This is an optimization exercise on Yosys and OpenROAD, whose aim is small area, not a production implementation.
Only simulation tests tie the RTL to the original design; equivalence was not proved.
Not every run is shown, and edits may drop behaviour that the tests do not exercise.

run_1/floorplan.png
Scale bar: 50 um. Pins as bars on the die edge. Tap cells in grey.
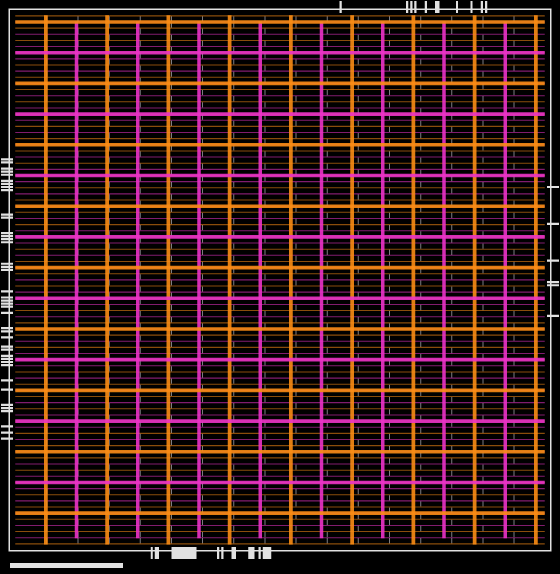
run_1/class_map.png
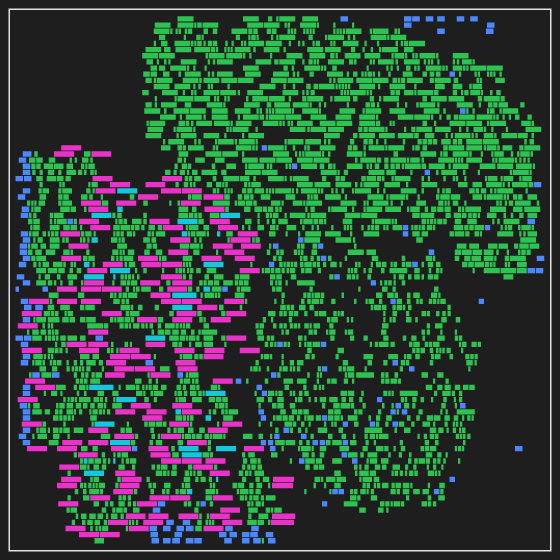
run_1/clock_wires.png
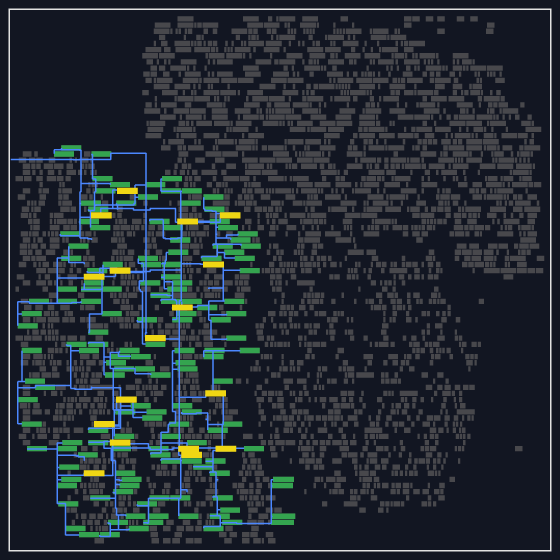
run_1/layers.png
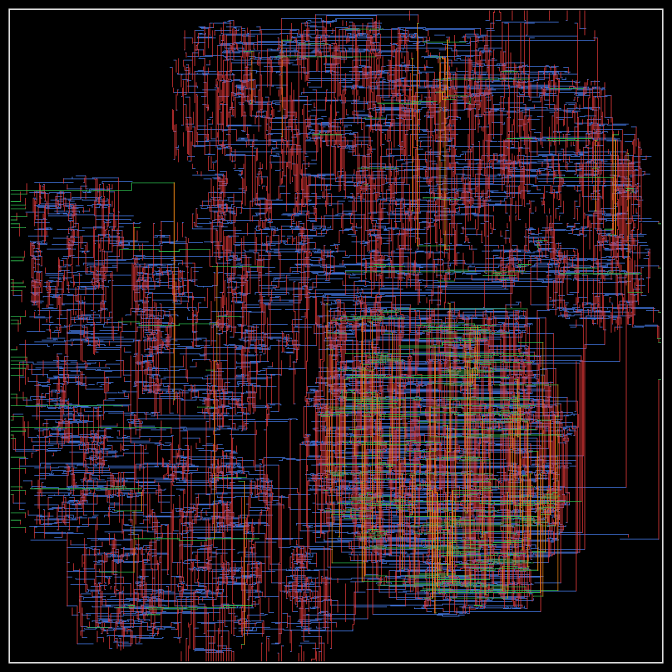
## flow/sine_lut.hex

```
0000
0324
0647
096a
0c8b
0fab
12c7
15e1
18f8
1c0b
1f19
2223
2527
2826
2b1e
2e10
30fb
33de
36b9
398c
3c56
3f16
41cd
447a
471c
49b3
4c3f
4ebf
5133
539a
55f4
5842
5a81
5cb3
5ed6
60eb
62f1
64e7
66ce
68a5
6a6c
6c23
6dc9
6f5e
70e1
7254
73b5
7503
7640
776b
7883
7989
7a7c
7b5c
7c29
7ce2
7d89
7e1c
7e9c
7f08
7f61
7fa6
7fd7
7ff5
7fff
7ff5
7fd7
7fa6
7f61
7f08
7e9c
7e1c
7d89
7ce2
7c29
7b5c
7a7c
7989
7883
776b
7640
7503
73b5
7254
70e1
6f5e
6dc9
6c23
6a6c
68a5
66ce
64e7
62f1
60eb
5ed6
5cb3
5a81
5842
55f4
539a
5133
4ebf
4c3f
49b3
471c
447a
41cd
3f16
3c56
398c
36b9
33de
30fb
2e10
2b1e
2826
2527
2223
1f19
1c0b
18f8
15e1
12c7
0fab
0c8b
096a
0647
0324
0000
fcdc
f9b9
f696
f375
f055
ed39
ea1f
e708
e3f5
e0e7
dddd
dad9
d7da
d4e2
d1f0
cf05
cc22
c947
c674
c3aa
c0ea
be33
bb86
b8e4
b64d
b3c1
b141
aecd
ac66
aa0c
a7be
a57f
a34d
a12a
9f15
9d0f
9b19
9932
975b
9594
93dd
9237
90a2
8f1f
8dac
8c4b
8afd
89c0
8895
877d
8677
8584
84a4
83d7
831e
8277
81e4
8164
80f8
809f
805a
8029
800b
8001
800b
8029
805a
809f
80f8
8164
81e4
8277
831e
83d7
84a4
8584
8677
877d
8895
89c0
8afd
8c4b
8dac
8f1f
90a2
9237
93dd
9594
975b
9932
9b19
9d0f
9f15
a12a
a34d
a57f
a7be
aa0c
ac66
aecd
b141
b3c1
b64d
b8e4
bb86
be33
c0ea
c3aa
c674
c947
cc22
cf05
d1f0
d4e2
d7da
dad9
dddd
e0e7
e3f5
e708
ea1f
ed39
f055
f375
f696
f9b9
fcdc
```

## flow/run.sh

```bash
#!/bin/bash
# synth_recipe.tcl (not shown) runs the flow's synth.tcl, then flattens the netlist and writes it again
# the make line also repeats each setting of config.mk as NAME=value (left out here)
make -C /OpenROAD-flow-scripts/flow DESIGN_CONFIG=/design/flow/config.mk WORK_HOME=/design/flow/orfs CLKGATE_MAP_FILE= SYNTH_SCRIPT=/design/flow/synth_recipe.tcl finish
```

## flow/config.mk

```make
export PLATFORM = sky130hd
export DESIGN_NAME = inverter_5level_top
export DESIGN_NICKNAME = inverter_5level_top
export VERILOG_FILES = /design/flow/design.v
export SDC_FILE = /design/flow/constraint.sdc
export NUM_CORES = 4
export LEC_CHECK = 0
export CAP_MARGIN = 20
export CORE_MARGIN = 2
export CORE_UTILIZATION = 40
export SLEW_MARGIN = 20
```

## flow/constraint.sdc

```tcl
create_clock -name core_clock -period 10.0 [get_ports {clk}]
set_input_delay 2.0000 -clock core_clock [delete_from_list [all_inputs] [get_ports {clk}]]
set_output_delay 2.0000 -clock core_clock [all_outputs]
set_load 0.01 [all_outputs]
```

## flow/design.v

```verilog
module sine_generator #(
    parameter DATA_WIDTH = 16,
    parameter PHASE_WIDTH = 32,
    parameter LUT_ADDR_WIDTH = 8             
)(
    input  wire                         clk,
    input  wire                         rst_n,
    input  wire                         enable,
    input  wire [PHASE_WIDTH-1:0]       freq_increment,
    input  wire [DATA_WIDTH-1:0]        modulation_index,
    output reg  signed [DATA_WIDTH-1:0] sine_out,
    output wire [LUT_ADDR_WIDTH-1:0]    phase
);
    reg [PHASE_WIDTH-1:0] phase_acc;
    assign phase = phase_acc[PHASE_WIDTH-1:PHASE_WIDTH-LUT_ADDR_WIDTH];
    reg signed [DATA_WIDTH-1:0] sine_lut [0:(1<<LUT_ADDR_WIDTH)-1];
    wire signed [2*DATA_WIDTH-1:0] sine_scaled;
    initial begin
        $readmemh("sine_lut.hex", sine_lut);
    end
    assign sine_scaled = sine_lut[phase] * $signed(modulation_index);
    always @(posedge clk or negedge rst_n) begin
        if (!rst_n) begin
            phase_acc <= 0;
            sine_out <= 0;
        end else begin
            if (enable) begin
                phase_acc <= phase_acc + freq_increment;
                sine_out <= sine_scaled >>> (DATA_WIDTH - 1);
            end else begin
                phase_acc <= 0;
                sine_out <= 0;
            end
        end
    end
endmodule
module carrier_generator #(
    parameter CARRIER_WIDTH = 16,            
    parameter COUNTER_WIDTH = 16             
)(
    input  wire                         clk,
    input  wire                         rst_n,
    input  wire                         enable,
    input  wire [COUNTER_WIDTH-1:0]     freq_div,       
    output reg  signed [CARRIER_WIDTH-1:0]  carrier1,       
    output reg  signed [CARRIER_WIDTH-1:0]  carrier2,       
    output reg                          sync_pulse      
);
    localparam signed CARRIER_MAX = (1 << (CARRIER_WIDTH-1)) - 1;   
    localparam signed CARRIER_MIN = -(1 << (CARRIER_WIDTH-1));      
    localparam signed CARRIER_MID = 0;
    reg [COUNTER_WIDTH-1:0] counter;
    reg counter_dir;                         
    reg prev_dir;                            
    reg [CARRIER_WIDTH-1:0] carrier_unsigned;
    always @(posedge clk or negedge rst_n) begin
        if (!rst_n) begin
            counter <= 0;
            counter_dir <= 0;
            prev_dir <= 0;
            carrier_unsigned <= 0;
            carrier1 <= CARRIER_MIN;
            carrier2 <= CARRIER_MID;
            sync_pulse <= 0;
        end else begin
            if (enable) begin
                if (counter >= freq_div - 1) begin
                    counter <= 0;
                    if (counter_dir == 0) begin
                        counter_dir <= 1;
                        carrier_unsigned <= (1 << (CARRIER_WIDTH-1)) - 1;   
                    end else begin
                        counter_dir <= 0;
                        carrier_unsigned <= 0;   
                    end
                end else begin
                    counter <= counter + 1;
                    if (counter_dir == 0) begin
                        carrier_unsigned <= carrier_unsigned + 1;
                    end else begin
                        carrier_unsigned <= carrier_unsigned - 1;
                    end
                end
                carrier1 <= $signed(carrier_unsigned) + CARRIER_MIN;
                carrier2 <= $signed(carrier_unsigned);
                prev_dir <= counter_dir;
                sync_pulse <= (prev_dir == 0) && (counter_dir == 1);
            end else begin
                counter <= 0;
                counter_dir <= 0;
                carrier_unsigned <= 0;
                carrier1 <= CARRIER_MIN;
                carrier2 <= CARRIER_MID;
                sync_pulse <= 0;
            end
        end
    end
endmodule
module pwm_comparator #(
    parameter DATA_WIDTH = 16,               
    parameter DEADTIME_WIDTH = 8             
)(
    input  wire                         clk,
    input  wire                         rst_n,
    input  wire                         enable,
    input  wire signed [DATA_WIDTH-1:0] reference,
    input  wire signed [DATA_WIDTH-1:0] carrier,
    input  wire [DEADTIME_WIDTH-1:0]    deadtime,
    output reg                          pwm_high,
    output reg                          pwm_low
);
    reg pwm_raw;                             
    reg pwm_raw_prev;                        
    reg [DEADTIME_WIDTH-1:0] deadtime_counter;
    reg deadtime_active;                     
    wire rising_edge;
    wire falling_edge;
    assign rising_edge = pwm_raw && !pwm_raw_prev;
    assign falling_edge = !pwm_raw && pwm_raw_prev;
    always @(posedge clk or negedge rst_n) begin
        if (!rst_n) begin
            pwm_raw <= 0;
            pwm_raw_prev <= 0;
            deadtime_counter <= 0;
            deadtime_active <= 0;
            pwm_high <= 0;
            pwm_low <= 0;
        end else begin
            if (enable) begin
                pwm_raw <= (reference > carrier) ? 1'b1 : 1'b0;
                pwm_raw_prev <= pwm_raw;
                if (rising_edge || falling_edge) begin
                    deadtime_active <= 1;
                    deadtime_counter <= deadtime;
                    pwm_high <= 0;
                    pwm_low <= 0;
                end else if (deadtime_active) begin
                    if (deadtime_counter > 0) begin
                        deadtime_counter <= deadtime_counter - 1;
                        pwm_high <= 0;
                        pwm_low <= 0;
                    end else begin
                        deadtime_active <= 0;
                        pwm_high <= pwm_raw;
                        pwm_low <= ~pwm_raw;
                    end
                end else begin
                    pwm_high <= pwm_raw;
                    pwm_low <= ~pwm_raw;
                end
            end else begin
                pwm_raw <= 0;
                pwm_raw_prev <= 0;
                deadtime_counter <= 0;
                deadtime_active <= 0;
                pwm_high <= 0;
                pwm_low <= 0;
            end
        end
    end
endmodule
module inverter_5level_top #(
    parameter DATA_WIDTH = 16,
    parameter PHASE_WIDTH = 32,
    parameter DEADTIME_WIDTH = 8,
    parameter CARRIER_DIV_WIDTH = 16
)(
    input  wire                         clk,
    input  wire                         rst_n,
    input  wire                         enable,
    input  wire [PHASE_WIDTH-1:0]       freq_50hz,           
    input  wire [DATA_WIDTH-1:0]        modulation_index,    
    input  wire [DEADTIME_WIDTH-1:0]    deadtime_cycles,     
    input  wire [CARRIER_DIV_WIDTH-1:0] carrier_freq_div,    
    output wire                         pwm1_ch1_high,       
    output wire                         pwm1_ch1_low,        
    output wire                         pwm1_ch2_high,       
    output wire                         pwm1_ch2_low,        
    output wire                         pwm2_ch1_high,       
    output wire                         pwm2_ch1_low,        
    output wire                         pwm2_ch2_high,       
    output wire                         pwm2_ch2_low,        
    output wire                         sync_pulse,
    output wire                         fault
);
    wire signed [DATA_WIDTH-1:0] sine_ref;
    wire signed [DATA_WIDTH-1:0] carrier1;
    wire signed [DATA_WIDTH-1:0] carrier2;
    sine_generator #(
        .DATA_WIDTH     (DATA_WIDTH),
        .PHASE_WIDTH    (PHASE_WIDTH)
    ) sine_gen (
        .clk                (clk),
        .rst_n              (rst_n),
        .enable             (enable),
        .freq_increment     (freq_50hz),
        .modulation_index   (modulation_index),
        .sine_out           (sine_ref),
        .phase              ()                   
    );
    carrier_generator #(
        .CARRIER_WIDTH  (DATA_WIDTH),
        .COUNTER_WIDTH  (CARRIER_DIV_WIDTH)
    ) carrier_gen (
        .clk            (clk),
        .rst_n          (rst_n),
        .enable         (enable),
        .freq_div       (carrier_freq_div),
        .carrier1       (carrier1),
        .carrier2       (carrier2),
        .sync_pulse     (sync_pulse)
    );
    pwm_comparator #(
        .DATA_WIDTH         (DATA_WIDTH),
        .DEADTIME_WIDTH     (DEADTIME_WIDTH)
    ) pwm1_ch1 (
        .clk        (clk),
        .rst_n      (rst_n),
        .enable     (enable),
        .reference  (sine_ref),
        .carrier    (carrier1),
        .deadtime   (deadtime_cycles),
        .pwm_high   (pwm1_ch1_high),
        .pwm_low    (pwm1_ch1_low)
    );
    pwm_comparator #(
        .DATA_WIDTH         (DATA_WIDTH),
        .DEADTIME_WIDTH     (DEADTIME_WIDTH)
    ) pwm1_ch2 (
        .clk        (clk),
        .rst_n      (rst_n),
        .enable     (enable),
        .reference  (sine_ref),
        .carrier    (carrier1),
        .deadtime   (deadtime_cycles),
        .pwm_high   (pwm1_ch2_high),
        .pwm_low    (pwm1_ch2_low)
    );
    pwm_comparator #(
        .DATA_WIDTH         (DATA_WIDTH),
        .DEADTIME_WIDTH     (DEADTIME_WIDTH)
    ) pwm2_ch1 (
        .clk        (clk),
        .rst_n      (rst_n),
        .enable     (enable),
        .reference  (sine_ref),
        .carrier    (carrier2),
        .deadtime   (deadtime_cycles),
        .pwm_high   (pwm2_ch1_high),
        .pwm_low    (pwm2_ch1_low)
    );
    pwm_comparator #(
        .DATA_WIDTH         (DATA_WIDTH),
        .DEADTIME_WIDTH     (DEADTIME_WIDTH)
    ) pwm2_ch2 (
        .clk        (clk),
        .rst_n      (rst_n),
        .enable     (enable),
        .reference  (sine_ref),
        .carrier    (carrier2),
        .deadtime   (deadtime_cycles),
        .pwm_high   (pwm2_ch2_high),
        .pwm_low    (pwm2_ch2_low)
    );
    assign fault = 1'b0;
endmodule
```

==> flow_summary.json, run 1 <==
{
  "status": "no timing/DRC/antenna violations",
  "cts_tree": "yes",
  "synthArstFlopShare_pct": 100,
  "worstPathRequired_ns": 10.34,
  "viasPerCell": 5.65,
  "place_inst": 3361,
  "ys.flop_type": "dfrtp_1",
  "timing.rr.end": "sine_gen.sine_out[15]",
  "nFillCells": 5544,
  "r2r_cells": 34,
  "grt_max_degree": 86,
  "tightest_slew_ns": 1.09,
  "cp.depth": 34,
  "largest_register": "sine_gen.phase_acc",
  "place_area_um2": 23700,
  "finalNonFillerCells": 3394,
  "synth-seq-cells": 148,
  "fmax_ghz": 0.106,
  "ios": 85,
  "setup_slack_ns": 0.591,
  "timing.rr.start": "sine_gen.phase_acc[25]",
  "drv_cap": 0,
  "min_path_type": "reg2reg",
  "synth_most_common_cell": "inv_1",
  "start_kind": "flop",
  "die_area_um2": 57200,
  "drive_gt1_share_pct": 5.17,
  "cts_buffers": 17,
  "postSynthNetCount": 3163,
  "crit_family": "adder cells",
  "tns_ns": 0,
  "synth.distinct_cells": 92,
  "slowest_stage": "ha_1",
  "largest_reg_flops": 32,
  "fin_nets": 3190,
  "netlist.area_leader.share_pct": 23.2,
  "setup_viol": 0,
  "synthCells": 2649,
  "finalMaxSlewViolations": 0,
  "drc": 0,
  "post-route-period-util_pct": 94.1,
  "rsz0062_at_grt": "no"
}
-- floorplan.png (at the start) --
Orange shows VSS. Magenta shows VDD.
17 straps on met4. 87 met1 rails follow the rows. 704 tap cells. 17 straps on met5.
chip height: 239 um
Die X: 239 um

-- class_map.png (at the start) --
Magenta shows registers, cells 148, share of their area 16%. Blue shows remaining buffers and delay cells, cells 145, share of their area 5.5%. Green shows remaining logic cells, cells 2364, share of their area 76%. Cyan shows clock drivers and dummy loads, cells 32, share of their area 2.4%.
register share of the cell area: 15.3%
final core utilization: 44.3%
fin area: 24300 um2
Core ar.: 54900 um2
Std-Cell Rows: 86

-- clock_wires.png (at the start) --
Blue shows clock wires, length 2090 um. Green shows flip-flops, count 148. Yellow shows clock-net drivers, count 17.
There are 18 routed clock nets.
final clock skew: 0.00898 ns
worst skew pair latency: 0.43 ns

-- layers.png (at the start) --
Orange shows M4, wire length 3140 um. Blue shows M1, wire length 28.5 mm. Green shows M3, wire length 3790 um. Red shows M2, wire length 32.2 mm.
Total GRT Usage: 24.3%
WL/cell: 19.9 um
via count: 19.2k
final WL: 67600 um

==> run 1: final cells by class <==
cell class / count / area, um2 / share of cell area, %
timing repair buffer: 145 / 1290 / 5.32
clock buffer: 20 / 437 / 1.80
inverter: 357 / 1340 / 5.51
multi-input combinational: 2007 / 16500 / 67.9
tap: 704 / 881 / 3.63
clock inverter: 12 / 133 / 0.546
antenna: 1 / 2.50 / 0.0103
sequential: 148 / 3710 / 15.3
==> run 1: layer usage <==
metal	part of all wire [%]	GRT usage [%]
met1	42	31.7
met2	48	40.8
met3	5.6	2.86
met4	4.6	10.4
met5	0	0
==> run 1: cells by family (layout without fill, tap and decap cells) <==
family                   count (synthesis)  in the layout  synth area share [%]
adder cells (fa/ha/maj)                439            439                  33.5
XOR/XNOR                               114            114                  4.51
multiplexers                            14             14                 0.978
buffers and inverters                  494            534                  8.73
other                                    1              2                0.0169
flip-flops                             148            148                  16.7
AO/OA/AOI/OAI                          588            588                  16.9
AND/OR/NAND/NOR                        851            851                  18.5
==> run 1: repair_timing <==
item                                    CTS  global route
resized for setup                         0             1
hold buffers                              0             0
endpoints found under the hold margin     0             0
buffers inserted                          0             0
endpoints found under the setup margin    0             1
==> run 2: a larger rewrite; changed files in full <==
removed: flow/sine_lut.hex
==> flow/design.v <==
module sine_generator (
    input  wire               clk,
    input  wire               rst_n,
    input  wire               enable,
    input  wire        [31:0] freq_increment,
    input  wire        [15:0] modulation_index,
    output wire signed [15:0] t_out,
    output wire               s_out
);
    reg [31:0] phase_acc;
    always @(posedge clk or negedge rst_n) begin
        if (!rst_n)
            phase_acc <= 32'd0;
        else if (enable)
            phase_acc <= phase_acc + freq_increment;
        else
            phase_acc <= 32'd0;
    end
    wire [7:0] p = phase_acc[31:24];
    wire [6:0] idx = p[6] ? (7'd64 - {1'b0, p[5:0]}) : {1'b0, p[5:0]};
    reg [14:0] quarter;
    always @(*) begin
        case (idx)
            7'd0: quarter = 15'd0;
            7'd1: quarter = 15'd804;
            7'd2: quarter = 15'd1607;
            7'd3: quarter = 15'd2410;
            7'd4: quarter = 15'd3211;
            7'd5: quarter = 15'd4011;
            7'd6: quarter = 15'd4807;
            7'd7: quarter = 15'd5601;
            7'd8: quarter = 15'd6392;
            7'd9: quarter = 15'd7179;
            7'd10: quarter = 15'd7961;
            7'd11: quarter = 15'd8739;
            7'd12: quarter = 15'd9511;
            7'd13: quarter = 15'd10278;
            7'd14: quarter = 15'd11038;
            7'd15: quarter = 15'd11792;
            7'd16: quarter = 15'd12539;
            7'd17: quarter = 15'd13278;
            7'd18: quarter = 15'd14009;
            7'd19: quarter = 15'd14732;
            7'd20: quarter = 15'd15446;
            7'd21: quarter = 15'd16150;
            7'd22: quarter = 15'd16845;
            7'd23: quarter = 15'd17530;
            7'd24: quarter = 15'd18204;
            7'd25: quarter = 15'd18867;
            7'd26: quarter = 15'd19519;
            7'd27: quarter = 15'd20159;
            7'd28: quarter = 15'd20787;
            7'd29: quarter = 15'd21402;
            7'd30: quarter = 15'd22004;
            7'd31: quarter = 15'd22594;
            7'd32: quarter = 15'd23169;
            7'd33: quarter = 15'd23731;
            7'd34: quarter = 15'd24278;
            7'd35: quarter = 15'd24811;
            7'd36: quarter = 15'd25329;
            7'd37: quarter = 15'd25831;
            7'd38: quarter = 15'd26318;
            7'd39: quarter = 15'd26789;
            7'd40: quarter = 15'd27244;
            7'd41: quarter = 15'd27683;
            7'd42: quarter = 15'd28105;
            7'd43: quarter = 15'd28510;
            7'd44: quarter = 15'd28897;
            7'd45: quarter = 15'd29268;
            7'd46: quarter = 15'd29621;
            7'd47: quarter = 15'd29955;
            7'd48: quarter = 15'd30272;
            7'd49: quarter = 15'd30571;
            7'd50: quarter = 15'd30851;
            7'd51: quarter = 15'd31113;
            7'd52: quarter = 15'd31356;
            7'd53: quarter = 15'd31580;
            7'd54: quarter = 15'd31785;
            7'd55: quarter = 15'd31970;
            7'd56: quarter = 15'd32137;
            7'd57: quarter = 15'd32284;
            7'd58: quarter = 15'd32412;
            7'd59: quarter = 15'd32520;
            7'd60: quarter = 15'd32609;
            7'd61: quarter = 15'd32678;
            7'd62: quarter = 15'd32727;
            7'd63: quarter = 15'd32757;
            7'd64: quarter = 15'd32767;
            default: quarter = 15'd0;
        endcase
    end
    wire signed [31:0] m = $signed({1'b0, quarter}) * $signed(modulation_index)
                         + $signed({17'd0, {15{p[7]}}});
    assign t_out = m[30:15];
    assign s_out = p[7];
endmodule
module carrier_generator (
    input  wire        clk,
    input  wire        rst_n,
    input  wire        enable,
    input  wire [15:0] freq_div,
    output wire [15:0] cu,
    output reg         sync_pulse
);
    reg [15:0] counter;
    reg        counter_dir;
    reg        prev_dir;
    wire wrap = (freq_div != 16'd0) && (counter >= freq_div - 16'd1);
    always @(posedge clk or negedge rst_n) begin
        if (!rst_n) begin
            counter     <= 16'd0;
            counter_dir <= 1'b0;
            prev_dir    <= 1'b0;
            sync_pulse  <= 1'b0;
        end else if (enable) begin
            if (wrap) begin
                counter     <= 16'd0;
                counter_dir <= ~counter_dir;
            end else begin
                counter     <= counter + 16'd1;
            end
            prev_dir   <= counter_dir;
            sync_pulse <= ~prev_dir & counter_dir;
        end else begin
            counter     <= 16'd0;
            counter_dir <= 1'b0;
            sync_pulse  <= 1'b0;
        end
    end
    assign cu = counter_dir ? {counter[15], ~counter[14:0]} : counter;
endmodule
module pwm_comparator #(
    parameter RESET_CMP = 1'b0
)(
    input  wire       clk,
    input  wire       rst_n,
    input  wire       enable,
    input  wire       cmp_next,
    input  wire [7:0] deadtime,
    output wire       pwm_high,
    output wire       pwm_low
);
    reg       cmp;
    reg       pwm_raw;
    reg       pwm_raw_prev;
    reg [7:0] deadtime_counter;
    reg       out_en;
    always @(posedge clk or negedge rst_n) begin
        if (!rst_n) begin
            cmp              <= RESET_CMP;
            pwm_raw          <= 1'b0;
            pwm_raw_prev     <= 1'b0;
            deadtime_counter <= 8'd0;
            out_en           <= 1'b0;
        end else if (enable) begin
            cmp          <= cmp_next;
            pwm_raw      <= cmp;
            pwm_raw_prev <= pwm_raw;
            if (pwm_raw != pwm_raw_prev) begin
                deadtime_counter <= deadtime;
                out_en           <= 1'b0;
            end else if (deadtime_counter != 8'd0) begin
                deadtime_counter <= deadtime_counter - 8'd1;
                out_en           <= 1'b0;
            end else begin
                out_en           <= 1'b1;
            end
        end else begin
            cmp              <= RESET_CMP;
            pwm_raw          <= 1'b0;
            pwm_raw_prev     <= 1'b0;
            deadtime_counter <= 8'd0;
            out_en           <= 1'b0;
        end
    end
    assign pwm_high = out_en & pwm_raw_prev;
    assign pwm_low  = out_en & ~pwm_raw_prev;
endmodule
module inverter_5level_top #(
    parameter DATA_WIDTH = 16,
    parameter PHASE_WIDTH = 32,
    parameter DEADTIME_WIDTH = 8,
    parameter CARRIER_DIV_WIDTH = 16
)(
    input  wire                         clk,
    input  wire                         rst_n,
    input  wire                         enable,
    input  wire [PHASE_WIDTH-1:0]       freq_50hz,
    input  wire [DATA_WIDTH-1:0]        modulation_index,
    input  wire [DEADTIME_WIDTH-1:0]    deadtime_cycles,
    input  wire [CARRIER_DIV_WIDTH-1:0] carrier_freq_div,
    output wire                         pwm1_ch1_high,
    output wire                         pwm1_ch1_low,
    output wire                         pwm1_ch2_high,
    output wire                         pwm1_ch2_low,
    output wire                         pwm2_ch1_high,
    output wire                         pwm2_ch1_low,
    output wire                         pwm2_ch2_high,
    output wire                         pwm2_ch2_low,
    output wire                         sync_pulse,
    output wire                         fault
);
    wire signed [15:0] t;
    wire               s;
    wire        [15:0] cu;
    sine_generator sine_gen (
        .clk            (clk),
        .rst_n          (rst_n),
        .enable         (enable),
        .freq_increment (freq_50hz),
        .modulation_index (modulation_index),
        .t_out          (t),
        .s_out          (s)
    );
    carrier_generator carrier_gen (
        .clk        (clk),
        .rst_n      (rst_n),
        .enable     (enable),
        .freq_div   (carrier_freq_div),
        .cu         (cu),
        .sync_pulse (sync_pulse)
    );
    wire signed [15:0] c2 = cu ^ {16{s}};
    wire signed [15:0] c1 = c2 ^ 16'h8000;
    wire cmp1 = s ^ (t > c1);
    wire cmp2 = s ^ (t > c2);
    wire h1, l1, h2, l2;
    pwm_comparator #(.RESET_CMP(1'b1)) pwm1 (
        .clk (clk), .rst_n (rst_n), .enable (enable),
        .cmp_next (cmp1), .deadtime (deadtime_cycles),
        .pwm_high (h1), .pwm_low (l1)
    );
    pwm_comparator #(.RESET_CMP(1'b0)) pwm2 (
        .clk (clk), .rst_n (rst_n), .enable (enable),
        .cmp_next (cmp2), .deadtime (deadtime_cycles),
        .pwm_high (h2), .pwm_low (l2)
    );
    assign pwm1_ch1_high = h1;
    assign pwm1_ch1_low  = l1;
    assign pwm1_ch2_high = h1;
    assign pwm1_ch2_low  = l1;
    assign pwm2_ch1_high = h2;
    assign pwm2_ch1_low  = l2;
    assign pwm2_ch2_high = h2;
    assign pwm2_ch2_low  = l2;
    assign fault = 1'b0;
endmodule
run_2/floorplan.png
Scale bar: 50 um. Pins as bars on the die edge. Tap cells in grey.
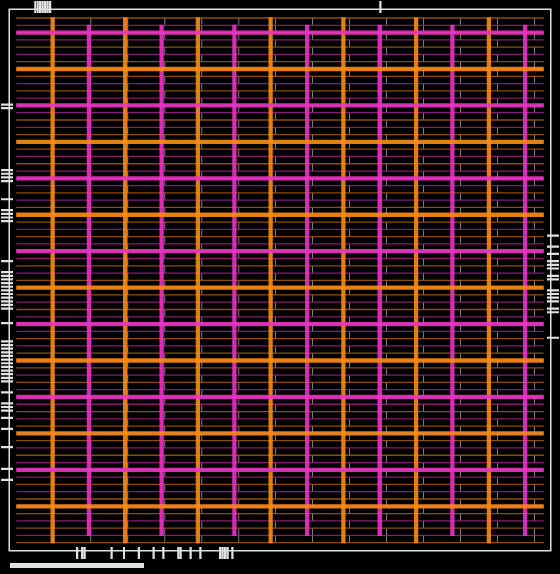
Orange shows VSS. Magenta shows VDD.
The core has 72 rows. 73 met1 rails follow the rows. 14 straps on met4.
Die X: 202 um
Core ar.: 38600 um2

run_2/class_map.png
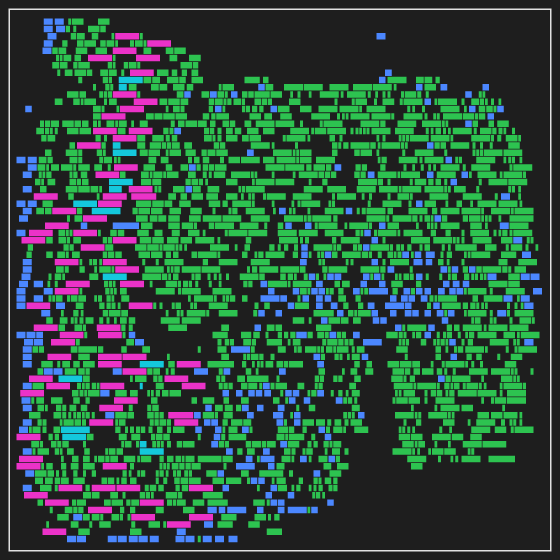
Magenta shows registers, cells 75, share of their area 10%. Cyan shows clock drivers and dummy loads, cells 16, share of their area 1.8%. Green shows remaining logic cells, cells 1687, share of their area 75%. Blue shows remaining buffers and delay cells, cells 268, share of their area 13%.
register share of the cell area: 9.95%
fin area: 18900 um2
Std-Cell Rows: 72

run_2/clock_wires.png
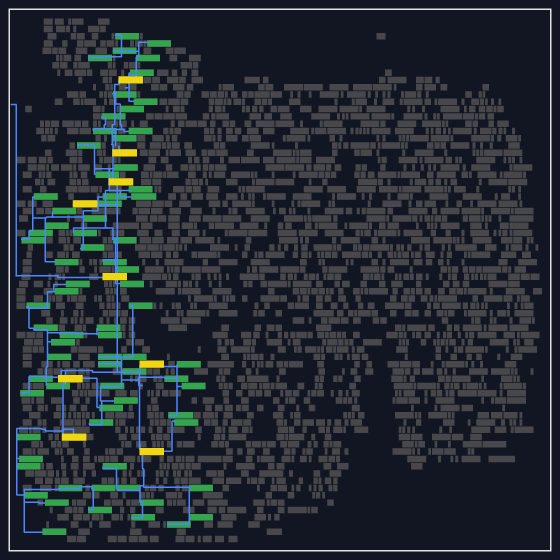
Blue shows clock wires, length 1180 um. Green shows flip-flops, count 75. Yellow shows clock-net drivers, count 9.
There are 10 routed clock nets.
final clock skew: 0.00742 ns
worst skew pair latency: 0.34 ns

run_2/clock_nets.png
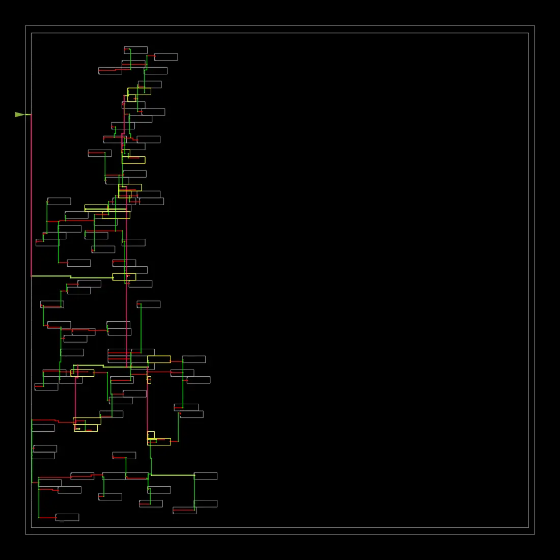
# clk buffers: 11
sequential cell count: 75
TritonCTS Buffers: 9
# clock sinks: 75

==> run 2 against run 1 <==
  * Still clean on timing, DRC and antenna
  * Clock skew shrank 0.0016 ns
  * Area after synthesis decreased by 29%
  * Sequential share of layout area shrank 5.3 points
  * Worst hold slack better by 0.0033 ns
  * Final cell count fell by 24%
  * Wire length shrank 39%
  * Synthesized cell count decreased by 30%
  * Clock-buffer cell count is 9 lower
  * Critical path type unchanged
  * Highest routed layer unchanged
==> flow_summary.json, run 2 <==
{
  "cts_tree": "yes",
  "tns_ns": 0,
  "yosys.area_share.simple_pct": 19.1,
  "routed_wl_um": 41500,
  "grt_max_degree": 76,
  "start_kind": "flop",
  "timing.rr.end": "pwm1.cmp",
  "ys.flop_type": "dfrtp_1",
  "place_area_um2": 18100,
  "drive_gt1_share_pct": 14.0,
  "drv_cap": 0,
  "netlist.area_leader.share_pct": 24.9,
  "cp.depth": 42,
  "timing.rr.start": "sine_gen.phase_acc[24]",
  "met3WireLength_um": 1620,
  "grt.total_usage_pct": 21.1,
  "wl_met1_um": 17900,
  "top_usage_layer": "met2",
  "rsz0062_at_grt": "yes",
  "slowest_stage": "fa_1",
  "setup_viol": 0,
  "synth_most_common_cell": "inv_1",
  "grt_use_met2_pct": 38.3,
  "wl_met2_um": 20900,
  "synth-seq-cells": 75,
  "use_met1_pct": 26.4,
  "crit_family": "adder cells",
  "viasPerCell": 5.23,
  "worstPathRequired_ns": 10.27,
  "vias": 13403,
  "die_area_um2": 40600,
  "ios": 85,
  "cts-resized-gates": 13,
  "min_path_type": "reg2reg",
  "synthArstFlopShare_pct": 100,
  "post-route-period-util_pct": 96.8,
  "synthCells": 1842,
  "antenna_cells": 0,
  "post-cts-setup-buffers": 3,
  "highest_layer": "met4",
  "ctsHoldBuffers": 0,
  "use_met3_pct": 1.73,
  "synth-xor-area-share_pct": 5.77,
  "final_core_util_pct": 49.0,
  "status": "no timing/DRC/antenna violations",
  "finalMaxSlewViolations": 0,
  "synth_compound_area_share_pct": 13.6
}
run 2: cell types whose count changed after synthesis, moves of 63 or more:
cell	delta
nand2_1	-128
a21oi_1	-126
inv_1	-80
dfrtp_1	-73
o21ai_0	-66
fa_1	-63
run 2: metrics by stage:
stage	worst slack (ns)	cells	hold WS, ns
2_1_floorplan	0.0128	1842	0.403
3_3_place_gp	-0.473	2533	0.450
3_5_place_dp	-0.482	2533	0.449
4_1_cts	0.0327	2552	0.454
5_1_grt	-0.0807	2564	0.461
6_report	0.317	2564	0.442
run 2: final cells by class:
type                       count  area [um2]
clock buffer                  11         243
inverter                     275        1030
fill                        3794       19700
timing repair buffer         268        2360
clock inverter                 5        85.1
sequential                    75        1880
multi-input combinational   1412       12600
tap                          518         648
run 2: worst reg2reg max path, delay by kind of cell (launching register included):
family,cells,cell delay [ns]
AOI/OAI and AO/OA,14,2.76
adders and majority gates,9,3.38
buffers and inverters,11,1.19
DFF,1,0.43
muxes,1,0.22
and+or+nand+nor,7,1.63
run_2/layers.png
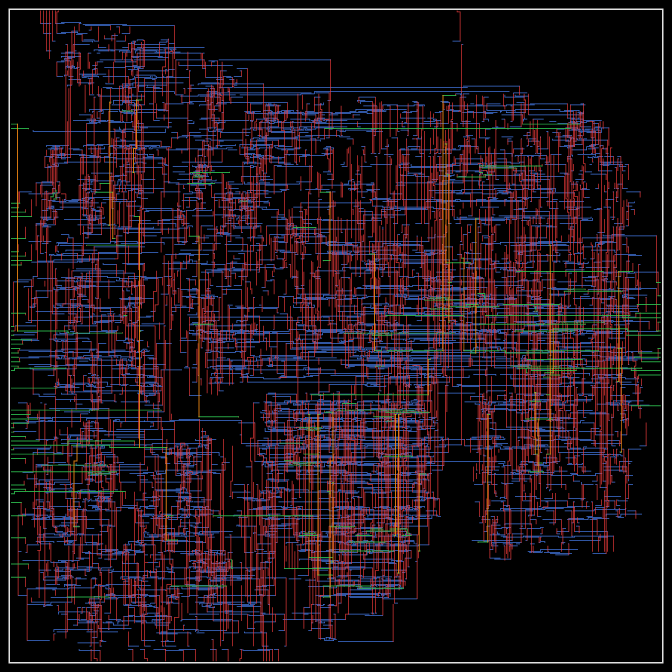

--- run 3 (changed files replaced; the others as in run 2) ---
==> flow/design.v <==
module sine_generator (
    input  wire        clk,
    input  wire        rst_n,
    input  wire        enable,
    input  wire [31:0] freq_increment,
    input  wire [15:0] modulation_index,
    input  wire [15:0] cu,
    output wire        cmp1,
    output wire        cmp2
);
    reg [31:0] phase_acc;
    always @(posedge clk or negedge rst_n) begin
        if (!rst_n)
            phase_acc <= 32'd0;
        else if (enable)
            phase_acc <= phase_acc + freq_increment;
        else
            phase_acc <= 32'd0;
    end
    wire [7:0] p = phase_acc[31:24];
    wire       s = p[7];
    wire [6:0] idx = p[6] ? (7'd64 - {1'b0, p[5:0]}) : {1'b0, p[5:0]};
    reg [23:0] dg;
    always @(*) begin
        case (idx)
            7'd0: dg = 24'h000000;
            7'd1: dg = 24'h221004;
            7'd2: dg = 24'h280112;
            7'd3: dg = 24'h180027;
            7'd4: dg = 24'h442308;
            7'd5: dg = 24'h400f00;
            7'd6: dg = 24'h601902;
            7'd7: dg = 24'h610814;
            7'd8: dg = 24'h500422;
            7'd9: dg = 24'h042340;
            7'd10: dg = 24'h051042;
            7'd11: dg = 24'h020154;
            7'd12: dg = 24'h300146;
            7'd13: dg = 24'h020065;
            7'd14: dg = 24'h807205;
            7'd15: dg = 24'h846010;
            7'd16: dg = 24'h904300;
            7'd17: dg = 24'ha04a05;
            7'd18: dg = 24'h815c22;
            7'd19: dg = 24'h944228;
            7'd20: dg = 24'h8e2001;
            7'd21: dg = 24'h861001;
            7'd22: dg = 24'h850a10;
            7'd23: dg = 24'ha0040b;
            7'd24: dg = 24'h801224;
            7'd25: dg = 24'h820d30;
            7'd26: dg = 24'hc82100;
            7'd27: dg = 24'hc01900;
            7'd28: dg = 24'hda0500;
            7'd29: dg = 24'he4100b;
            7'd30: dg = 24'he20410;
            7'd31: dg = 24'hc80021;
            7'd32: dg = 24'hc10038;
            7'd33: dg = 24'h922d40;
            7'd34: dg = 24'h861841;
            7'd35: dg = 24'h900740;
            7'd36: dg = 24'ha11440;
            7'd37: dg = 24'hb00946;
            7'd38: dg = 24'h841a61;
            7'd39: dg = 24'h83006c;
            7'd40: dg = 24'h800678;
            7'd41: dg = 24'h026184;
            7'd42: dg = 24'h016892;
            7'd43: dg = 24'h085285;
            7'd44: dg = 24'h114884;
            7'd45: dg = 24'h0e4090;
            7'd46: dg = 24'h234c80;
            7'd47: dg = 24'h324180;
            7'd48: dg = 24'h284090;
            7'd49: dg = 24'h0057a8;
            7'd50: dg = 24'h0241a8;
            7'd51: dg = 24'h1140aa;
            7'd52: dg = 24'h0042b8;
            7'd53: dg = 24'h083284;
            7'd54: dg = 24'h012086;
            7'd55: dg = 24'h102885;
            7'd56: dg = 24'h11208a;
            7'd57: dg = 24'h002294;
            7'd58: dg = 24'h00229c;
            7'd59: dg = 24'h001082;
            7'd60: dg = 24'h091084;
            7'd61: dg = 24'h02108d;
            7'd62: dg = 24'h040982;
            7'd63: dg = 24'h030480;
            7'd64: dg = 24'h000180;
            default: dg = 24'h000000;
        endcase
    end
    wire [7:0] dg_p1 = dg[23:16];
    wire [7:0] dg_n1 = dg[15:8];
    wire [7:0] dg_p2 = dg[7:0];
    wire [15:0] m = modulation_index;
    wire [15:0] nc = ~(cu ^ {16{s}});
    wire pp0_0 = (dg_p1[0] & m[0]) | (dg_n1[0] & ~m[0]);
    wire pp0_1 = (dg_p1[0] & m[1]) | (dg_n1[0] & ~m[1]) | (dg_p2[0] & m[0]);
    wire pp0_2 = (dg_p1[0] & m[2]) | (dg_n1[0] & ~m[2]) | (dg_p2[0] & m[1]);
    wire pp0_3 = (dg_p1[0] & m[3]) | (dg_n1[0] & ~m[3]) | (dg_p2[0] & m[2]);
    wire pp0_4 = (dg_p1[0] & m[4]) | (dg_n1[0] & ~m[4]) | (dg_p2[0] & m[3]);
    wire pp0_5 = (dg_p1[0] & m[5]) | (dg_n1[0] & ~m[5]) | (dg_p2[0] & m[4]);
    wire pp0_6 = (dg_p1[0] & m[6]) | (dg_n1[0] & ~m[6]) | (dg_p2[0] & m[5]);
    wire pp0_7 = (dg_p1[0] & m[7]) | (dg_n1[0] & ~m[7]) | (dg_p2[0] & m[6]);
    wire pp0_8 = (dg_p1[0] & m[8]) | (dg_n1[0] & ~m[8]) | (dg_p2[0] & m[7]);
    wire pp0_9 = (dg_p1[0] & m[9]) | (dg_n1[0] & ~m[9]) | (dg_p2[0] & m[8]);
    wire pp0_10 = (dg_p1[0] & m[10]) | (dg_n1[0] & ~m[10]) | (dg_p2[0] & m[9]);
    wire pp0_11 = (dg_p1[0] & m[11]) | (dg_n1[0] & ~m[11]) | (dg_p2[0] & m[10]);
    wire pp0_12 = (dg_p1[0] & m[12]) | (dg_n1[0] & ~m[12]) | (dg_p2[0] & m[11]);
    wire pp0_13 = (dg_p1[0] & m[13]) | (dg_n1[0] & ~m[13]) | (dg_p2[0] & m[12]);
    wire pp0_14 = (dg_p1[0] & m[14]) | (dg_n1[0] & ~m[14]) | (dg_p2[0] & m[13]);
    wire pp0_15 = (dg_p1[0] & m[15]) | (dg_n1[0] & ~m[15]) | (dg_p2[0] & m[14]);
    wire pp0_16 = (dg_p1[0] & m[15]) | (dg_n1[0] & ~m[15]) | (dg_p2[0] & m[15]);
    wire pp1_0 = (dg_p1[1] & m[0]) | (dg_n1[1] & ~m[0]);
    wire pp1_1 = (dg_p1[1] & m[1]) | (dg_n1[1] & ~m[1]) | (dg_p2[1] & m[0]);
    wire pp1_2 = (dg_p1[1] & m[2]) | (dg_n1[1] & ~m[2]) | (dg_p2[1] & m[1]);
    wire pp1_3 = (dg_p1[1] & m[3]) | (dg_n1[1] & ~m[3]) | (dg_p2[1] & m[2]);
    wire pp1_4 = (dg_p1[1] & m[4]) | (dg_n1[1] & ~m[4]) | (dg_p2[1] & m[3]);
    wire pp1_5 = (dg_p1[1] & m[5]) | (dg_n1[1] & ~m[5]) | (dg_p2[1] & m[4]);
    wire pp1_6 = (dg_p1[1] & m[6]) | (dg_n1[1] & ~m[6]) | (dg_p2[1] & m[5]);
    wire pp1_7 = (dg_p1[1] & m[7]) | (dg_n1[1] & ~m[7]) | (dg_p2[1] & m[6]);
    wire pp1_8 = (dg_p1[1] & m[8]) | (dg_n1[1] & ~m[8]) | (dg_p2[1] & m[7]);
    wire pp1_9 = (dg_p1[1] & m[9]) | (dg_n1[1] & ~m[9]) | (dg_p2[1] & m[8]);
    wire pp1_10 = (dg_p1[1] & m[10]) | (dg_n1[1] & ~m[10]) | (dg_p2[1] & m[9]);
    wire pp1_11 = (dg_p1[1] & m[11]) | (dg_n1[1] & ~m[11]) | (dg_p2[1] & m[10]);
    wire pp1_12 = (dg_p1[1] & m[12]) | (dg_n1[1] & ~m[12]) | (dg_p2[1] & m[11]);
    wire pp1_13 = (dg_p1[1] & m[13]) | (dg_n1[1] & ~m[13]) | (dg_p2[1] & m[12]);
    wire pp1_14 = (dg_p1[1] & m[14]) | (dg_n1[1] & ~m[14]) | (dg_p2[1] & m[13]);
    wire pp1_15 = (dg_p1[1] & m[15]) | (dg_n1[1] & ~m[15]) | (dg_p2[1] & m[14]);
    wire pp1_16 = (dg_p1[1] & m[15]) | (dg_n1[1] & ~m[15]) | (dg_p2[1] & m[15]);
    wire pp2_0 = (dg_p1[2] & m[0]) | (dg_n1[2] & ~m[0]);
    wire pp2_1 = (dg_p1[2] & m[1]) | (dg_n1[2] & ~m[1]) | (dg_p2[2] & m[0]);
    wire pp2_2 = (dg_p1[2] & m[2]) | (dg_n1[2] & ~m[2]) | (dg_p2[2] & m[1]);
    wire pp2_3 = (dg_p1[2] & m[3]) | (dg_n1[2] & ~m[3]) | (dg_p2[2] & m[2]);
    wire pp2_4 = (dg_p1[2] & m[4]) | (dg_n1[2] & ~m[4]) | (dg_p2[2] & m[3]);
    wire pp2_5 = (dg_p1[2] & m[5]) | (dg_n1[2] & ~m[5]) | (dg_p2[2] & m[4]);
    wire pp2_6 = (dg_p1[2] & m[6]) | (dg_n1[2] & ~m[6]) | (dg_p2[2] & m[5]);
    wire pp2_7 = (dg_p1[2] & m[7]) | (dg_n1[2] & ~m[7]) | (dg_p2[2] & m[6]);
    wire pp2_8 = (dg_p1[2] & m[8]) | (dg_n1[2] & ~m[8]) | (dg_p2[2] & m[7]);
    wire pp2_9 = (dg_p1[2] & m[9]) | (dg_n1[2] & ~m[9]) | (dg_p2[2] & m[8]);
    wire pp2_10 = (dg_p1[2] & m[10]) | (dg_n1[2] & ~m[10]) | (dg_p2[2] & m[9]);
    wire pp2_11 = (dg_p1[2] & m[11]) | (dg_n1[2] & ~m[11]) | (dg_p2[2] & m[10]);
    wire pp2_12 = (dg_p1[2] & m[12]) | (dg_n1[2] & ~m[12]) | (dg_p2[2] & m[11]);
    wire pp2_13 = (dg_p1[2] & m[13]) | (dg_n1[2] & ~m[13]) | (dg_p2[2] & m[12]);
    wire pp2_14 = (dg_p1[2] & m[14]) | (dg_n1[2] & ~m[14]) | (dg_p2[2] & m[13]);
    wire pp2_15 = (dg_p1[2] & m[15]) | (dg_n1[2] & ~m[15]) | (dg_p2[2] & m[14]);
    wire pp2_16 = (dg_p1[2] & m[15]) | (dg_n1[2] & ~m[15]) | (dg_p2[2] & m[15]);
    wire pp3_0 = (dg_p1[3] & m[0]) | (dg_n1[3] & ~m[0]);
    wire pp3_1 = (dg_p1[3] & m[1]) | (dg_n1[3] & ~m[1]) | (dg_p2[3] & m[0]);
    wire pp3_2 = (dg_p1[3] & m[2]) | (dg_n1[3] & ~m[2]) | (dg_p2[3] & m[1]);
    wire pp3_3 = (dg_p1[3] & m[3]) | (dg_n1[3] & ~m[3]) | (dg_p2[3] & m[2]);
    wire pp3_4 = (dg_p1[3] & m[4]) | (dg_n1[3] & ~m[4]) | (dg_p2[3] & m[3]);
    wire pp3_5 = (dg_p1[3] & m[5]) | (dg_n1[3] & ~m[5]) | (dg_p2[3] & m[4]);
    wire pp3_6 = (dg_p1[3] & m[6]) | (dg_n1[3] & ~m[6]) | (dg_p2[3] & m[5]);
    wire pp3_7 = (dg_p1[3] & m[7]) | (dg_n1[3] & ~m[7]) | (dg_p2[3] & m[6]);
    wire pp3_8 = (dg_p1[3] & m[8]) | (dg_n1[3] & ~m[8]) | (dg_p2[3] & m[7]);
    wire pp3_9 = (dg_p1[3] & m[9]) | (dg_n1[3] & ~m[9]) | (dg_p2[3] & m[8]);
    wire pp3_10 = (dg_p1[3] & m[10]) | (dg_n1[3] & ~m[10]) | (dg_p2[3] & m[9]);
    wire pp3_11 = (dg_p1[3] & m[11]) | (dg_n1[3] & ~m[11]) | (dg_p2[3] & m[10]);
    wire pp3_12 = (dg_p1[3] & m[12]) | (dg_n1[3] & ~m[12]) | (dg_p2[3] & m[11]);
    wire pp3_13 = (dg_p1[3] & m[13]) | (dg_n1[3] & ~m[13]) | (dg_p2[3] & m[12]);
    wire pp3_14 = (dg_p1[3] & m[14]) | (dg_n1[3] & ~m[14]) | (dg_p2[3] & m[13]);
    wire pp3_15 = (dg_p1[3] & m[15]) | (dg_n1[3] & ~m[15]) | (dg_p2[3] & m[14]);
    wire pp3_16 = (dg_p1[3] & m[15]) | (dg_n1[3] & ~m[15]) | (dg_p2[3] & m[15]);
    wire pp4_0 = (dg_p1[4] & m[0]) | (dg_n1[4] & ~m[0]);
    wire pp4_1 = (dg_p1[4] & m[1]) | (dg_n1[4] & ~m[1]) | (dg_p2[4] & m[0]);
    wire pp4_2 = (dg_p1[4] & m[2]) | (dg_n1[4] & ~m[2]) | (dg_p2[4] & m[1]);
    wire pp4_3 = (dg_p1[4] & m[3]) | (dg_n1[4] & ~m[3]) | (dg_p2[4] & m[2]);
    wire pp4_4 = (dg_p1[4] & m[4]) | (dg_n1[4] & ~m[4]) | (dg_p2[4] & m[3]);
    wire pp4_5 = (dg_p1[4] & m[5]) | (dg_n1[4] & ~m[5]) | (dg_p2[4] & m[4]);
    wire pp4_6 = (dg_p1[4] & m[6]) | (dg_n1[4] & ~m[6]) | (dg_p2[4] & m[5]);
    wire pp4_7 = (dg_p1[4] & m[7]) | (dg_n1[4] & ~m[7]) | (dg_p2[4] & m[6]);
    wire pp4_8 = (dg_p1[4] & m[8]) | (dg_n1[4] & ~m[8]) | (dg_p2[4] & m[7]);
    wire pp4_9 = (dg_p1[4] & m[9]) | (dg_n1[4] & ~m[9]) | (dg_p2[4] & m[8]);
    wire pp4_10 = (dg_p1[4] & m[10]) | (dg_n1[4] & ~m[10]) | (dg_p2[4] & m[9]);
    wire pp4_11 = (dg_p1[4] & m[11]) | (dg_n1[4] & ~m[11]) | (dg_p2[4] & m[10]);
    wire pp4_12 = (dg_p1[4] & m[12]) | (dg_n1[4] & ~m[12]) | (dg_p2[4] & m[11]);
    wire pp4_13 = (dg_p1[4] & m[13]) | (dg_n1[4] & ~m[13]) | (dg_p2[4] & m[12]);
    wire pp4_14 = (dg_p1[4] & m[14]) | (dg_n1[4] & ~m[14]) | (dg_p2[4] & m[13]);
    wire pp4_15 = (dg_p1[4] & m[15]) | (dg_n1[4] & ~m[15]) | (dg_p2[4] & m[14]);
    wire pp4_16 = (dg_p1[4] & m[15]) | (dg_n1[4] & ~m[15]) | (dg_p2[4] & m[15]);
    wire pp5_0 = (dg_p1[5] & m[0]) | (dg_n1[5] & ~m[0]);
    wire pp5_1 = (dg_p1[5] & m[1]) | (dg_n1[5] & ~m[1]) | (dg_p2[5] & m[0]);
    wire pp5_2 = (dg_p1[5] & m[2]) | (dg_n1[5] & ~m[2]) | (dg_p2[5] & m[1]);
    wire pp5_3 = (dg_p1[5] & m[3]) | (dg_n1[5] & ~m[3]) | (dg_p2[5] & m[2]);
    wire pp5_4 = (dg_p1[5] & m[4]) | (dg_n1[5] & ~m[4]) | (dg_p2[5] & m[3]);
    wire pp5_5 = (dg_p1[5] & m[5]) | (dg_n1[5] & ~m[5]) | (dg_p2[5] & m[4]);
    wire pp5_6 = (dg_p1[5] & m[6]) | (dg_n1[5] & ~m[6]) | (dg_p2[5] & m[5]);
    wire pp5_7 = (dg_p1[5] & m[7]) | (dg_n1[5] & ~m[7]) | (dg_p2[5] & m[6]);
    wire pp5_8 = (dg_p1[5] & m[8]) | (dg_n1[5] & ~m[8]) | (dg_p2[5] & m[7]);
    wire pp5_9 = (dg_p1[5] & m[9]) | (dg_n1[5] & ~m[9]) | (dg_p2[5] & m[8]);
    wire pp5_10 = (dg_p1[5] & m[10]) | (dg_n1[5] & ~m[10]) | (dg_p2[5] & m[9]);
    wire pp5_11 = (dg_p1[5] & m[11]) | (dg_n1[5] & ~m[11]) | (dg_p2[5] & m[10]);
    wire pp5_12 = (dg_p1[5] & m[12]) | (dg_n1[5] & ~m[12]) | (dg_p2[5] & m[11]);
    wire pp5_13 = (dg_p1[5] & m[13]) | (dg_n1[5] & ~m[13]) | (dg_p2[5] & m[12]);
    wire pp5_14 = (dg_p1[5] & m[14]) | (dg_n1[5] & ~m[14]) | (dg_p2[5] & m[13]);
    wire pp5_15 = (dg_p1[5] & m[15]) | (dg_n1[5] & ~m[15]) | (dg_p2[5] & m[14]);
    wire pp5_16 = (dg_p1[5] & m[15]) | (dg_n1[5] & ~m[15]) | (dg_p2[5] & m[15]);
    wire pp6_0 = (dg_p1[6] & m[0]) | (dg_n1[6] & ~m[0]);
    wire pp6_1 = (dg_p1[6] & m[1]) | (dg_n1[6] & ~m[1]) | (dg_p2[6] & m[0]);
    wire pp6_2 = (dg_p1[6] & m[2]) | (dg_n1[6] & ~m[2]) | (dg_p2[6] & m[1]);
    wire pp6_3 = (dg_p1[6] & m[3]) | (dg_n1[6] & ~m[3]) | (dg_p2[6] & m[2]);
    wire pp6_4 = (dg_p1[6] & m[4]) | (dg_n1[6] & ~m[4]) | (dg_p2[6] & m[3]);
    wire pp6_5 = (dg_p1[6] & m[5]) | (dg_n1[6] & ~m[5]) | (dg_p2[6] & m[4]);
    wire pp6_6 = (dg_p1[6] & m[6]) | (dg_n1[6] & ~m[6]) | (dg_p2[6] & m[5]);
    wire pp6_7 = (dg_p1[6] & m[7]) | (dg_n1[6] & ~m[7]) | (dg_p2[6] & m[6]);
    wire pp6_8 = (dg_p1[6] & m[8]) | (dg_n1[6] & ~m[8]) | (dg_p2[6] & m[7]);
    wire pp6_9 = (dg_p1[6] & m[9]) | (dg_n1[6] & ~m[9]) | (dg_p2[6] & m[8]);
    wire pp6_10 = (dg_p1[6] & m[10]) | (dg_n1[6] & ~m[10]) | (dg_p2[6] & m[9]);
    wire pp6_11 = (dg_p1[6] & m[11]) | (dg_n1[6] & ~m[11]) | (dg_p2[6] & m[10]);
    wire pp6_12 = (dg_p1[6] & m[12]) | (dg_n1[6] & ~m[12]) | (dg_p2[6] & m[11]);
    wire pp6_13 = (dg_p1[6] & m[13]) | (dg_n1[6] & ~m[13]) | (dg_p2[6] & m[12]);
    wire pp6_14 = (dg_p1[6] & m[14]) | (dg_n1[6] & ~m[14]) | (dg_p2[6] & m[13]);
    wire pp6_15 = (dg_p1[6] & m[15]) | (dg_n1[6] & ~m[15]) | (dg_p2[6] & m[14]);
    wire pp6_16 = (dg_p1[6] & m[15]) | (dg_n1[6] & ~m[15]) | (dg_p2[6] & m[15]);
    wire pp7_0 = (dg_p1[7] & m[0]) | (dg_n1[7] & ~m[0]);
    wire pp7_1 = (dg_p1[7] & m[1]) | (dg_n1[7] & ~m[1]) | (dg_p2[7] & m[0]);
    wire pp7_2 = (dg_p1[7] & m[2]) | (dg_n1[7] & ~m[2]) | (dg_p2[7] & m[1]);
    wire pp7_3 = (dg_p1[7] & m[3]) | (dg_n1[7] & ~m[3]) | (dg_p2[7] & m[2]);
    wire pp7_4 = (dg_p1[7] & m[4]) | (dg_n1[7] & ~m[4]) | (dg_p2[7] & m[3]);
    wire pp7_5 = (dg_p1[7] & m[5]) | (dg_n1[7] & ~m[5]) | (dg_p2[7] & m[4]);
    wire pp7_6 = (dg_p1[7] & m[6]) | (dg_n1[7] & ~m[6]) | (dg_p2[7] & m[5]);
    wire pp7_7 = (dg_p1[7] & m[7]) | (dg_n1[7] & ~m[7]) | (dg_p2[7] & m[6]);
    wire pp7_8 = (dg_p1[7] & m[8]) | (dg_n1[7] & ~m[8]) | (dg_p2[7] & m[7]);
    wire pp7_9 = (dg_p1[7] & m[9]) | (dg_n1[7] & ~m[9]) | (dg_p2[7] & m[8]);
    wire pp7_10 = (dg_p1[7] & m[10]) | (dg_n1[7] & ~m[10]) | (dg_p2[7] & m[9]);
    wire pp7_11 = (dg_p1[7] & m[11]) | (dg_n1[7] & ~m[11]) | (dg_p2[7] & m[10]);
    wire pp7_12 = (dg_p1[7] & m[12]) | (dg_n1[7] & ~m[12]) | (dg_p2[7] & m[11]);
    wire pp7_13 = (dg_p1[7] & m[13]) | (dg_n1[7] & ~m[13]) | (dg_p2[7] & m[12]);
    wire pp7_14 = (dg_p1[7] & m[14]) | (dg_n1[7] & ~m[14]) | (dg_p2[7] & m[13]);
    wire pp7_15 = (dg_p1[7] & m[15]) | (dg_n1[7] & ~m[15]) | (dg_p2[7] & m[14]);
    wire pp7_16 = (dg_p1[7] & m[15]) | (dg_n1[7] & ~m[15]) | (dg_p2[7] & m[15]);
    wire hs1 = pp0_14 ^ pp1_12;
    wire hc2 = pp0_14 & pp1_12;
    wire hs3 = pp0_15 ^ pp1_13;
    wire hc4 = pp0_15 & pp1_13;
    wire fs5 = ~pp0_16 ^ pp1_14 ^ pp2_12;
    wire fc6 = (~pp0_16 & pp1_14) | (~pp0_16 & pp2_12) | (pp1_14 & pp2_12);
    wire hs7 = pp1_15 ^ pp2_13;
    wire hc8 = pp1_15 & pp2_13;
    wire hs9 = pp0_8 ^ pp1_6;
    wire hc10 = pp0_8 & pp1_6;
    wire hs11 = pp0_9 ^ pp1_7;
    wire hc12 = pp0_9 & pp1_7;
    wire fs13 = pp0_10 ^ pp1_8 ^ pp2_6;
    wire fc14 = (pp0_10 & pp1_8) | (pp0_10 & pp2_6) | (pp1_8 & pp2_6);
    wire hs15 = pp3_4 ^ pp4_2;
    wire hc16 = pp3_4 & pp4_2;
    wire fs17 = pp0_11 ^ pp1_9 ^ pp2_7;
    wire fc18 = (pp0_11 & pp1_9) | (pp0_11 & pp2_7) | (pp1_9 & pp2_7);
    wire hs19 = pp3_5 ^ pp4_3;
    wire hc20 = pp3_5 & pp4_3;
    wire fs21 = pp0_12 ^ pp1_10 ^ pp2_8;
    wire fc22 = (pp0_12 & pp1_10) | (pp0_12 & pp2_8) | (pp1_10 & pp2_8);
    wire fs23 = pp3_6 ^ pp4_4 ^ pp5_2;
    wire fc24 = (pp3_6 & pp4_4) | (pp3_6 & pp5_2) | (pp4_4 & pp5_2);
    wire hs25 = pp6_0 ^ dg_n1[6];
    wire hc26 = pp6_0 & dg_n1[6];
    wire fs27 = pp0_13 ^ pp1_11 ^ pp2_9;
    wire fc28 = (pp0_13 & pp1_11) | (pp0_13 & pp2_9) | (pp1_11 & pp2_9);
    wire fs29 = pp3_7 ^ pp4_5 ^ pp5_3;
    wire fc30 = (pp3_7 & pp4_5) | (pp3_7 & pp5_3) | (pp4_5 & pp5_3);
    wire hs31 = pp6_1 ^ s;
    wire hc32 = pp6_1 & s;
    wire fs33 = hs1 ^ pp2_10 ^ pp3_8;
    wire fc34 = (hs1 & pp2_10) | (hs1 & pp3_8) | (pp2_10 & pp3_8);
    wire fs35 = pp4_6 ^ pp5_4 ^ pp6_2;
    wire fc36 = (pp4_6 & pp5_4) | (pp4_6 & pp6_2) | (pp5_4 & pp6_2);
    wire fs37 = pp7_0 ^ dg_n1[7] ^ s;
    wire fc38 = (pp7_0 & dg_n1[7]) | (pp7_0 & s) | (dg_n1[7] & s);
    wire fs39 = hc2 ^ hs3 ^ pp2_11;
    wire fc40 = (hc2 & hs3) | (hc2 & pp2_11) | (hs3 & pp2_11);
    wire fs41 = pp3_9 ^ pp4_7 ^ pp5_5;
    wire fc42 = (pp3_9 & pp4_7) | (pp3_9 & pp5_5) | (pp4_7 & pp5_5);
    wire fs43 = pp6_3 ^ pp7_1 ^ nc[0];
    wire fc44 = (pp6_3 & pp7_1) | (pp6_3 & nc[0]) | (pp7_1 & nc[0]);
    wire fs45 = hc4 ^ fs5 ^ pp3_10;
    wire fc46 = (hc4 & fs5) | (hc4 & pp3_10) | (fs5 & pp3_10);
    wire fs47 = pp4_8 ^ pp5_6 ^ pp6_4;
    wire fc48 = (pp4_8 & pp5_6) | (pp4_8 & pp6_4) | (pp5_6 & pp6_4);
    wire fs49 = pp7_2 ^ nc[1] ^ 1'b1;
    wire fc50 = (pp7_2 & nc[1]) | (pp7_2 & 1'b1) | (nc[1] & 1'b1);
    wire fs51 = fc6 ^ hs7 ^ pp3_11;
    wire fc52 = (fc6 & hs7) | (fc6 & pp3_11) | (hs7 & pp3_11);
    wire fs53 = pp4_9 ^ pp5_7 ^ pp6_5;
    wire fc54 = (pp4_9 & pp5_7) | (pp4_9 & pp6_5) | (pp5_7 & pp6_5);
    wire fs55 = pp7_3 ^ nc[2] ^ 1'b1;
    wire fc56 = (pp7_3 & nc[2]) | (pp7_3 & 1'b1) | (nc[2] & 1'b1);
    wire fs57 = hc8 ^ ~pp1_16 ^ pp2_14;
    wire fc58 = (hc8 & ~pp1_16) | (hc8 & pp2_14) | (~pp1_16 & pp2_14);
    wire fs59 = pp3_12 ^ pp4_10 ^ pp5_8;
    wire fc60 = (pp3_12 & pp4_10) | (pp3_12 & pp5_8) | (pp4_10 & pp5_8);
    wire fs61 = pp6_6 ^ pp7_4 ^ nc[3];
    wire fc62 = (pp6_6 & pp7_4) | (pp6_6 & nc[3]) | (pp7_4 & nc[3]);
    wire fs63 = pp2_15 ^ pp3_13 ^ pp4_11;
    wire fc64 = (pp2_15 & pp3_13) | (pp2_15 & pp4_11) | (pp3_13 & pp4_11);
    wire fs65 = pp5_9 ^ pp6_7 ^ pp7_5;
    wire fc66 = (pp5_9 & pp6_7) | (pp5_9 & pp7_5) | (pp6_7 & pp7_5);
    wire hs67 = nc[4] ^ 1'b1;
    wire hc68 = nc[4] & 1'b1;
    wire fs69 = ~pp2_16 ^ pp3_14 ^ pp4_12;
    wire fc70 = (~pp2_16 & pp3_14) | (~pp2_16 & pp4_12) | (pp3_14 & pp4_12);
    wire fs71 = pp5_10 ^ pp6_8 ^ pp7_6;
    wire fc72 = (pp5_10 & pp6_8) | (pp5_10 & pp7_6) | (pp6_8 & pp7_6);
    wire fs73 = pp3_15 ^ pp4_13 ^ pp5_11;
    wire fc74 = (pp3_15 & pp4_13) | (pp3_15 & pp5_11) | (pp4_13 & pp5_11);
    wire hs75 = pp6_9 ^ pp7_7;
    wire hc76 = pp6_9 & pp7_7;
    wire fs77 = ~pp3_16 ^ pp4_14 ^ pp5_12;
    wire fc78 = (~pp3_16 & pp4_14) | (~pp3_16 & pp5_12) | (pp4_14 & pp5_12);
    wire hs79 = pp4_15 ^ pp5_13;
    wire hc80 = pp4_15 & pp5_13;
    wire hs81 = pp0_4 ^ pp1_2;
    wire hc82 = pp0_4 & pp1_2;
    wire hs83 = pp0_5 ^ pp1_3;
    wire hc84 = pp0_5 & pp1_3;
    wire fs85 = pp0_6 ^ pp1_4 ^ pp2_2;
    wire fc86 = (pp0_6 & pp1_4) | (pp0_6 & pp2_2) | (pp1_4 & pp2_2);
    wire hs87 = pp3_0 ^ dg_n1[3];
    wire hc88 = pp3_0 & dg_n1[3];
    wire fs89 = pp0_7 ^ pp1_5 ^ pp2_3;
    wire fc90 = (pp0_7 & pp1_5) | (pp0_7 & pp2_3) | (pp1_5 & pp2_3);
    wire hs91 = pp3_1 ^ s;
    wire hc92 = pp3_1 & s;
    wire fs93 = hs9 ^ pp2_4 ^ pp3_2;
    wire fc94 = (hs9 & pp2_4) | (hs9 & pp3_2) | (pp2_4 & pp3_2);
    wire fs95 = pp4_0 ^ dg_n1[4] ^ s;
    wire fc96 = (pp4_0 & dg_n1[4]) | (pp4_0 & s) | (dg_n1[4] & s);
    wire fs97 = hc10 ^ hs11 ^ pp2_5;
    wire fc98 = (hc10 & hs11) | (hc10 & pp2_5) | (hs11 & pp2_5);
    wire fs99 = pp3_3 ^ pp4_1 ^ s;
    wire fc100 = (pp3_3 & pp4_1) | (pp3_3 & s) | (pp4_1 & s);
    wire fs101 = hc12 ^ fs13 ^ hs15;
    wire fc102 = (hc12 & fs13) | (hc12 & hs15) | (fs13 & hs15);
    wire fs103 = pp5_0 ^ dg_n1[5] ^ s;
    wire fc104 = (pp5_0 & dg_n1[5]) | (pp5_0 & s) | (dg_n1[5] & s);
    wire fs105 = fc14 ^ hc16 ^ fs17;
    wire fc106 = (fc14 & hc16) | (fc14 & fs17) | (hc16 & fs17);
    wire fs107 = hs19 ^ pp5_1 ^ s;
    wire fc108 = (hs19 & pp5_1) | (hs19 & s) | (pp5_1 & s);
    wire fs109 = fc18 ^ hc20 ^ fs21;
    wire fc110 = (fc18 & hc20) | (fc18 & fs21) | (hc20 & fs21);
    wire fs111 = fs23 ^ hs25 ^ s;
    wire fc112 = (fs23 & hs25) | (fs23 & s) | (hs25 & s);
    wire fs113 = fc22 ^ fc24 ^ hc26;
    wire fc114 = (fc22 & fc24) | (fc22 & hc26) | (fc24 & hc26);
    wire fs115 = fs27 ^ fs29 ^ hs31;
    wire fc116 = (fs27 & fs29) | (fs27 & hs31) | (fs29 & hs31);
    wire fs117 = fc28 ^ fc30 ^ hc32;
    wire fc118 = (fc28 & fc30) | (fc28 & hc32) | (fc30 & hc32);
    wire fs119 = fs33 ^ fs35 ^ fs37;
    wire fc120 = (fs33 & fs35) | (fs33 & fs37) | (fs35 & fs37);
    wire fs121 = fc34 ^ fc36 ^ fc38;
    wire fc122 = (fc34 & fc36) | (fc34 & fc38) | (fc36 & fc38);
    wire fs123 = fs39 ^ fs41 ^ fs43;
    wire fc124 = (fs39 & fs41) | (fs39 & fs43) | (fs41 & fs43);
    wire fs125 = fc40 ^ fc42 ^ fc44;
    wire fc126 = (fc40 & fc42) | (fc40 & fc44) | (fc42 & fc44);
    wire fs127 = fs45 ^ fs47 ^ fs49;
    wire fc128 = (fs45 & fs47) | (fs45 & fs49) | (fs47 & fs49);
    wire fs129 = fc46 ^ fc48 ^ fc50;
    wire fc130 = (fc46 & fc48) | (fc46 & fc50) | (fc48 & fc50);
    wire fs131 = fs51 ^ fs53 ^ fs55;
    wire fc132 = (fs51 & fs53) | (fs51 & fs55) | (fs53 & fs55);
    wire fs133 = fc52 ^ fc54 ^ fc56;
    wire fc134 = (fc52 & fc54) | (fc52 & fc56) | (fc54 & fc56);
    wire fs135 = fs57 ^ fs59 ^ fs61;
    wire fc136 = (fs57 & fs59) | (fs57 & fs61) | (fs59 & fs61);
    wire fs137 = fc58 ^ fc60 ^ fc62;
    wire fc138 = (fc58 & fc60) | (fc58 & fc62) | (fc60 & fc62);
    wire fs139 = fs63 ^ fs65 ^ hs67;
    wire fc140 = (fs63 & fs65) | (fs63 & hs67) | (fs65 & hs67);
    wire fs141 = fc64 ^ fc66 ^ hc68;
    wire fc142 = (fc64 & fc66) | (fc64 & hc68) | (fc66 & hc68);
    wire fs143 = fs69 ^ fs71 ^ nc[5];
    wire fc144 = (fs69 & fs71) | (fs69 & nc[5]) | (fs71 & nc[5]);
    wire fs145 = fc70 ^ fc72 ^ fs73;
    wire fc146 = (fc70 & fc72) | (fc70 & fs73) | (fc72 & fs73);
    wire fs147 = hs75 ^ nc[6] ^ 1'b1;
    wire fc148 = (hs75 & nc[6]) | (hs75 & 1'b1) | (nc[6] & 1'b1);
    wire fs149 = fc74 ^ hc76 ^ fs77;
    wire fc150 = (fc74 & hc76) | (fc74 & fs77) | (hc76 & fs77);
    wire fs151 = pp6_10 ^ pp7_8 ^ nc[7];
    wire fc152 = (pp6_10 & pp7_8) | (pp6_10 & nc[7]) | (pp7_8 & nc[7]);
    wire fs153 = fc78 ^ hs79 ^ pp6_11;
    wire fc154 = (fc78 & hs79) | (fc78 & pp6_11) | (hs79 & pp6_11);
    wire fs155 = pp7_9 ^ nc[8] ^ 1'b1;
    wire fc156 = (pp7_9 & nc[8]) | (pp7_9 & 1'b1) | (nc[8] & 1'b1);
    wire fs157 = hc80 ^ ~pp4_16 ^ pp5_14;
    wire fc158 = (hc80 & ~pp4_16) | (hc80 & pp5_14) | (~pp4_16 & pp5_14);
    wire fs159 = pp6_12 ^ pp7_10 ^ nc[9];
    wire fc160 = (pp6_12 & pp7_10) | (pp6_12 & nc[9]) | (pp7_10 & nc[9]);
    wire fs161 = pp5_15 ^ pp6_13 ^ pp7_11;
    wire fc162 = (pp5_15 & pp6_13) | (pp5_15 & pp7_11) | (pp6_13 & pp7_11);
    wire hs163 = nc[10] ^ 1'b1;
    wire hc164 = nc[10] & 1'b1;
    wire fs165 = ~pp5_16 ^ pp6_14 ^ pp7_12;
    wire fc166 = (~pp5_16 & pp6_14) | (~pp5_16 & pp7_12) | (pp6_14 & pp7_12);
    wire hs167 = pp6_15 ^ pp7_13;
    wire hc168 = pp6_15 & pp7_13;
    wire hs169 = pp0_2 ^ pp1_0;
    wire hc170 = pp0_2 & pp1_0;
    wire hs171 = pp0_3 ^ pp1_1;
    wire hc172 = pp0_3 & pp1_1;
    wire fs173 = hs81 ^ pp2_0 ^ dg_n1[2];
    wire fc174 = (hs81 & pp2_0) | (hs81 & dg_n1[2]) | (pp2_0 & dg_n1[2]);
    wire fs175 = hc82 ^ hs83 ^ pp2_1;
    wire fc176 = (hc82 & hs83) | (hc82 & pp2_1) | (hs83 & pp2_1);
    wire fs177 = hc84 ^ fs85 ^ hs87;
    wire fc178 = (hc84 & fs85) | (hc84 & hs87) | (fs85 & hs87);
    wire fs179 = fc86 ^ hc88 ^ fs89;
    wire fc180 = (fc86 & hc88) | (fc86 & fs89) | (hc88 & fs89);
    wire fs181 = fc90 ^ hc92 ^ fs93;
    wire fc182 = (fc90 & hc92) | (fc90 & fs93) | (hc92 & fs93);
    wire fs183 = fc94 ^ fc96 ^ fs97;
    wire fc184 = (fc94 & fc96) | (fc94 & fs97) | (fc96 & fs97);
    wire fs185 = fc98 ^ fc100 ^ fs101;
    wire fc186 = (fc98 & fc100) | (fc98 & fs101) | (fc100 & fs101);
    wire fs187 = fc102 ^ fc104 ^ fs105;
    wire fc188 = (fc102 & fc104) | (fc102 & fs105) | (fc104 & fs105);
    wire fs189 = fc106 ^ fc108 ^ fs109;
    wire fc190 = (fc106 & fc108) | (fc106 & fs109) | (fc108 & fs109);
    wire fs191 = fc110 ^ fc112 ^ fs113;
    wire fc192 = (fc110 & fc112) | (fc110 & fs113) | (fc112 & fs113);
    wire fs193 = fc114 ^ fc116 ^ fs117;
    wire fc194 = (fc114 & fc116) | (fc114 & fs117) | (fc116 & fs117);
    wire fs195 = fc118 ^ fc120 ^ fs121;
    wire fc196 = (fc118 & fc120) | (fc118 & fs121) | (fc120 & fs121);
    wire fs197 = fc122 ^ fc124 ^ fs125;
    wire fc198 = (fc122 & fc124) | (fc122 & fs125) | (fc124 & fs125);
    wire fs199 = fc126 ^ fc128 ^ fs129;
    wire fc200 = (fc126 & fc128) | (fc126 & fs129) | (fc128 & fs129);
    wire fs201 = fc130 ^ fc132 ^ fs133;
    wire fc202 = (fc130 & fc132) | (fc130 & fs133) | (fc132 & fs133);
    wire fs203 = fc134 ^ fc136 ^ fs137;
    wire fc204 = (fc134 & fc136) | (fc134 & fs137) | (fc136 & fs137);
    wire fs205 = fc138 ^ fc140 ^ fs141;
    wire fc206 = (fc138 & fc140) | (fc138 & fs141) | (fc140 & fs141);
    wire fs207 = fc142 ^ fc144 ^ fs145;
    wire fc208 = (fc142 & fc144) | (fc142 & fs145) | (fc144 & fs145);
    wire fs209 = fc146 ^ fc148 ^ fs149;
    wire fc210 = (fc146 & fc148) | (fc146 & fs149) | (fc148 & fs149);
    wire fs211 = fc150 ^ fc152 ^ fs153;
    wire fc212 = (fc150 & fc152) | (fc150 & fs153) | (fc152 & fs153);
    wire fs213 = fc154 ^ fc156 ^ fs157;
    wire fc214 = (fc154 & fc156) | (fc154 & fs157) | (fc156 & fs157);
    wire fs215 = fc158 ^ fc160 ^ fs161;
    wire fc216 = (fc158 & fc160) | (fc158 & fs161) | (fc160 & fs161);
    wire fs217 = fc162 ^ hc164 ^ fs165;
    wire fc218 = (fc162 & hc164) | (fc162 & fs165) | (hc164 & fs165);
    wire fs219 = fc166 ^ hs167 ^ nc[12];
    wire fc220 = (fc166 & hs167) | (fc166 & nc[12]) | (hs167 & nc[12]);
    wire fs221 = hc168 ^ ~pp6_16 ^ pp7_14;
    wire fc222 = (hc168 & ~pp6_16) | (hc168 & pp7_14) | (~pp6_16 & pp7_14);
    wire hs223 = pp7_15 ^ nc[14];
    wire hc224 = pp7_15 & nc[14];
    wire hs225 = pp0_0 ^ dg_n1[0];
    wire hc226 = pp0_0 & dg_n1[0];
    wire hs227 = pp0_1 ^ s;
    wire hc228 = pp0_1 & s;
    wire fs229 = hs169 ^ dg_n1[1] ^ s;
    wire fc230 = (hs169 & dg_n1[1]) | (hs169 & s) | (dg_n1[1] & s);
    wire fs231 = hc170 ^ hs171 ^ s;
    wire fc232 = (hc170 & hs171) | (hc170 & s) | (hs171 & s);
    wire fs233 = hc172 ^ fs173 ^ s;
    wire fc234 = (hc172 & fs173) | (hc172 & s) | (fs173 & s);
    wire fs235 = fc174 ^ fs175 ^ s;
    wire fc236 = (fc174 & fs175) | (fc174 & s) | (fs175 & s);
    wire fs237 = fc176 ^ fs177 ^ s;
    wire fc238 = (fc176 & fs177) | (fc176 & s) | (fs177 & s);
    wire fs239 = fc178 ^ fs179 ^ hs91;
    wire fc240 = (fc178 & fs179) | (fc178 & hs91) | (fs179 & hs91);
    wire fs241 = fc180 ^ fs181 ^ fs95;
    wire fc242 = (fc180 & fs181) | (fc180 & fs95) | (fs181 & fs95);
    wire fs243 = fc182 ^ fs183 ^ fs99;
    wire fc244 = (fc182 & fs183) | (fc182 & fs99) | (fs183 & fs99);
    wire fs245 = fc184 ^ fs185 ^ fs103;
    wire fc246 = (fc184 & fs185) | (fc184 & fs103) | (fs185 & fs103);
    wire fs247 = fc186 ^ fs187 ^ fs107;
    wire fc248 = (fc186 & fs187) | (fc186 & fs107) | (fs187 & fs107);
    wire fs249 = fc188 ^ fs189 ^ fs111;
    wire fc250 = (fc188 & fs189) | (fc188 & fs111) | (fs189 & fs111);
    wire fs251 = fc190 ^ fs191 ^ fs115;
    wire fc252 = (fc190 & fs191) | (fc190 & fs115) | (fs191 & fs115);
    wire fs253 = fc192 ^ fs193 ^ fs119;
    wire fc254 = (fc192 & fs193) | (fc192 & fs119) | (fs193 & fs119);
    wire fs255 = fc194 ^ fs195 ^ fs123;
    wire fc256 = (fc194 & fs195) | (fc194 & fs123) | (fs195 & fs123);
    wire fs257 = fc196 ^ fs197 ^ fs127;
    wire fc258 = (fc196 & fs197) | (fc196 & fs127) | (fs197 & fs127);
    wire fs259 = fc198 ^ fs199 ^ fs131;
    wire fc260 = (fc198 & fs199) | (fc198 & fs131) | (fs199 & fs131);
    wire fs261 = fc200 ^ fs201 ^ fs135;
    wire fc262 = (fc200 & fs201) | (fc200 & fs135) | (fs201 & fs135);
    wire fs263 = fc202 ^ fs203 ^ fs139;
    wire fc264 = (fc202 & fs203) | (fc202 & fs139) | (fs203 & fs139);
    wire fs265 = fc204 ^ fs205 ^ fs143;
    wire fc266 = (fc204 & fs205) | (fc204 & fs143) | (fs205 & fs143);
    wire fs267 = fc206 ^ fs207 ^ fs147;
    wire fc268 = (fc206 & fs207) | (fc206 & fs147) | (fs207 & fs147);
    wire fs269 = fc208 ^ fs209 ^ fs151;
    wire fc270 = (fc208 & fs209) | (fc208 & fs151) | (fs209 & fs151);
    wire fs271 = fc210 ^ fs211 ^ fs155;
    wire fc272 = (fc210 & fs211) | (fc210 & fs155) | (fs211 & fs155);
    wire fs273 = fc212 ^ fs213 ^ fs159;
    wire fc274 = (fc212 & fs213) | (fc212 & fs159) | (fs213 & fs159);
    wire fs275 = fc214 ^ fs215 ^ hs163;
    wire fc276 = (fc214 & fs215) | (fc214 & hs163) | (fs215 & hs163);
    wire fs277 = fc216 ^ fs217 ^ nc[11];
    wire fc278 = (fc216 & fs217) | (fc216 & nc[11]) | (fs217 & nc[11]);
    wire fs279 = fc218 ^ fs219 ^ 1'b1;
    wire fc280 = (fc218 & fs219) | (fc218 & 1'b1) | (fs219 & 1'b1);
    wire fs281 = fc220 ^ fs221 ^ nc[13];
    wire fc282 = (fc220 & fs221) | (fc220 & nc[13]) | (fs221 & nc[13]);
    wire fs283 = fc222 ^ hs223 ^ 1'b1;
    wire fc284 = (fc222 & hs223) | (fc222 & 1'b1) | (hs223 & 1'b1);
    wire fs285 = hc224 ^ ~pp7_16 ^ 1'b1;
    wire fc286 = (hc224 & ~pp7_16) | (hc224 & 1'b1) | (~pp7_16 & 1'b1);
    wire [31:0] ra = {fc286, fc284, fc282, fc280, fc278, fc276, fc274, fc272, fc270, fc268, fc266, fc264, fc262, fc260, fc258, fc256, fc254, fc252, fc250, fc248, fc246, fc244, fc242, fc240, fc238, fc236, fc234, fc232, fc230, hc228, hc226, hs225};
    wire [31:0] rb = {1'b0, fs285, fs283, fs281, fs279, fs277, fs275, fs273, fs271, fs269, fs267, fs265, fs263, fs261, fs259, fs257, fs255, fs253, fs251, fs249, fs247, fs245, fs243, fs241, fs239, fs237, fs235, fs233, fs231, fs229, hs227, s};
    wire [30:0] low = {1'b0, ra[29:0]} + {1'b0, rb[29:0]};
    wire        k30 = low[30];
    wire        e2 = ~nc[15];
    wire        e1 = nc[15];
    wire [1:0]  t2 = ra[30] + rb[30] + e2 + k30;
    wire [1:0]  t1 = ra[30] + rb[30] + e1 + k30;
    wire        d31_2 = ra[31] ^ rb[31] ^ t2[1];
    wire        d31_1 = ra[31] ^ rb[31] ^ t1[1];
    assign cmp2 = ~(s ^ d31_2);
    assign cmp1 = ~(s ^ d31_1);
endmodule
module carrier_generator (
    input  wire        clk,
    input  wire        rst_n,
    input  wire        enable,
    input  wire [15:0] freq_div,
    output wire [15:0] cu,
    output reg         sync_pulse
);
    reg [15:0] counter;
    reg        counter_dir;
    reg        prev_dir;
    wire wrap = (freq_div != 16'd0) && (counter >= freq_div - 16'd1);
    always @(posedge clk or negedge rst_n) begin
        if (!rst_n) begin
            counter     <= 16'd0;
            counter_dir <= 1'b0;
            prev_dir    <= 1'b0;
            sync_pulse  <= 1'b0;
        end else if (enable) begin
            if (wrap) begin
                counter     <= 16'd0;
                counter_dir <= ~counter_dir;
            end else begin
                counter     <= counter + 16'd1;
            end
            prev_dir   <= counter_dir;
            sync_pulse <= ~prev_dir & counter_dir;
        end else begin
            counter     <= 16'd0;
            counter_dir <= 1'b0;
            sync_pulse  <= 1'b0;
        end
    end
    assign cu = counter_dir ? {counter[15], ~counter[14:0]} : counter;
endmodule
module pwm_comparator #(
    parameter RESET_CMP = 1'b0
)(
    input  wire       clk,
    input  wire       rst_n,
    input  wire       enable,
    input  wire       cmp_next,
    input  wire [7:0] deadtime,
    output wire       pwm_high,
    output wire       pwm_low
);
    reg       cmp;
    reg       pwm_raw;
    reg       pwm_raw_prev;
    reg [7:0] deadtime_counter;
    reg       out_en;
    always @(posedge clk or negedge rst_n) begin
        if (!rst_n) begin
            cmp              <= RESET_CMP;
            pwm_raw          <= 1'b0;
            pwm_raw_prev     <= 1'b0;
            deadtime_counter <= 8'd0;
            out_en           <= 1'b0;
        end else if (enable) begin
            cmp          <= cmp_next;
            pwm_raw      <= cmp;
            pwm_raw_prev <= pwm_raw;
            if (pwm_raw != pwm_raw_prev) begin
                deadtime_counter <= deadtime;
                out_en           <= 1'b0;
            end else if (deadtime_counter != 8'd0) begin
                deadtime_counter <= deadtime_counter - 8'd1;
                out_en           <= 1'b0;
            end else begin
                out_en           <= 1'b1;
            end
        end else begin
            cmp              <= RESET_CMP;
            pwm_raw          <= 1'b0;
            pwm_raw_prev     <= 1'b0;
            deadtime_counter <= 8'd0;
            out_en           <= 1'b0;
        end
    end
    assign pwm_high = out_en & pwm_raw_prev;
    assign pwm_low  = out_en & ~pwm_raw_prev;
endmodule
module inverter_5level_top #(
    parameter DATA_WIDTH = 16,
    parameter PHASE_WIDTH = 32,
    parameter DEADTIME_WIDTH = 8,
    parameter CARRIER_DIV_WIDTH = 16
)(
    input  wire                         clk,
    input  wire                         rst_n,
    input  wire                         enable,
    input  wire [PHASE_WIDTH-1:0]       freq_50hz,
    input  wire [DATA_WIDTH-1:0]        modulation_index,
    input  wire [DEADTIME_WIDTH-1:0]    deadtime_cycles,
    input  wire [CARRIER_DIV_WIDTH-1:0] carrier_freq_div,
    output wire                         pwm1_ch1_high,
    output wire                         pwm1_ch1_low,
    output wire                         pwm1_ch2_high,
    output wire                         pwm1_ch2_low,
    output wire                         pwm2_ch1_high,
    output wire                         pwm2_ch1_low,
    output wire                         pwm2_ch2_high,
    output wire                         pwm2_ch2_low,
    output wire                         sync_pulse,
    output wire                         fault
);
    wire [15:0] cu;
    wire        cmp1, cmp2;
    carrier_generator carrier_gen (
        .clk        (clk),
        .rst_n      (rst_n),
        .enable     (enable),
        .freq_div   (carrier_freq_div),
        .cu         (cu),
        .sync_pulse (sync_pulse)
    );
    sine_generator sine_gen (
        .clk              (clk),
        .rst_n            (rst_n),
        .enable           (enable),
        .freq_increment   (freq_50hz),
        .modulation_index (modulation_index),
        .cu               (cu),
        .cmp1             (cmp1),
        .cmp2             (cmp2)
    );
    wire h1, l1, h2, l2;
    pwm_comparator #(.RESET_CMP(1'b1)) pwm1 (
        .clk (clk), .rst_n (rst_n), .enable (enable),
        .cmp_next (cmp1), .deadtime (deadtime_cycles),
        .pwm_high (h1), .pwm_low (l1)
    );
    pwm_comparator #(.RESET_CMP(1'b0)) pwm2 (
        .clk (clk), .rst_n (rst_n), .enable (enable),
        .cmp_next (cmp2), .deadtime (deadtime_cycles),
        .pwm_high (h2), .pwm_low (l2)
    );
    assign pwm1_ch1_high = h1;
    assign pwm1_ch1_low  = l1;
    assign pwm1_ch2_high = h1;
    assign pwm1_ch2_low  = l1;
    assign pwm2_ch1_high = h2;
    assign pwm2_ch1_low  = l2;
    assign pwm2_ch2_high = h2;
    assign pwm2_ch2_low  = l2;
    assign fault = 1'b0;
endmodule
run_3/layers.png
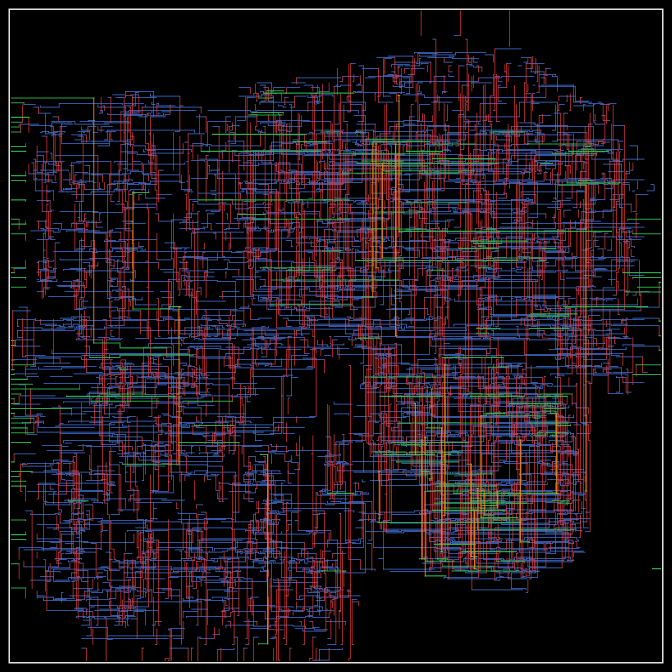
Red shows M2, wire length 16600 um. Blue shows M1, wire length 16700 um. Orange shows M4, wire length 828 um. Green shows M3, wire length 2060 um.
Total GRT Usage: 22.5%
WL/cell: 18.0 um

run_3/clock_wires.png
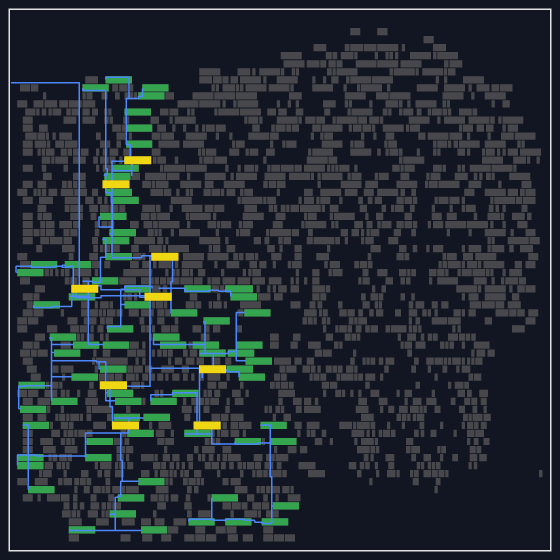
Yellow shows clock-net drivers, count 9. Blue shows clock wires, length 1140 um. Green shows flip-flops, count 75.
There are 10 routed clock nets.
final clock skew: 0.00888 ns

run_3/floorplan.png
Scale bar: 50 um. Pins as bars on the die edge. Tap cells in grey.
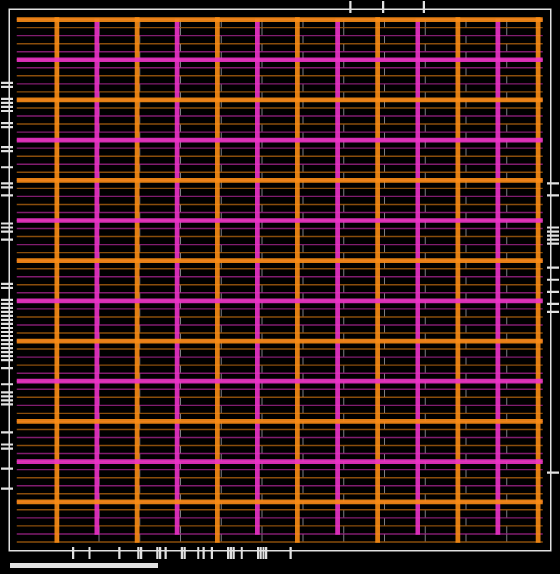
Orange shows VSS. Magenta shows VDD.
402 tap cells. 85 signal pins sit on the boundary. 13 straps on met5. 13 straps on met4.
chip height: 183 um
Die X: 183 um

run_3/class_map.png
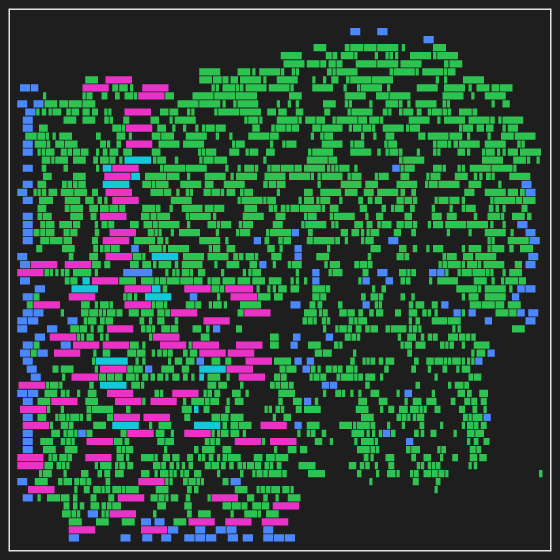
Magenta shows registers, cells 75, share of their area 14%. Green shows remaining logic cells, cells 1394, share of their area 76%. Cyan shows clock drivers and dummy loads, cells 16, share of their area 2.2%. Blue shows remaining buffers and delay cells, cells 126, share of their area 8.4%.
fin area: 14400 um2
register share of the cell area: 13.1%
final core utilization: 45.6%
Std-Cell Rows: 65

==> run 3 against run 2 <==
  * Non-clock buffer count decreased by 142
  * Worst hold slack worse by 0.0074 ns
  * First-iteration DRC count rose by 49%
  * Register-to-register slack better by 0.88 ns
  * Largest cell class unchanged
  * Setup slack gained 0.88 ns
  * Global-route usage is 1.4 points higher
  * Die area is 18% lower
==> flow_summary.json, run 3 <==
{
  "status": "no timing/DRC/antenna violations",
  "largest_class": "multi-input combinational cells",
  "crit_family": "adder cells",
  "routed_wl_um": 36200,
  "die_area_um2": 33400,
  "clockBufferCount": 9,
  "start_kind": "flop",
  "cp.depth": 35,
  "cts-resized-gates": 0,
  "worstPathRequired_ns": 10.22,
  "fin_nets": 1913,
  "vias": 11548,
  "tns_ns": 0,
  "synth.distinct_cells": 74,
  "drv_cap": 0,
  "place_area_um2": 14000,
  "clkCellAreaFrac_pct": 2.08,
  "rsz0062_at_grt": "no",
  "seq_area_um2": 1880,
  "final-nonclk-buf-share_pct": 8.15,
  "timing.rr.start": "sine_gen.phase_acc[24]",
  "min_path_type": "reg2reg",
  "nFillCells": 3158,
  "use_met1_pct": 32.7,
  "multi_input_cells": 1219,
  "synth-seq-cells": 75,
  "cts_buffers": 9,
  "synth_most_common_cell": "nor2_1",
  "synthCells": 1571,
  "clock_latency_ns": 0.34,
  "ios": 85,
  "ys.flop_type": "dfrtp_1",
  "drive_gt1_share_pct": 5.90,
  "viasPerCell": 5.74,
  "fmax_ghz": 0.114,
  "cts_tree": "yes",
  "setup_viol": 0,
  "highest_layer": "met4",
  "grt_use_met2_pct": 36.1,
  "clock_sinks": 75
}
==> run 3: cell types whose count changed after synthesis, sizes merged, moves of 42 or more <==
cell	previous run	this run
inv	275	174
fa	194	113
and2	90	13
ha	185	119
a221o	3	53
nand2	154	112
==> run 3: kinds of logic (layout without fill, tap and decap cells) <==
family | after synthesis | after routing | synth area share, %
fa+ha+maj | 232 | 232 | 29.3
other cells | 1 | 1 | 0.0293
compound gates | 432 | 432 | 24.1
flops | 75 | 75 | 14.7
xor+xnor | 95 | 95 | 6.63
mux | 5 | 5 | 0.401
simple gates | 454 | 454 | 16.2
buf+inv | 277 | 317 | 8.58
==> run 3: through the flow <==
| stage | hold slack, ns | instances |
|---|---|---|
| 3_5_place_dp | 0.414 | 1996 |
| 2_1_floorplan | 0.402 | 1571 |
| 5_1_grt | 0.443 | 2013 |
| 4_1_cts | 0.428 | 2012 |
| 6_report | 0.434 | 2013 |
| 3_3_place_gp | 0.416 | 1996 |
## Run 4: large edit since run 3, in outline
flow/design.v: 680 -> 773 lines; modules unchanged: 2
  sine_generator: edited, 533 -> 616 lines
  carrier_generator: edited, 35 -> 45 lines
==> module carrier_generator as of run 4 <==
module carrier_generator (
    input  wire        clk,
    input  wire        rst_n,
    input  wire        enable,
    input  wire [15:0] freq_div,
    output wire [15:0] cu,
    output reg         sync_pulse
);
    reg [15:0] counter;
    reg        counter_dir;
    reg        prev_dir;
    wire [16:0] cnt_inc;
    assign cnt_inc[0] = 1'b1;
    wire [15:0] cnt_plus1;
    genvar gi;
    generate
        for (gi = 0; gi < 16; gi = gi + 1) begin : g_inc
            assign cnt_plus1[gi]  = counter[gi] ^ cnt_inc[gi];
            assign cnt_inc[gi+1]  = counter[gi] & cnt_inc[gi];
        end
    endgenerate
    wire wrap = (|freq_div) && (cnt_inc[16] || (cnt_plus1 >= freq_div));
    always @(posedge clk or negedge rst_n) begin
        if (!rst_n) begin
            counter     <= 16'd0;
            counter_dir <= 1'b0;
            prev_dir    <= 1'b0;
            sync_pulse  <= 1'b0;
        end else if (enable) begin
            if (wrap) begin
                counter     <= 16'd0;
                counter_dir <= ~counter_dir;
            end else begin
                counter     <= cnt_plus1;
            end
            prev_dir   <= counter_dir;
            sync_pulse <= ~prev_dir & counter_dir;
        end else begin
            counter     <= 16'd0;
            counter_dir <= 1'b0;
            sync_pulse  <= 1'b0;
        end
    end
    assign cu = counter_dir ? {counter[15], ~counter[14:0]} : counter;
endmodule
==> flow/flow/run.sh (new file) <==
#!/bin/bash
# Own layout flow: the standard flow (standard.sh) with two changes:
#  - synthesis maps logic with an area-oriented ABC script (flow/abc_area.script)
#    instead of ORFS's speed script; registers are mapped as before (dfflibmap
#    runs before ABC), so their names and cells match the standard synthesis;
#  - port buffers are sky130_fd_sc_hd__buf_1 (every port still gets one).
# Each tool's output is in orfs/logs/...; make's own output goes to flow_make.log.
set -euo pipefail
here=$(pwd)
rm -rf "$here/scripts_area"
cp -r "$FLOW_HOME/scripts" "$here/scripts_area"
cp "$here/flow/abc_area.script" "$here/scripts_area/abc_area.script"
bash standard.sh \
  SCRIPTS_DIR="$here/scripts_area" \
  ABC_AREA=1 \
  BUFFER_PORTS_ARGS="-buffer_cell sky130_fd_sc_hd__buf_1" \
  finish > "$here/flow_make.log" 2>&1
==> flow/flow/abc_area.script (new file) <==
strash
&get -n
&deepsyn -T 60
&put
dch
map -a
topo
stime -c
==> flow/standard.sh (new file) <==
#!/bin/bash
# synth_recipe.tcl (not shown) runs the flow's synth.tcl, then flattens the netlist and writes it again
# the make line also repeats each setting of config.mk as NAME=value (left out here)
make -C /OpenROAD-flow-scripts/flow DESIGN_CONFIG=/design/flow/config.mk WORK_HOME=/design/flow/orfs CLKGATE_MAP_FILE= SYNTH_SCRIPT=/design/flow/synth_recipe.tcl "${@:-finish}"
removed: flow/run.sh
==> run 4 against run 3 <==
  * Still clean on timing, DRC and antenna
  * Non-clock buffer count is 8 higher
  * Final area is 16% lower
  * Via count is 11% lower
  * Flip-flop and latch count is 1 higher
  * First-iteration DRC count is 16% higher
  * Die area is 16% lower
  * Clock-buffer cell count stayed put
  * Fmax is 4.6% lower
  * Critical path type unchanged
==> flow_summary.json, run 4 <==
{
  "nFillCells": 2669,
  "cts_tree": "yes",
  "nonClockInverterCount": 312,
  "cts_buffers": 9,
  "ctsHoldBuffers": 0,
  "postSynthNetCount": 1625,
  "drc": 0,
  "min_path_type": "reg2reg",
  "synthArstFlopShare_pct": 100,
  "worstPathRequired_ns": 10.24,
  "multi_input_cells": 949,
  "met3WireLength_um": 2440,
  "clock_latency_ns": 0.34,
  "synth-seq-cells": 76,
  "grt_use_met2_pct": 40.3,
  "tightest_slew_ns": 0.961,
  "wl_met1_um": 13800,
  "multiInputGateArea_um2": 7600,
  "post_drt_wl_per_cell_um": 18.1,
  "slowest_stage": "fa_1",
  "status": "no timing/DRC/antenna violations",
  "die_area_um2": 28000,
  "ios": 85,
  "num_tap_cells": 335,
  "final-nonclk-buf-share_pct": 5.76,
  "top_usage_layer": "met2",
  "num_rows": 59,
  "start_kind": "flop",
  "place_inst": 1804,
  "antenna_cells": 1,
  "setup_slack_ns": 0.772,
  "drive_gt1_share_pct": 5.25,
  "vias": 10235,
  "design.core.area_um2": 26100,
  "fin_nets": 1765,
  "finalNonFillerCells": 1823,
  "sh_seq_area_pct": 15.7,
  "use_met3_pct": 3.17,
  "die_width_um": 167,
  "whs_ns": 0.425,
  "post-cts-setup-buffers": 0,
  "grt_max_degree": 77,
  "multi_input_area_share_pct": 62.8,
  "num-nonclk-buffers": 134,
  "tns_ns": 0,
  "use_met1_pct": 32.0,
  "die_height_um": 167,
  "netlist.area_leader.share_pct": 24.0,
  "wl_met2_um": 15300,
  "viasPerCell": 5.61
}
==> run 4: changes by cell type in the layout (fill, tap and decap cells not counted), sizes merged, moves of 46 or more <==
cell | previous run | this run
clkinv | 3 | 316
clkdlybuf4s50 | 82 | 0
o221ai | 3 | 54
xnor2 | 58 | 12
a221o | 53 | 0
buf | 44 | 133
inv | 177 | 0
==> run 4: final timing paths <==
check	slack [ns]	depth (start not counted)	endpoint	start
worst min-delay path	0.43	1	carrier_gen.sync_pulse	carrier_gen.prev_dir
worst max register to register	0.77	42	pwm2.cmp	sine_gen.ph_top[0]
max in group asynchronous	7.46	2	sine_gen.ph_low[9]	rst_n
worst min register to register	0.43	1	carrier_gen.sync_pulse	carrier_gen.prev_dir
min in group asynchronous	1.89	2	pwm1.deadtime_counter[6]	rst_n
worst max-delay path	0.77	42	pwm2.cmp	sine_gen.ph_top[0]
==> run 4: cell families after synthesis <==
group                      count (synthesis)  synth area share (%)
and+or+nand+nor                          383                  14.6
AOI/OAI and AO/OA                        330                  20.7
buffers and inverters                    317                  11.3
adders and majority gates                208                  33.3
DFF                                       76                  17.8
xor gates and xnor gates                  27                  2.21
other                                      1                0.0351
run_4/class_map.png
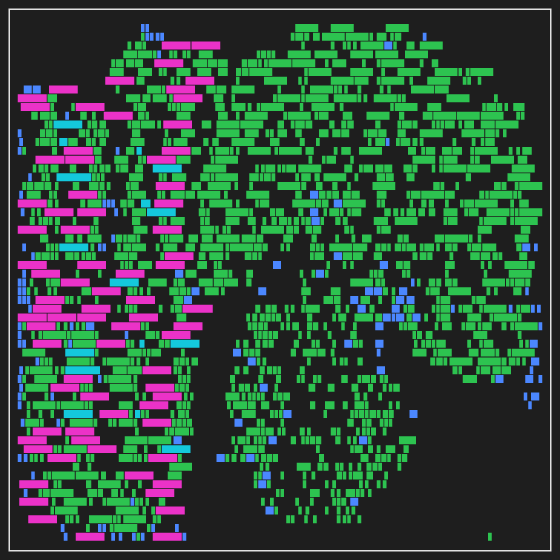
Magenta shows registers, cells 76, share of their area 16%. Green shows remaining logic cells, cells 1261, share of their area 75%. Blue shows remaining buffers and delay cells, cells 134, share of their area 6.0%. Cyan shows clock drivers and dummy loads, cells 16, share of their area 2.7%.
final core utilization: 46.3%
fin area: 12100 um2

run_4/clock_wires.png
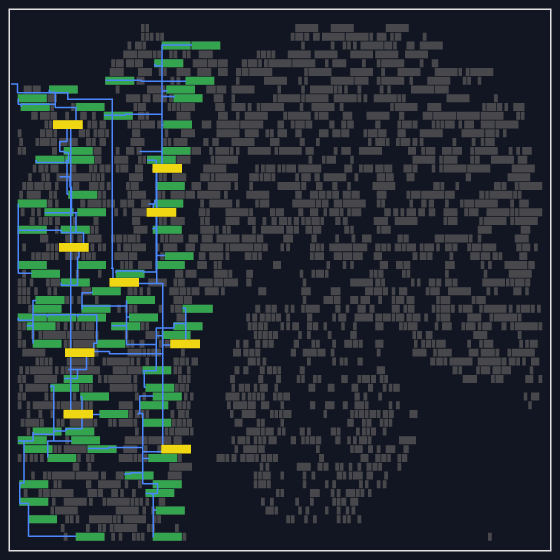
Green shows flip-flops, count 76. Yellow shows clock-net drivers, count 9. Blue shows clock wires, length 1060 um.
There are 10 routed clock nets.
final clock skew: 0.00634 ns

run_4/clock_nets.png
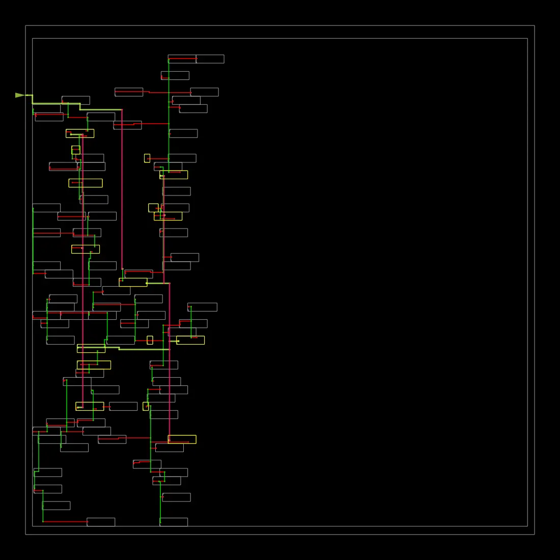
sequential cell count: 76
# clk buffers: 9
# clock sinks: 76

run_4/layers.png
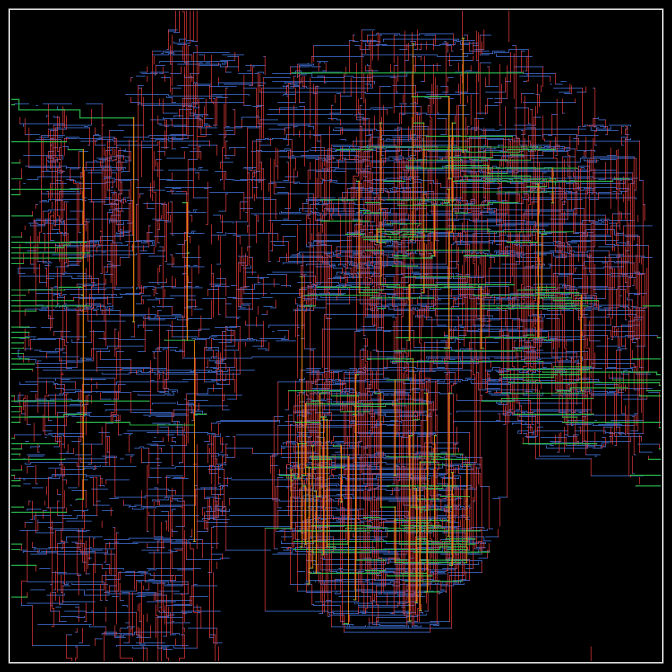
Orange shows M4, wire length 1440 um. Red shows M2, wire length 15300 um. Blue shows M1, wire length 13800 um. Green shows M3, wire length 2440 um.
final WL: 33000 um
Total GRT Usage: 24.5%

run_4/floorplan.png
Scale bar: 50 um. Pins as bars on the die edge. Tap cells in grey.
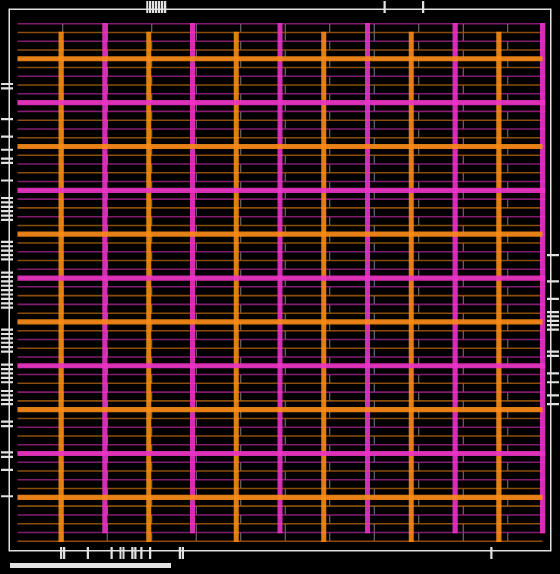

## Run 5: what changed since run 4
==> flow/run.sh (new file) <==
#!/bin/bash
# synth_recipe.tcl (not shown) runs the flow's synth.tcl, then flattens the netlist and writes it again
# the make line also repeats each setting of config.mk as NAME=value (left out here)
make -C /OpenROAD-flow-scripts/flow DESIGN_CONFIG=/design/flow/config.mk WORK_HOME=/design/flow/orfs CLKGATE_MAP_FILE= SYNTH_SCRIPT=/design/flow/synth_recipe.tcl finish
removed: flow/flow/run.sh
removed: flow/flow/abc_area.script
removed: flow/standard.sh
run_5/floorplan.png
Scale bar: 50 um. Pins as bars on the die edge. Tap cells in grey.
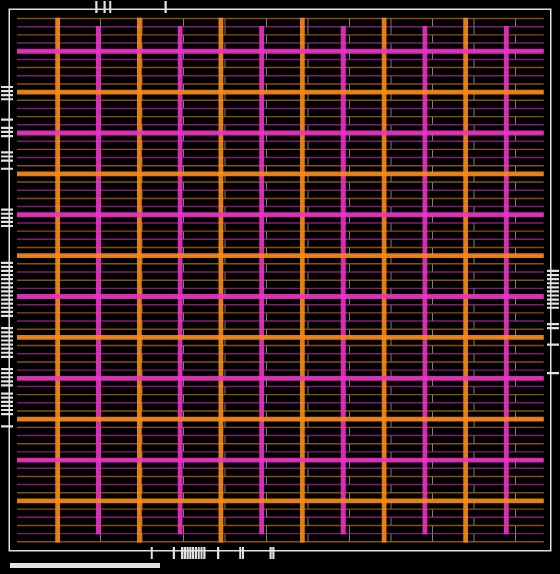
Orange shows VSS. Magenta shows VDD.
396 tap cells. The core has 64 rows. 85 signal pins sit on the boundary. 12 straps on met4. 65 met1 rails follow the rows.
Die X: 180 um
chip height: 180 um

run_5/clock_nets.png
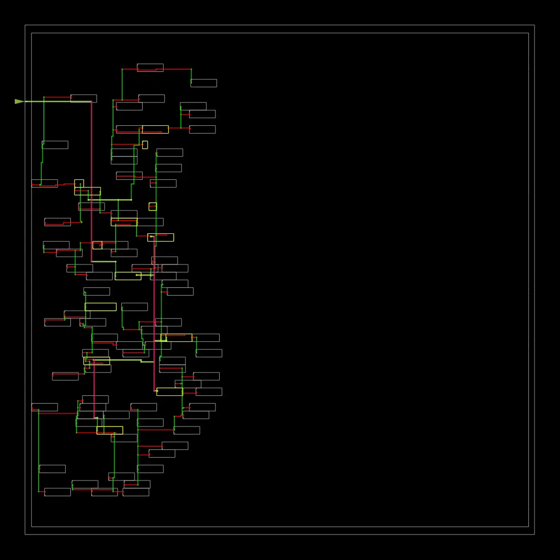
final clock skew: 0.00958 ns

==> run 5 against run 4 <==
  * Critical path depth fell by 15
  * Final cell count increased by 3.8%
  * Via count rose by 9.5%
  * Synthesized cell count up 8.8%
==> flow_summary.json, run 5 <==
{
  "finalNonFillerCells": 1893,
  "synthCells": 1460,
  "status": "no timing/DRC/antenna violations",
  "start_kind": "input pin",
  "wl_met2_um": 17200,
  "highest_layer": "met4",
  "nFillCells": 2955,
  "worstPathRequired_ns": 10.18,
  "largest_register": "carrier_gen.counter",
  "post-route-period-util_pct": 95.8,
  "crit_family": "adder cells",
  "viasPerCell": 5.92,
  "cts_buffers": 9,
  "place_area_um2": 13500,
  "design.core.area_um2": 30500,
  "whs_ns": 0.462,
  "grt_max_degree": 77,
  "tightest_slew_ns": 0.988,
  "ctsHoldBuffers": 0,
  "drc": 0,
  "yosys.area_share.simple_pct": 15.5,
  "drive_gt1_share_pct": 7.95,
  "netlist.area_leader.share_pct": 20.8,
  "setup_viol": 0,
  "slowest_stage": "clkdlybuf4s50_1",
  "synth-xor-area-share_pct": 3.63,
  "multiInputGateArea_um2": 9170,
  "rrSetupSlack_ns": 1.25,
  "use_met1_pct": 31.1,
  "synth_top_family_by_area": "adder cells",
  "clock_sinks": 76,
  "dpl_worst_slack_ns": -0.236,
  "synth_fa_ha_area_share_pct": 29.1,
  "synth.distinct_cells": 88,
  "place_inst": 1877,
  "synth-seq-cells": 76,
  "drv_cap": 0,
  "fmax_ghz": 0.104,
  "rsz0062_at_grt": "no",
  "clock_latency_ns": 0.34,
  "use_met3_pct": 2.07,
  "ys.flop_type": "dfrtp_1",
  "final_core_util_pct": 45.4,
  "antenna_cells": 0,
  "wl_met1_um": 16000,
  "largest_reg_flops": 16,
  "cts_tree": "yes",
  "cts-resized-gates": 0,
  "met3WireLength_um": 1940,
  "num_rows": 64,
  "finalMaxSlewViolations": 0,
  "muxShareOfSynthArea_pct": 0.852,
  "tns_ns": 0,
  "synth_compound_area_share_pct": 24.8
}
run_5/clock_wires.png
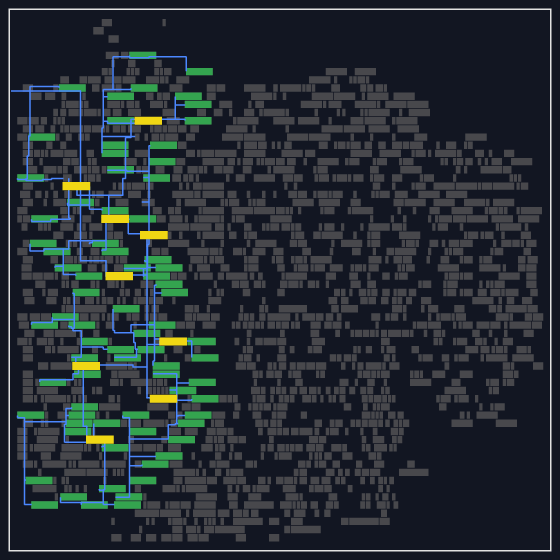
Yellow shows clock-net drivers, count 9. Green shows flip-flops, count 76. Blue shows clock wires, length 1070 um.
There are 10 routed clock nets.

run_5/layers.png
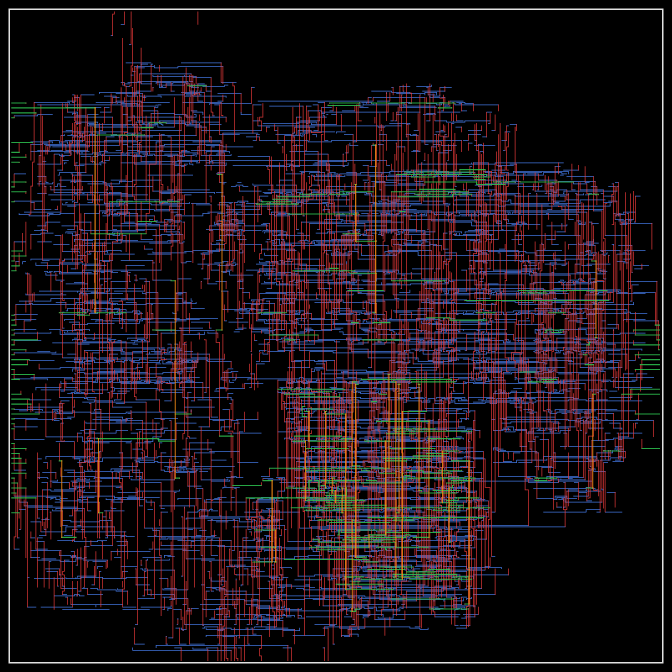
Green shows M3, wire length 1940 um. Orange shows M4, wire length 860 um. Blue shows M1, wire length 16000 um. Red shows M2, wire length 17200 um.
final WL: 36000 um
WL/cell: 19.0 um
Total GRT Usage: 22.4%
via count: 11.2k

[run 5: path summary, 6_finish.rpt]
check,from,endpoint,cells after the start
max in group asynchronous,rst_n,pwm2.pwm_raw_prev,1
setup / recovery,freq_50hz[12],sine_gen.ph_top[7],27
setup reg to reg,sine_gen.ph_top[1],pwm2.cmp,33
min in group asynchronous,rst_n,carrier_gen.prev_dir,1
hold / removal,pwm2.cmp,pwm2.pwm_raw,1
hold reg to reg,pwm2.cmp,pwm2.pwm_raw,1
[run 5: area by class of cell]
| type | instances | share of cell area, % |
|---|---|---|
| multi-input combinational | 1075 | 66.3 |
| tap | 396 | 3.58 |
| clock inverter | 6 | 0.470 |
| clock buffer | 9 | 1.63 |
| sequential | 76 | 13.7 |
| timing repair buffer | 143 | 9.23 |
| inverter | 188 | 5.10 |
## Run 6: what changed since run 5
--- a/flow/design.v
+++ b/flow/design.v
@@ -636,5 +636,12 @@
         end
     endgenerate
-    wire wrap = (|freq_div) && (cnt_inc[16] || (cnt_plus1 >= freq_div));
+    wire [16:0] ge;
+    assign ge[0] = 1'b1;
+    generate
+        for (gi = 0; gi < 16; gi = gi + 1) begin : g_ge
+            assign ge[gi+1] = (cnt_plus1[gi] & ~freq_div[gi]) | (ge[gi] & (cnt_plus1[gi] | ~freq_div[gi]));
+        end
+    endgenerate
+    wire wrap = (|freq_div) && (cnt_inc[16] || ge[16]);
     always @(posedge clk or negedge rst_n) begin
         if (!rst_n) begin
@@ -676,4 +683,17 @@
     reg [7:0] deadtime_counter;
     reg       out_en;
+    wire       edge_seen = pwm_raw ^ pwm_raw_prev;
+    wire       dt_zero   = ~|deadtime_counter;
+    wire [8:0] borrow;
+    wire [7:0] dt_dec;
+    assign borrow[0] = 1'b1;
+    genvar gi;
+    generate
+        for (gi = 0; gi < 8; gi = gi + 1) begin : g_dec
+            assign dt_dec[gi]   = deadtime_counter[gi] ^ borrow[gi];
+            assign borrow[gi+1] = borrow[gi] & ~deadtime_counter[gi];
+        end
+    endgenerate
+    wire [7:0] dt_next = edge_seen ? deadtime : (dt_zero ? 8'd0 : dt_dec);
     always @(posedge clk or negedge rst_n) begin
         if (!rst_n) begin
@@ -683,23 +703,10 @@
             deadtime_counter <= 8'd0;
             out_en           <= 1'b0;
-        end else if (enable) begin
-            cmp          <= cmp_next;
-            pwm_raw      <= cmp;
-            pwm_raw_prev <= pwm_raw;
-            if (pwm_raw != pwm_raw_prev) begin
-                deadtime_counter <= deadtime;
-                out_en           <= 1'b0;
-            end else if (deadtime_counter != 8'd0) begin
-                deadtime_counter <= deadtime_counter - 8'd1;
-                out_en           <= 1'b0;
-            end else begin
-                out_en           <= 1'b1;
-            end
         end else begin
-            cmp              <= RESET_CMP;
-            pwm_raw          <= 1'b0;
-            pwm_raw_prev     <= 1'b0;
-            deadtime_counter <= 8'd0;
-            out_en           <= 1'b0;
+            cmp              <= enable ? cmp_next : RESET_CMP;
+            pwm_raw          <= enable & cmp;
+            pwm_raw_prev     <= enable & pwm_raw;
+            deadtime_counter <= enable ? dt_next : 8'd0;
+            out_en           <= enable & ~edge_seen & dt_zero;
         end
     end
==> flow/flow/run.sh (new file) <==
#!/bin/bash
# Own layout flow: the standard flow (standard.sh) with two changes:
#  - synthesis maps logic with an area-oriented ABC script (flow/abc_area.script)
#    instead of ORFS's speed script; registers are mapped as before (dfflibmap
#    runs before ABC), so their names and cells match the standard synthesis;
#  - port buffers are sky130_fd_sc_hd__buf_1 (every port still gets one).
# Each tool's output is in orfs/logs/...; make's own output goes to flow_make.log.
set -euo pipefail
here=$(pwd)
rm -rf "$here/scripts_area"
cp -r "$FLOW_HOME/scripts" "$here/scripts_area"
cp "$here/flow/abc_area.script" "$here/scripts_area/abc_area.script"
bash standard.sh \
  SCRIPTS_DIR="$here/scripts_area" \
  ABC_AREA=1 \
  BUFFER_PORTS_ARGS="-buffer_cell sky130_fd_sc_hd__buf_1" \
  finish > "$here/flow_make.log" 2>&1
==> flow/flow/abc_area.script (new file) <==
strash
&get -n
&deepsyn -T 60
&put
dch
map -a
topo
stime -c
==> flow/standard.sh (new file) <==
#!/bin/bash
# synth_recipe.tcl (not shown) runs the flow's synth.tcl, then flattens the netlist and writes it again
# the make line also repeats each setting of config.mk as NAME=value (left out here)
make -C /OpenROAD-flow-scripts/flow DESIGN_CONFIG=/design/flow/config.mk WORK_HOME=/design/flow/orfs CLKGATE_MAP_FILE= SYNTH_SCRIPT=/design/flow/synth_recipe.tcl "${@:-finish}"
--- a/flow/config.mk
+++ b/flow/config.mk
@@ -9,3 +9,4 @@
 export CORE_MARGIN = 2
 export CORE_UTILIZATION = 40
+export CTS_BUF_LIST = sky130_fd_sc_hd__clkbuf_8
 export SLEW_MARGIN = 20
removed: flow/run.sh
run_6/floorplan.png
Scale bar: 50 um. Pins as bars on the die edge. Tap cells in grey.
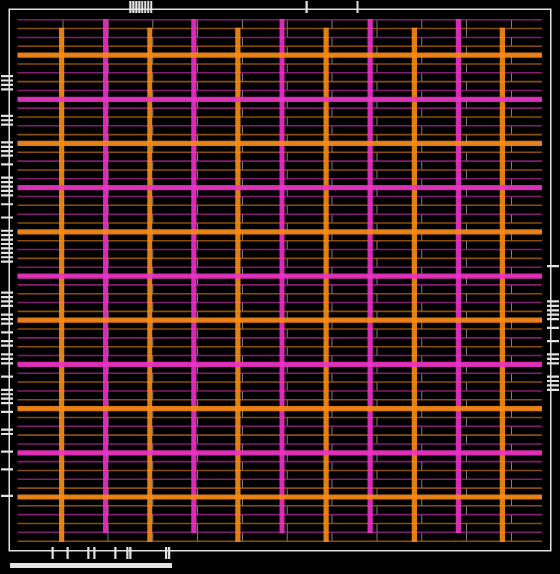
Orange shows VSS. Magenta shows VDD.
60 met1 rails follow the rows. 335 tap cells. 11 straps on met4. The core has 59 rows. 85 signal pins sit on the boundary.
Core ar.: 25900 um2
Die X: 166 um
chip height: 166 um

run_6/layers.png
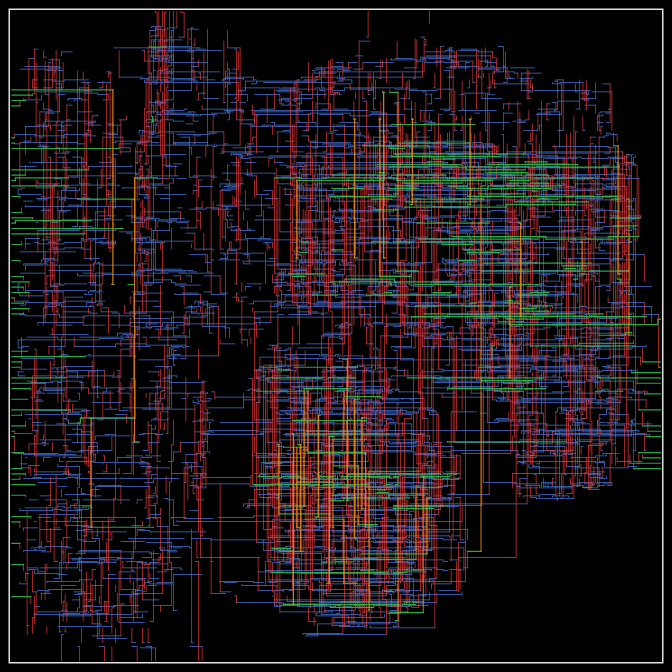
Red shows M2, wire length 15400 um. Orange shows M4, wire length 1110 um. Blue shows M1, wire length 14100 um. Green shows M3, wire length 2620 um.
final WL: 33300 um
Total GRT Usage: 24.8%

run_6/clock_wires.png
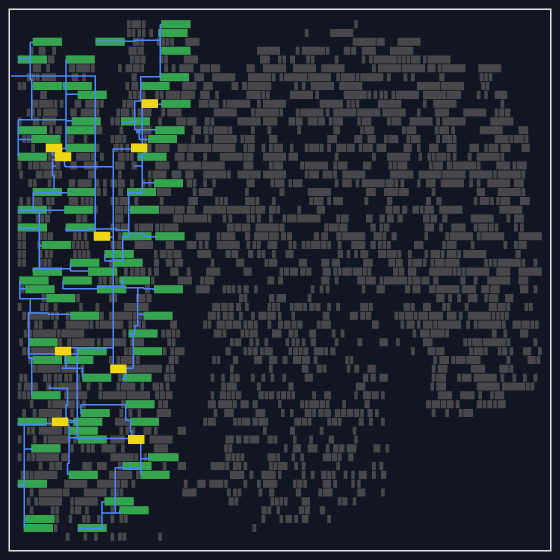
Green shows flip-flops, count 76. Blue shows clock wires, length 982 um. Yellow shows clock-net drivers, count 9.
There are 10 routed clock nets. Position of the flops: a column on the left.
worst skew pair latency: 0.35 ns
final clock skew: 0.00548 ns

run_6/class_map.png
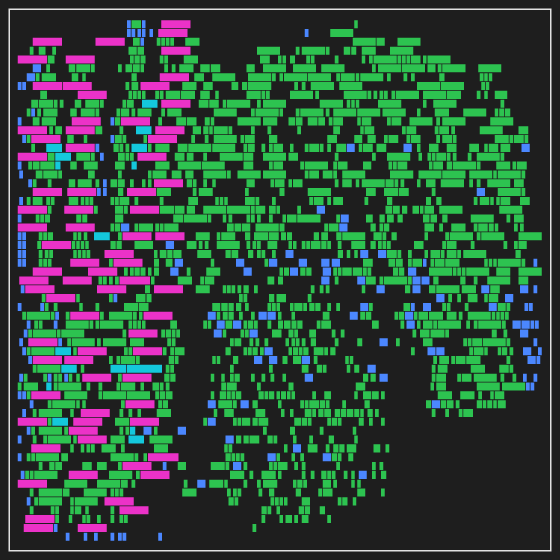
Green shows remaining logic cells, cells 1248, share of their area 74%. Magenta shows registers, cells 76, share of their area 16%. Cyan shows clock drivers and dummy loads, cells 16, share of their area 1.7%. Blue shows remaining buffers and delay cells, cells 158, share of their area 7.6%.
register share of the cell area: 15.9%
Std-Cell Rows: 59
fin area: 12000 um2

==> run 6 against run 5 <==
  * Still clean
  * Global-route usage is 2.3 points higher
  * Non-clock buffer count increased by 15
  * Final cell count decreased by 3.2%
  * Via count fell by 8.5%
  * Flip-flop and latch count unchanged
  * Critical path type unchanged
  * Largest cell class unchanged
  * Highest routed layer unchanged
==> flow_summary.json, run 6 <==
{
  "yosysWarnings": 4,
  "path_common_cell": "fa_1",
  "finalMaxSlewViolations": 0,
  "dpl_worst_slack_ns": 0.367,
  "clock_sinks": 76,
  "mostFrequentLayoutCells": "307 x clkinv_1, 181 x nor2_1, 164 x nand2_1, 128 x fa_1, 82 x buf_1",
  "cpPeakStageDelay_ns": 0.47,
  "nFillCells": 2624,
  "initial_core_util_pct": 40.6,
  "ys.flop_type": "dfrtp_1",
  "reg_top3": "carrier_gen.counter (16), sine_gen.ph_low (12), sine_gen.ph_mid (12)",
  "htreeDepth": 3,
  "grt_max_degree": 77,
  "synth_area_per_cell_um2": 7.92,
  "antenna_cells": 0,
  "clock_path_buffers": 2,
  "status": "no timing/DRC/antenna violations",
  "tns_ns": 0,
  "largest_register": "carrier_gen.counter",
  "fin_nets": 1769,
  "post_drt_wl_per_cell_um": 18.1,
  "drtIter0Drc": 955,
  "synth-seq-area-share_pct": 18.1,
  "slowest_stage": "fa_1",
  "worstPathRequired_ns": 10.28,
  "viasPerCell": 5.60,
  "start_kind": "input pin",
  "highest_layer": "met4",
  "synthArstFlopShare_pct": 100,
  "wl_met1_um": 14100,
  "grt_overflow": 0,
  "post-route-period-util_pct": 92.1,
  "crit_family": "adder cells",
  "path_class": "in2reg",
  "hold_viol": 0,
  "top_usage_layer": "met2",
  "die_area_um2": 27600,
  "setup_viol": 0,
  "endpoint_kind": "flop",
  "synthCells": 1329,
  "fmax_ghz": 0.109,
  "use_met1_pct": 32.8,
  "synth.distinct_cells": 38,
  "cts-resized-gates": 0,
  "antenna_left": 0,
  "drive_gt1_share_pct": 6.88,
  "tightest_slew_ns": 0.957,
  "synth_most_common_cell": "clkinv_1",
  "cts_root_buf": "clkbuf_8",
  "critPathMaxFanout": 2,
  "finalNonFillerCells": 1833,
  "grt_pass1_wl_um": 55500,
  "drc": 0,
  "crit_start": "freq_50hz[0]",
  "timing.rr.start": "sine_gen.ph_top[0]",
  "met3WireLength_um": 2620,
  "synth-seq-cells": 76,
  "drt-pass1-iter-count": 7,
  "hpwl_um": 26800,
  "setup_slack_ns": 0.792,
  "cts_buffers": 9,
  "gp_congestion": 1.02,
  "place.port_buffers": 83,
  "place_area_um2": 11800,
  "synthTopCellsByArea": "fa_1 24%, dfrtp_1 18%, clkinv_1 11%",
  "place_inst": 1817,
  "grt_use_met2_pct": 40.3,
  "timing.slew.headroom_pct": 36.2,
  "grt_pass1_vias": 10603,
  "cp.arrival_ns": 9.48,
  "wl_met2_um": 15400,
  "use_met3_pct": 4.58,
  "postSynthNetCount": 1605,
  "worstHoldStart": "carrier_gen.prev_dir",
  "netlist.area_leader.share_pct": 24.3,
  "final_common_cell": "clkinv_1",
  "clk_pin_slew_ns": 0.08,
  "drv_cap": 0,
  "synthToLayoutAreaGrowth_pct": 14.0,
  "synth_edf_count": 0,
  "largest_reg_flops": 16,
  "syn-cell-area_um2": 10500,
  "critPathBufInv": 2,
  "vias": 10256,
  "yosys-top-cells-count": "309 x clkinv_1, 181 x nor2_1, 164 x nand2_1, 128 x fa_1, 75 x dfrtp_1",
  "rsz0062_at_grt": "no",
  "min_path_type": "reg2reg",
  "final_core_util_pct": 46.3,
  "antenna_found_initial": 0,
  "period_needed_ns": 9.21,
  "whs_ns": 0.443,
  "cts_tree": "yes",
  "post-cts-setup-buffers": 0,
  "ctsHoldBuffers": 0,
  "ios": 85,
  "synth_area_leader_cell": "fa_1"
}
[run 6: logic make-up (layout without fill, tap and decap cells)]
logic type / count (synthesis) / after routing / synth area share [%]
xor gates and xnor gates: 20 / 20 / 1.66
and+or+nand+nor: 415 / 415 / 16.0
DFF: 76 / 76 / 18.1
AOI/OAI and AO/OA: 302 / 302 / 19.8
adders and majority gates: 201 / 201 / 33.0
other: 1 / 1 / 0.0356
buffers and inverters: 314 / 483 / 11.4
[run 6: path summary, 6_finish.rpt]
check	end	slack, ns	depth (start not counted)
min in group asynchronous	pwm1.deadtime_counter[0]	1.90	2
min reg2reg	carrier_gen.sync_pulse	0.44	1
max reg2reg	pwm2.cmp	0.92	45
max	sine_gen.ph_top[7]	0.79	27
max in group asynchronous	sine_gen.ph_top[0]	7.42	2
min	carrier_gen.sync_pulse	0.44	1
[run 6: layout make-up]
cell class | count | area, um2 | share of cell area, %
tap | 335 | 419 | 3.49
clock buffer | 11 | 151 | 1.26
sequential | 76 | 1900 | 15.9
clock inverter | 5 | 50.0 | 0.417
multi-input combinational | 939 | 7430 | 61.9
inverter | 309 | 1160 | 9.70
timing repair buffer | 158 | 878 | 7.32
## Run 7: what changed since run 6
--- a/flow/config.mk
+++ b/flow/config.mk
@@ -10,3 +10,4 @@
 export CORE_UTILIZATION = 40
 export CTS_BUF_LIST = sky130_fd_sc_hd__clkbuf_8
+export GPL_TIMING_DRIVEN = 0
 export SLEW_MARGIN = 20
run_7/layers.png
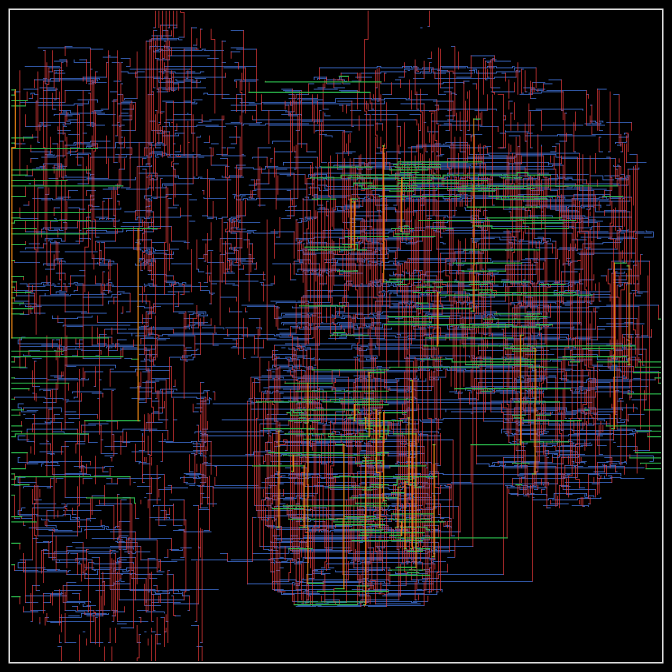
Green shows M3, wire length 2550 um. Orange shows M4, wire length 780 um. Red shows M2, wire length 15300 um. Blue shows M1, wire length 13900 um.
via count: 10.1k
WL/cell: 18.3 um
Total GRT Usage: 23.9%
final WL: 32500 um

run_7/class_map.png
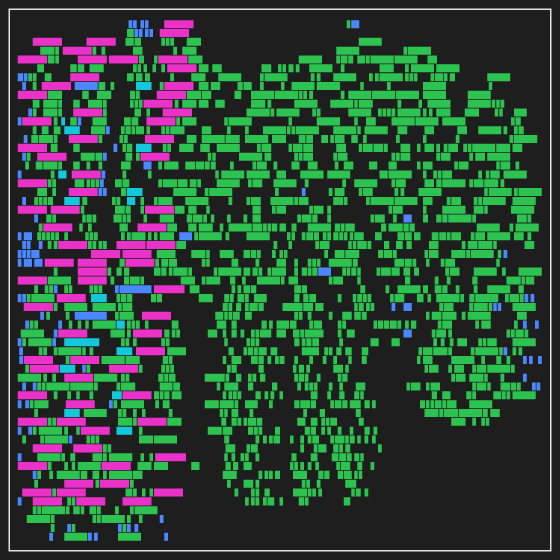
Green shows remaining logic cells, cells 1248, share of their area 77%. Blue shows remaining buffers and delay cells, cells 97, share of their area 4.2%. Cyan shows clock drivers and dummy loads, cells 16, share of their area 1.8%. Magenta shows registers, cells 76, share of their area 17%.
fin area: 11700 um2
final core utilization: 45.3%
register share of the cell area: 16.2%

==> run 7 against run 6 <==
  * Critical path depth unchanged
  * Critical path type unchanged
  * Wire length decreased by 2.2%
  * Area after synthesis did not move
  * Utilization down 0.96 points
  * Die area unchanged
  * Clock-buffer cell count decreased by 1
  * Final area is 2.1% lower
  * Final cell count is 3.3% lower
  * Register-to-register slack got worse by 0.10 ns
  * Synthesized cell count is the same
  * Still clean on timing, DRC and antenna
==> flow_summary.json, run 7 <==
{
  "status": "no timing/DRC/antenna violations",
  "path_common_cell": "fa_1",
  "largest_register": "carrier_gen.counter",
  "cpPeakStageDelay_ns": 0.49,
  "path_class": "in2reg",
  "multiInputGateArea_um2": 7530,
  "met3WireLength_um": 2550,
  "cts_root_buf": "clkbuf_8",
  "fmax_ghz": 0.107,
  "endpoint_kind": "flop",
  "synth-seq-area-share_pct": 18.1,
  "seq_area_um2": 1900,
  "timing.slew.headroom_pct": 31.9,
  "synth_most_common_cell": "clkinv_1",
  "rsz0062_at_grt": "no",
  "largest_class": "multi-input combinational cells",
  "worstPathRequired_ns": 10.26,
  "ios": 85,
  "synthToLayoutAreaGrowth_pct": 11.6,
  "antenna_left": 0,
  "grt_pass1_wl_um": 53300,
  "synthCells": 1329,
  "ys.flop_type": "dfrtp_1",
  "synthTopCellsByArea": "fa_1 24%, dfrtp_1 18%, clkinv_1 11%",
  "num-nonclk-buffers": 97,
  "setup_viol": 0,
  "wl_met2_um": 15300,
  "synthArstFlopShare_pct": 100,
  "dpl_worst_slack_ns": -0.379,
  "netlist.area_leader.share_pct": 24.3,
  "die_area_um2": 27600,
  "viasPerCell": 5.68,
  "nFillCells": 2664,
  "use_met1_pct": 32.5,
  "grt_overflow": 0,
  "final-nonclk-buf-share_pct": 4.07,
  "period_needed_ns": 9.38,
  "setup_slack_ns": 0.621,
  "finalMaxSlewViolations": 0
}
run_7/clock_wires.png
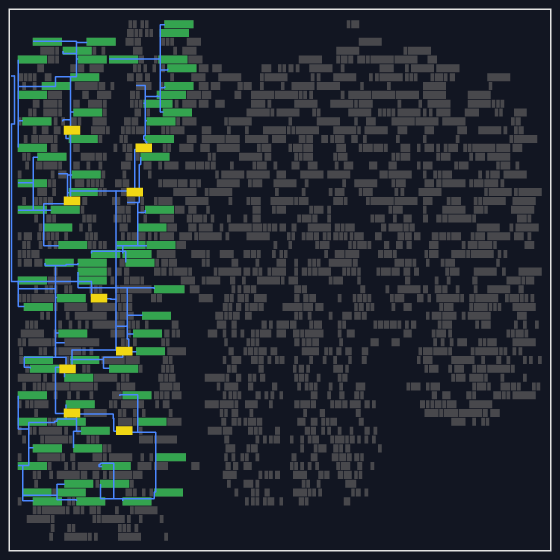
Yellow shows clock-net drivers, count 9. Blue shows clock wires, length 957 um. Green shows flip-flops, count 76.
There are 10 routed clock nets.
final clock skew: 0.00879 ns

run_7/clock_nets.png
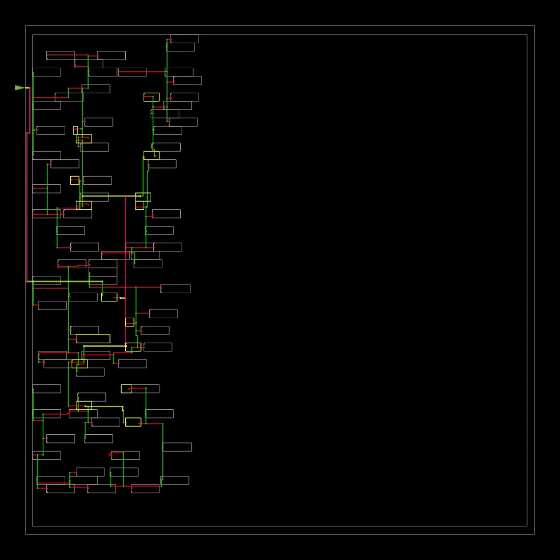
# clk buffers: 10

-- run 7: worst paths after layout --
check | slack [ns] | end | depth (start not counted) | from
hold reg to reg | 0.43 | carrier_gen.sync_pulse | 1 | carrier_gen.prev_dir
max in group asynchronous | 7.74 | pwm1.cmp | 2 | rst_n
setup / recovery | 0.62 | sine_gen.ph_top[7] | 27 | freq_50hz[12]
min in group asynchronous | 1.65 | pwm1.deadtime_counter[0] | 1 | rst_n
setup reg to reg | 0.82 | pwm2.cmp | 40 | sine_gen.ph_top[0]
hold / removal | 0.43 | carrier_gen.sync_pulse | 1 | carrier_gen.prev_dir
-- run 7: cells by family after synthesis --
| group | Yosys count | share of synthesized area, % |
|---|---|---|
| AND/OR/NAND/NOR | 415 | 16.0 |
| other | 1 | 0.0356 |
| buffers and inverters | 314 | 11.4 |
| AO/OA/AOI/OAI | 302 | 19.8 |
| flip-flops | 76 | 18.1 |
| adder cells (fa/ha/maj) | 201 | 33.0 |
| XOR/XNOR | 20 | 1.66 |
-- run 7: what timing repair did --
item,CTS,global route
resized for setup,9,29
setup buffers,0,3
endpoints found under the setup margin,2,2
pin swaps,0,0

-- re-timing with driven ports --
The results above use ideal ports. As a check the final layouts listed here were re-extracted and re-timed, cells and wires unchanged.
Step 1 sets driving cells, clkbuf_16 on the clock port and buf_2 on the other inputs (assumed; they add their load-dependent delay and slew).
Step 2 adds t to the input delays and takes it off the output delays; t is the mean of the earliest and latest rising clock arrival at the registers after step 1. Input paths then give back, and output paths get back, about the clock's delay inside the block.
a / b / c = no drivers / after step 1 / after step 2; a / b = the first two.
run	t, ns	setup WS [ns]	worst setup path after step 2	latest minus earliest clock arrival (ns)	worst data-port slew with drivers (ns)
run 1	0.471	0.591 / 0.591 / 0.591	register to register	0.012 / 0.012	0.07
run 2	0.378	0.317 / 0.317 / 0.096	input to register	0.009 / 0.009	0.06
run 3	0.378	1.194 / 1.194 / 1.194	register to register	0.009 / 0.009	0.08
run 4	0.378	0.772 / 0.772 / 0.464	input to register	0.007 / 0.007	0.07
run 5	0.373	0.417 / 0.429 / 0.056	input to register	0.010 / 0.010	0.05
run 6	0.378	0.792 / 0.799 / 0.422	input to register	0.006 / 0.005	0.06
run 7	0.370	0.621 / 0.630 / 0.259	input to register	0.009 / 0.009	0.07
After both steps every run listed still meets setup and hold. The setup slack of run 6, which loses most, moves by +0.007 ns with the drivers and by -0.370 ns with both steps.
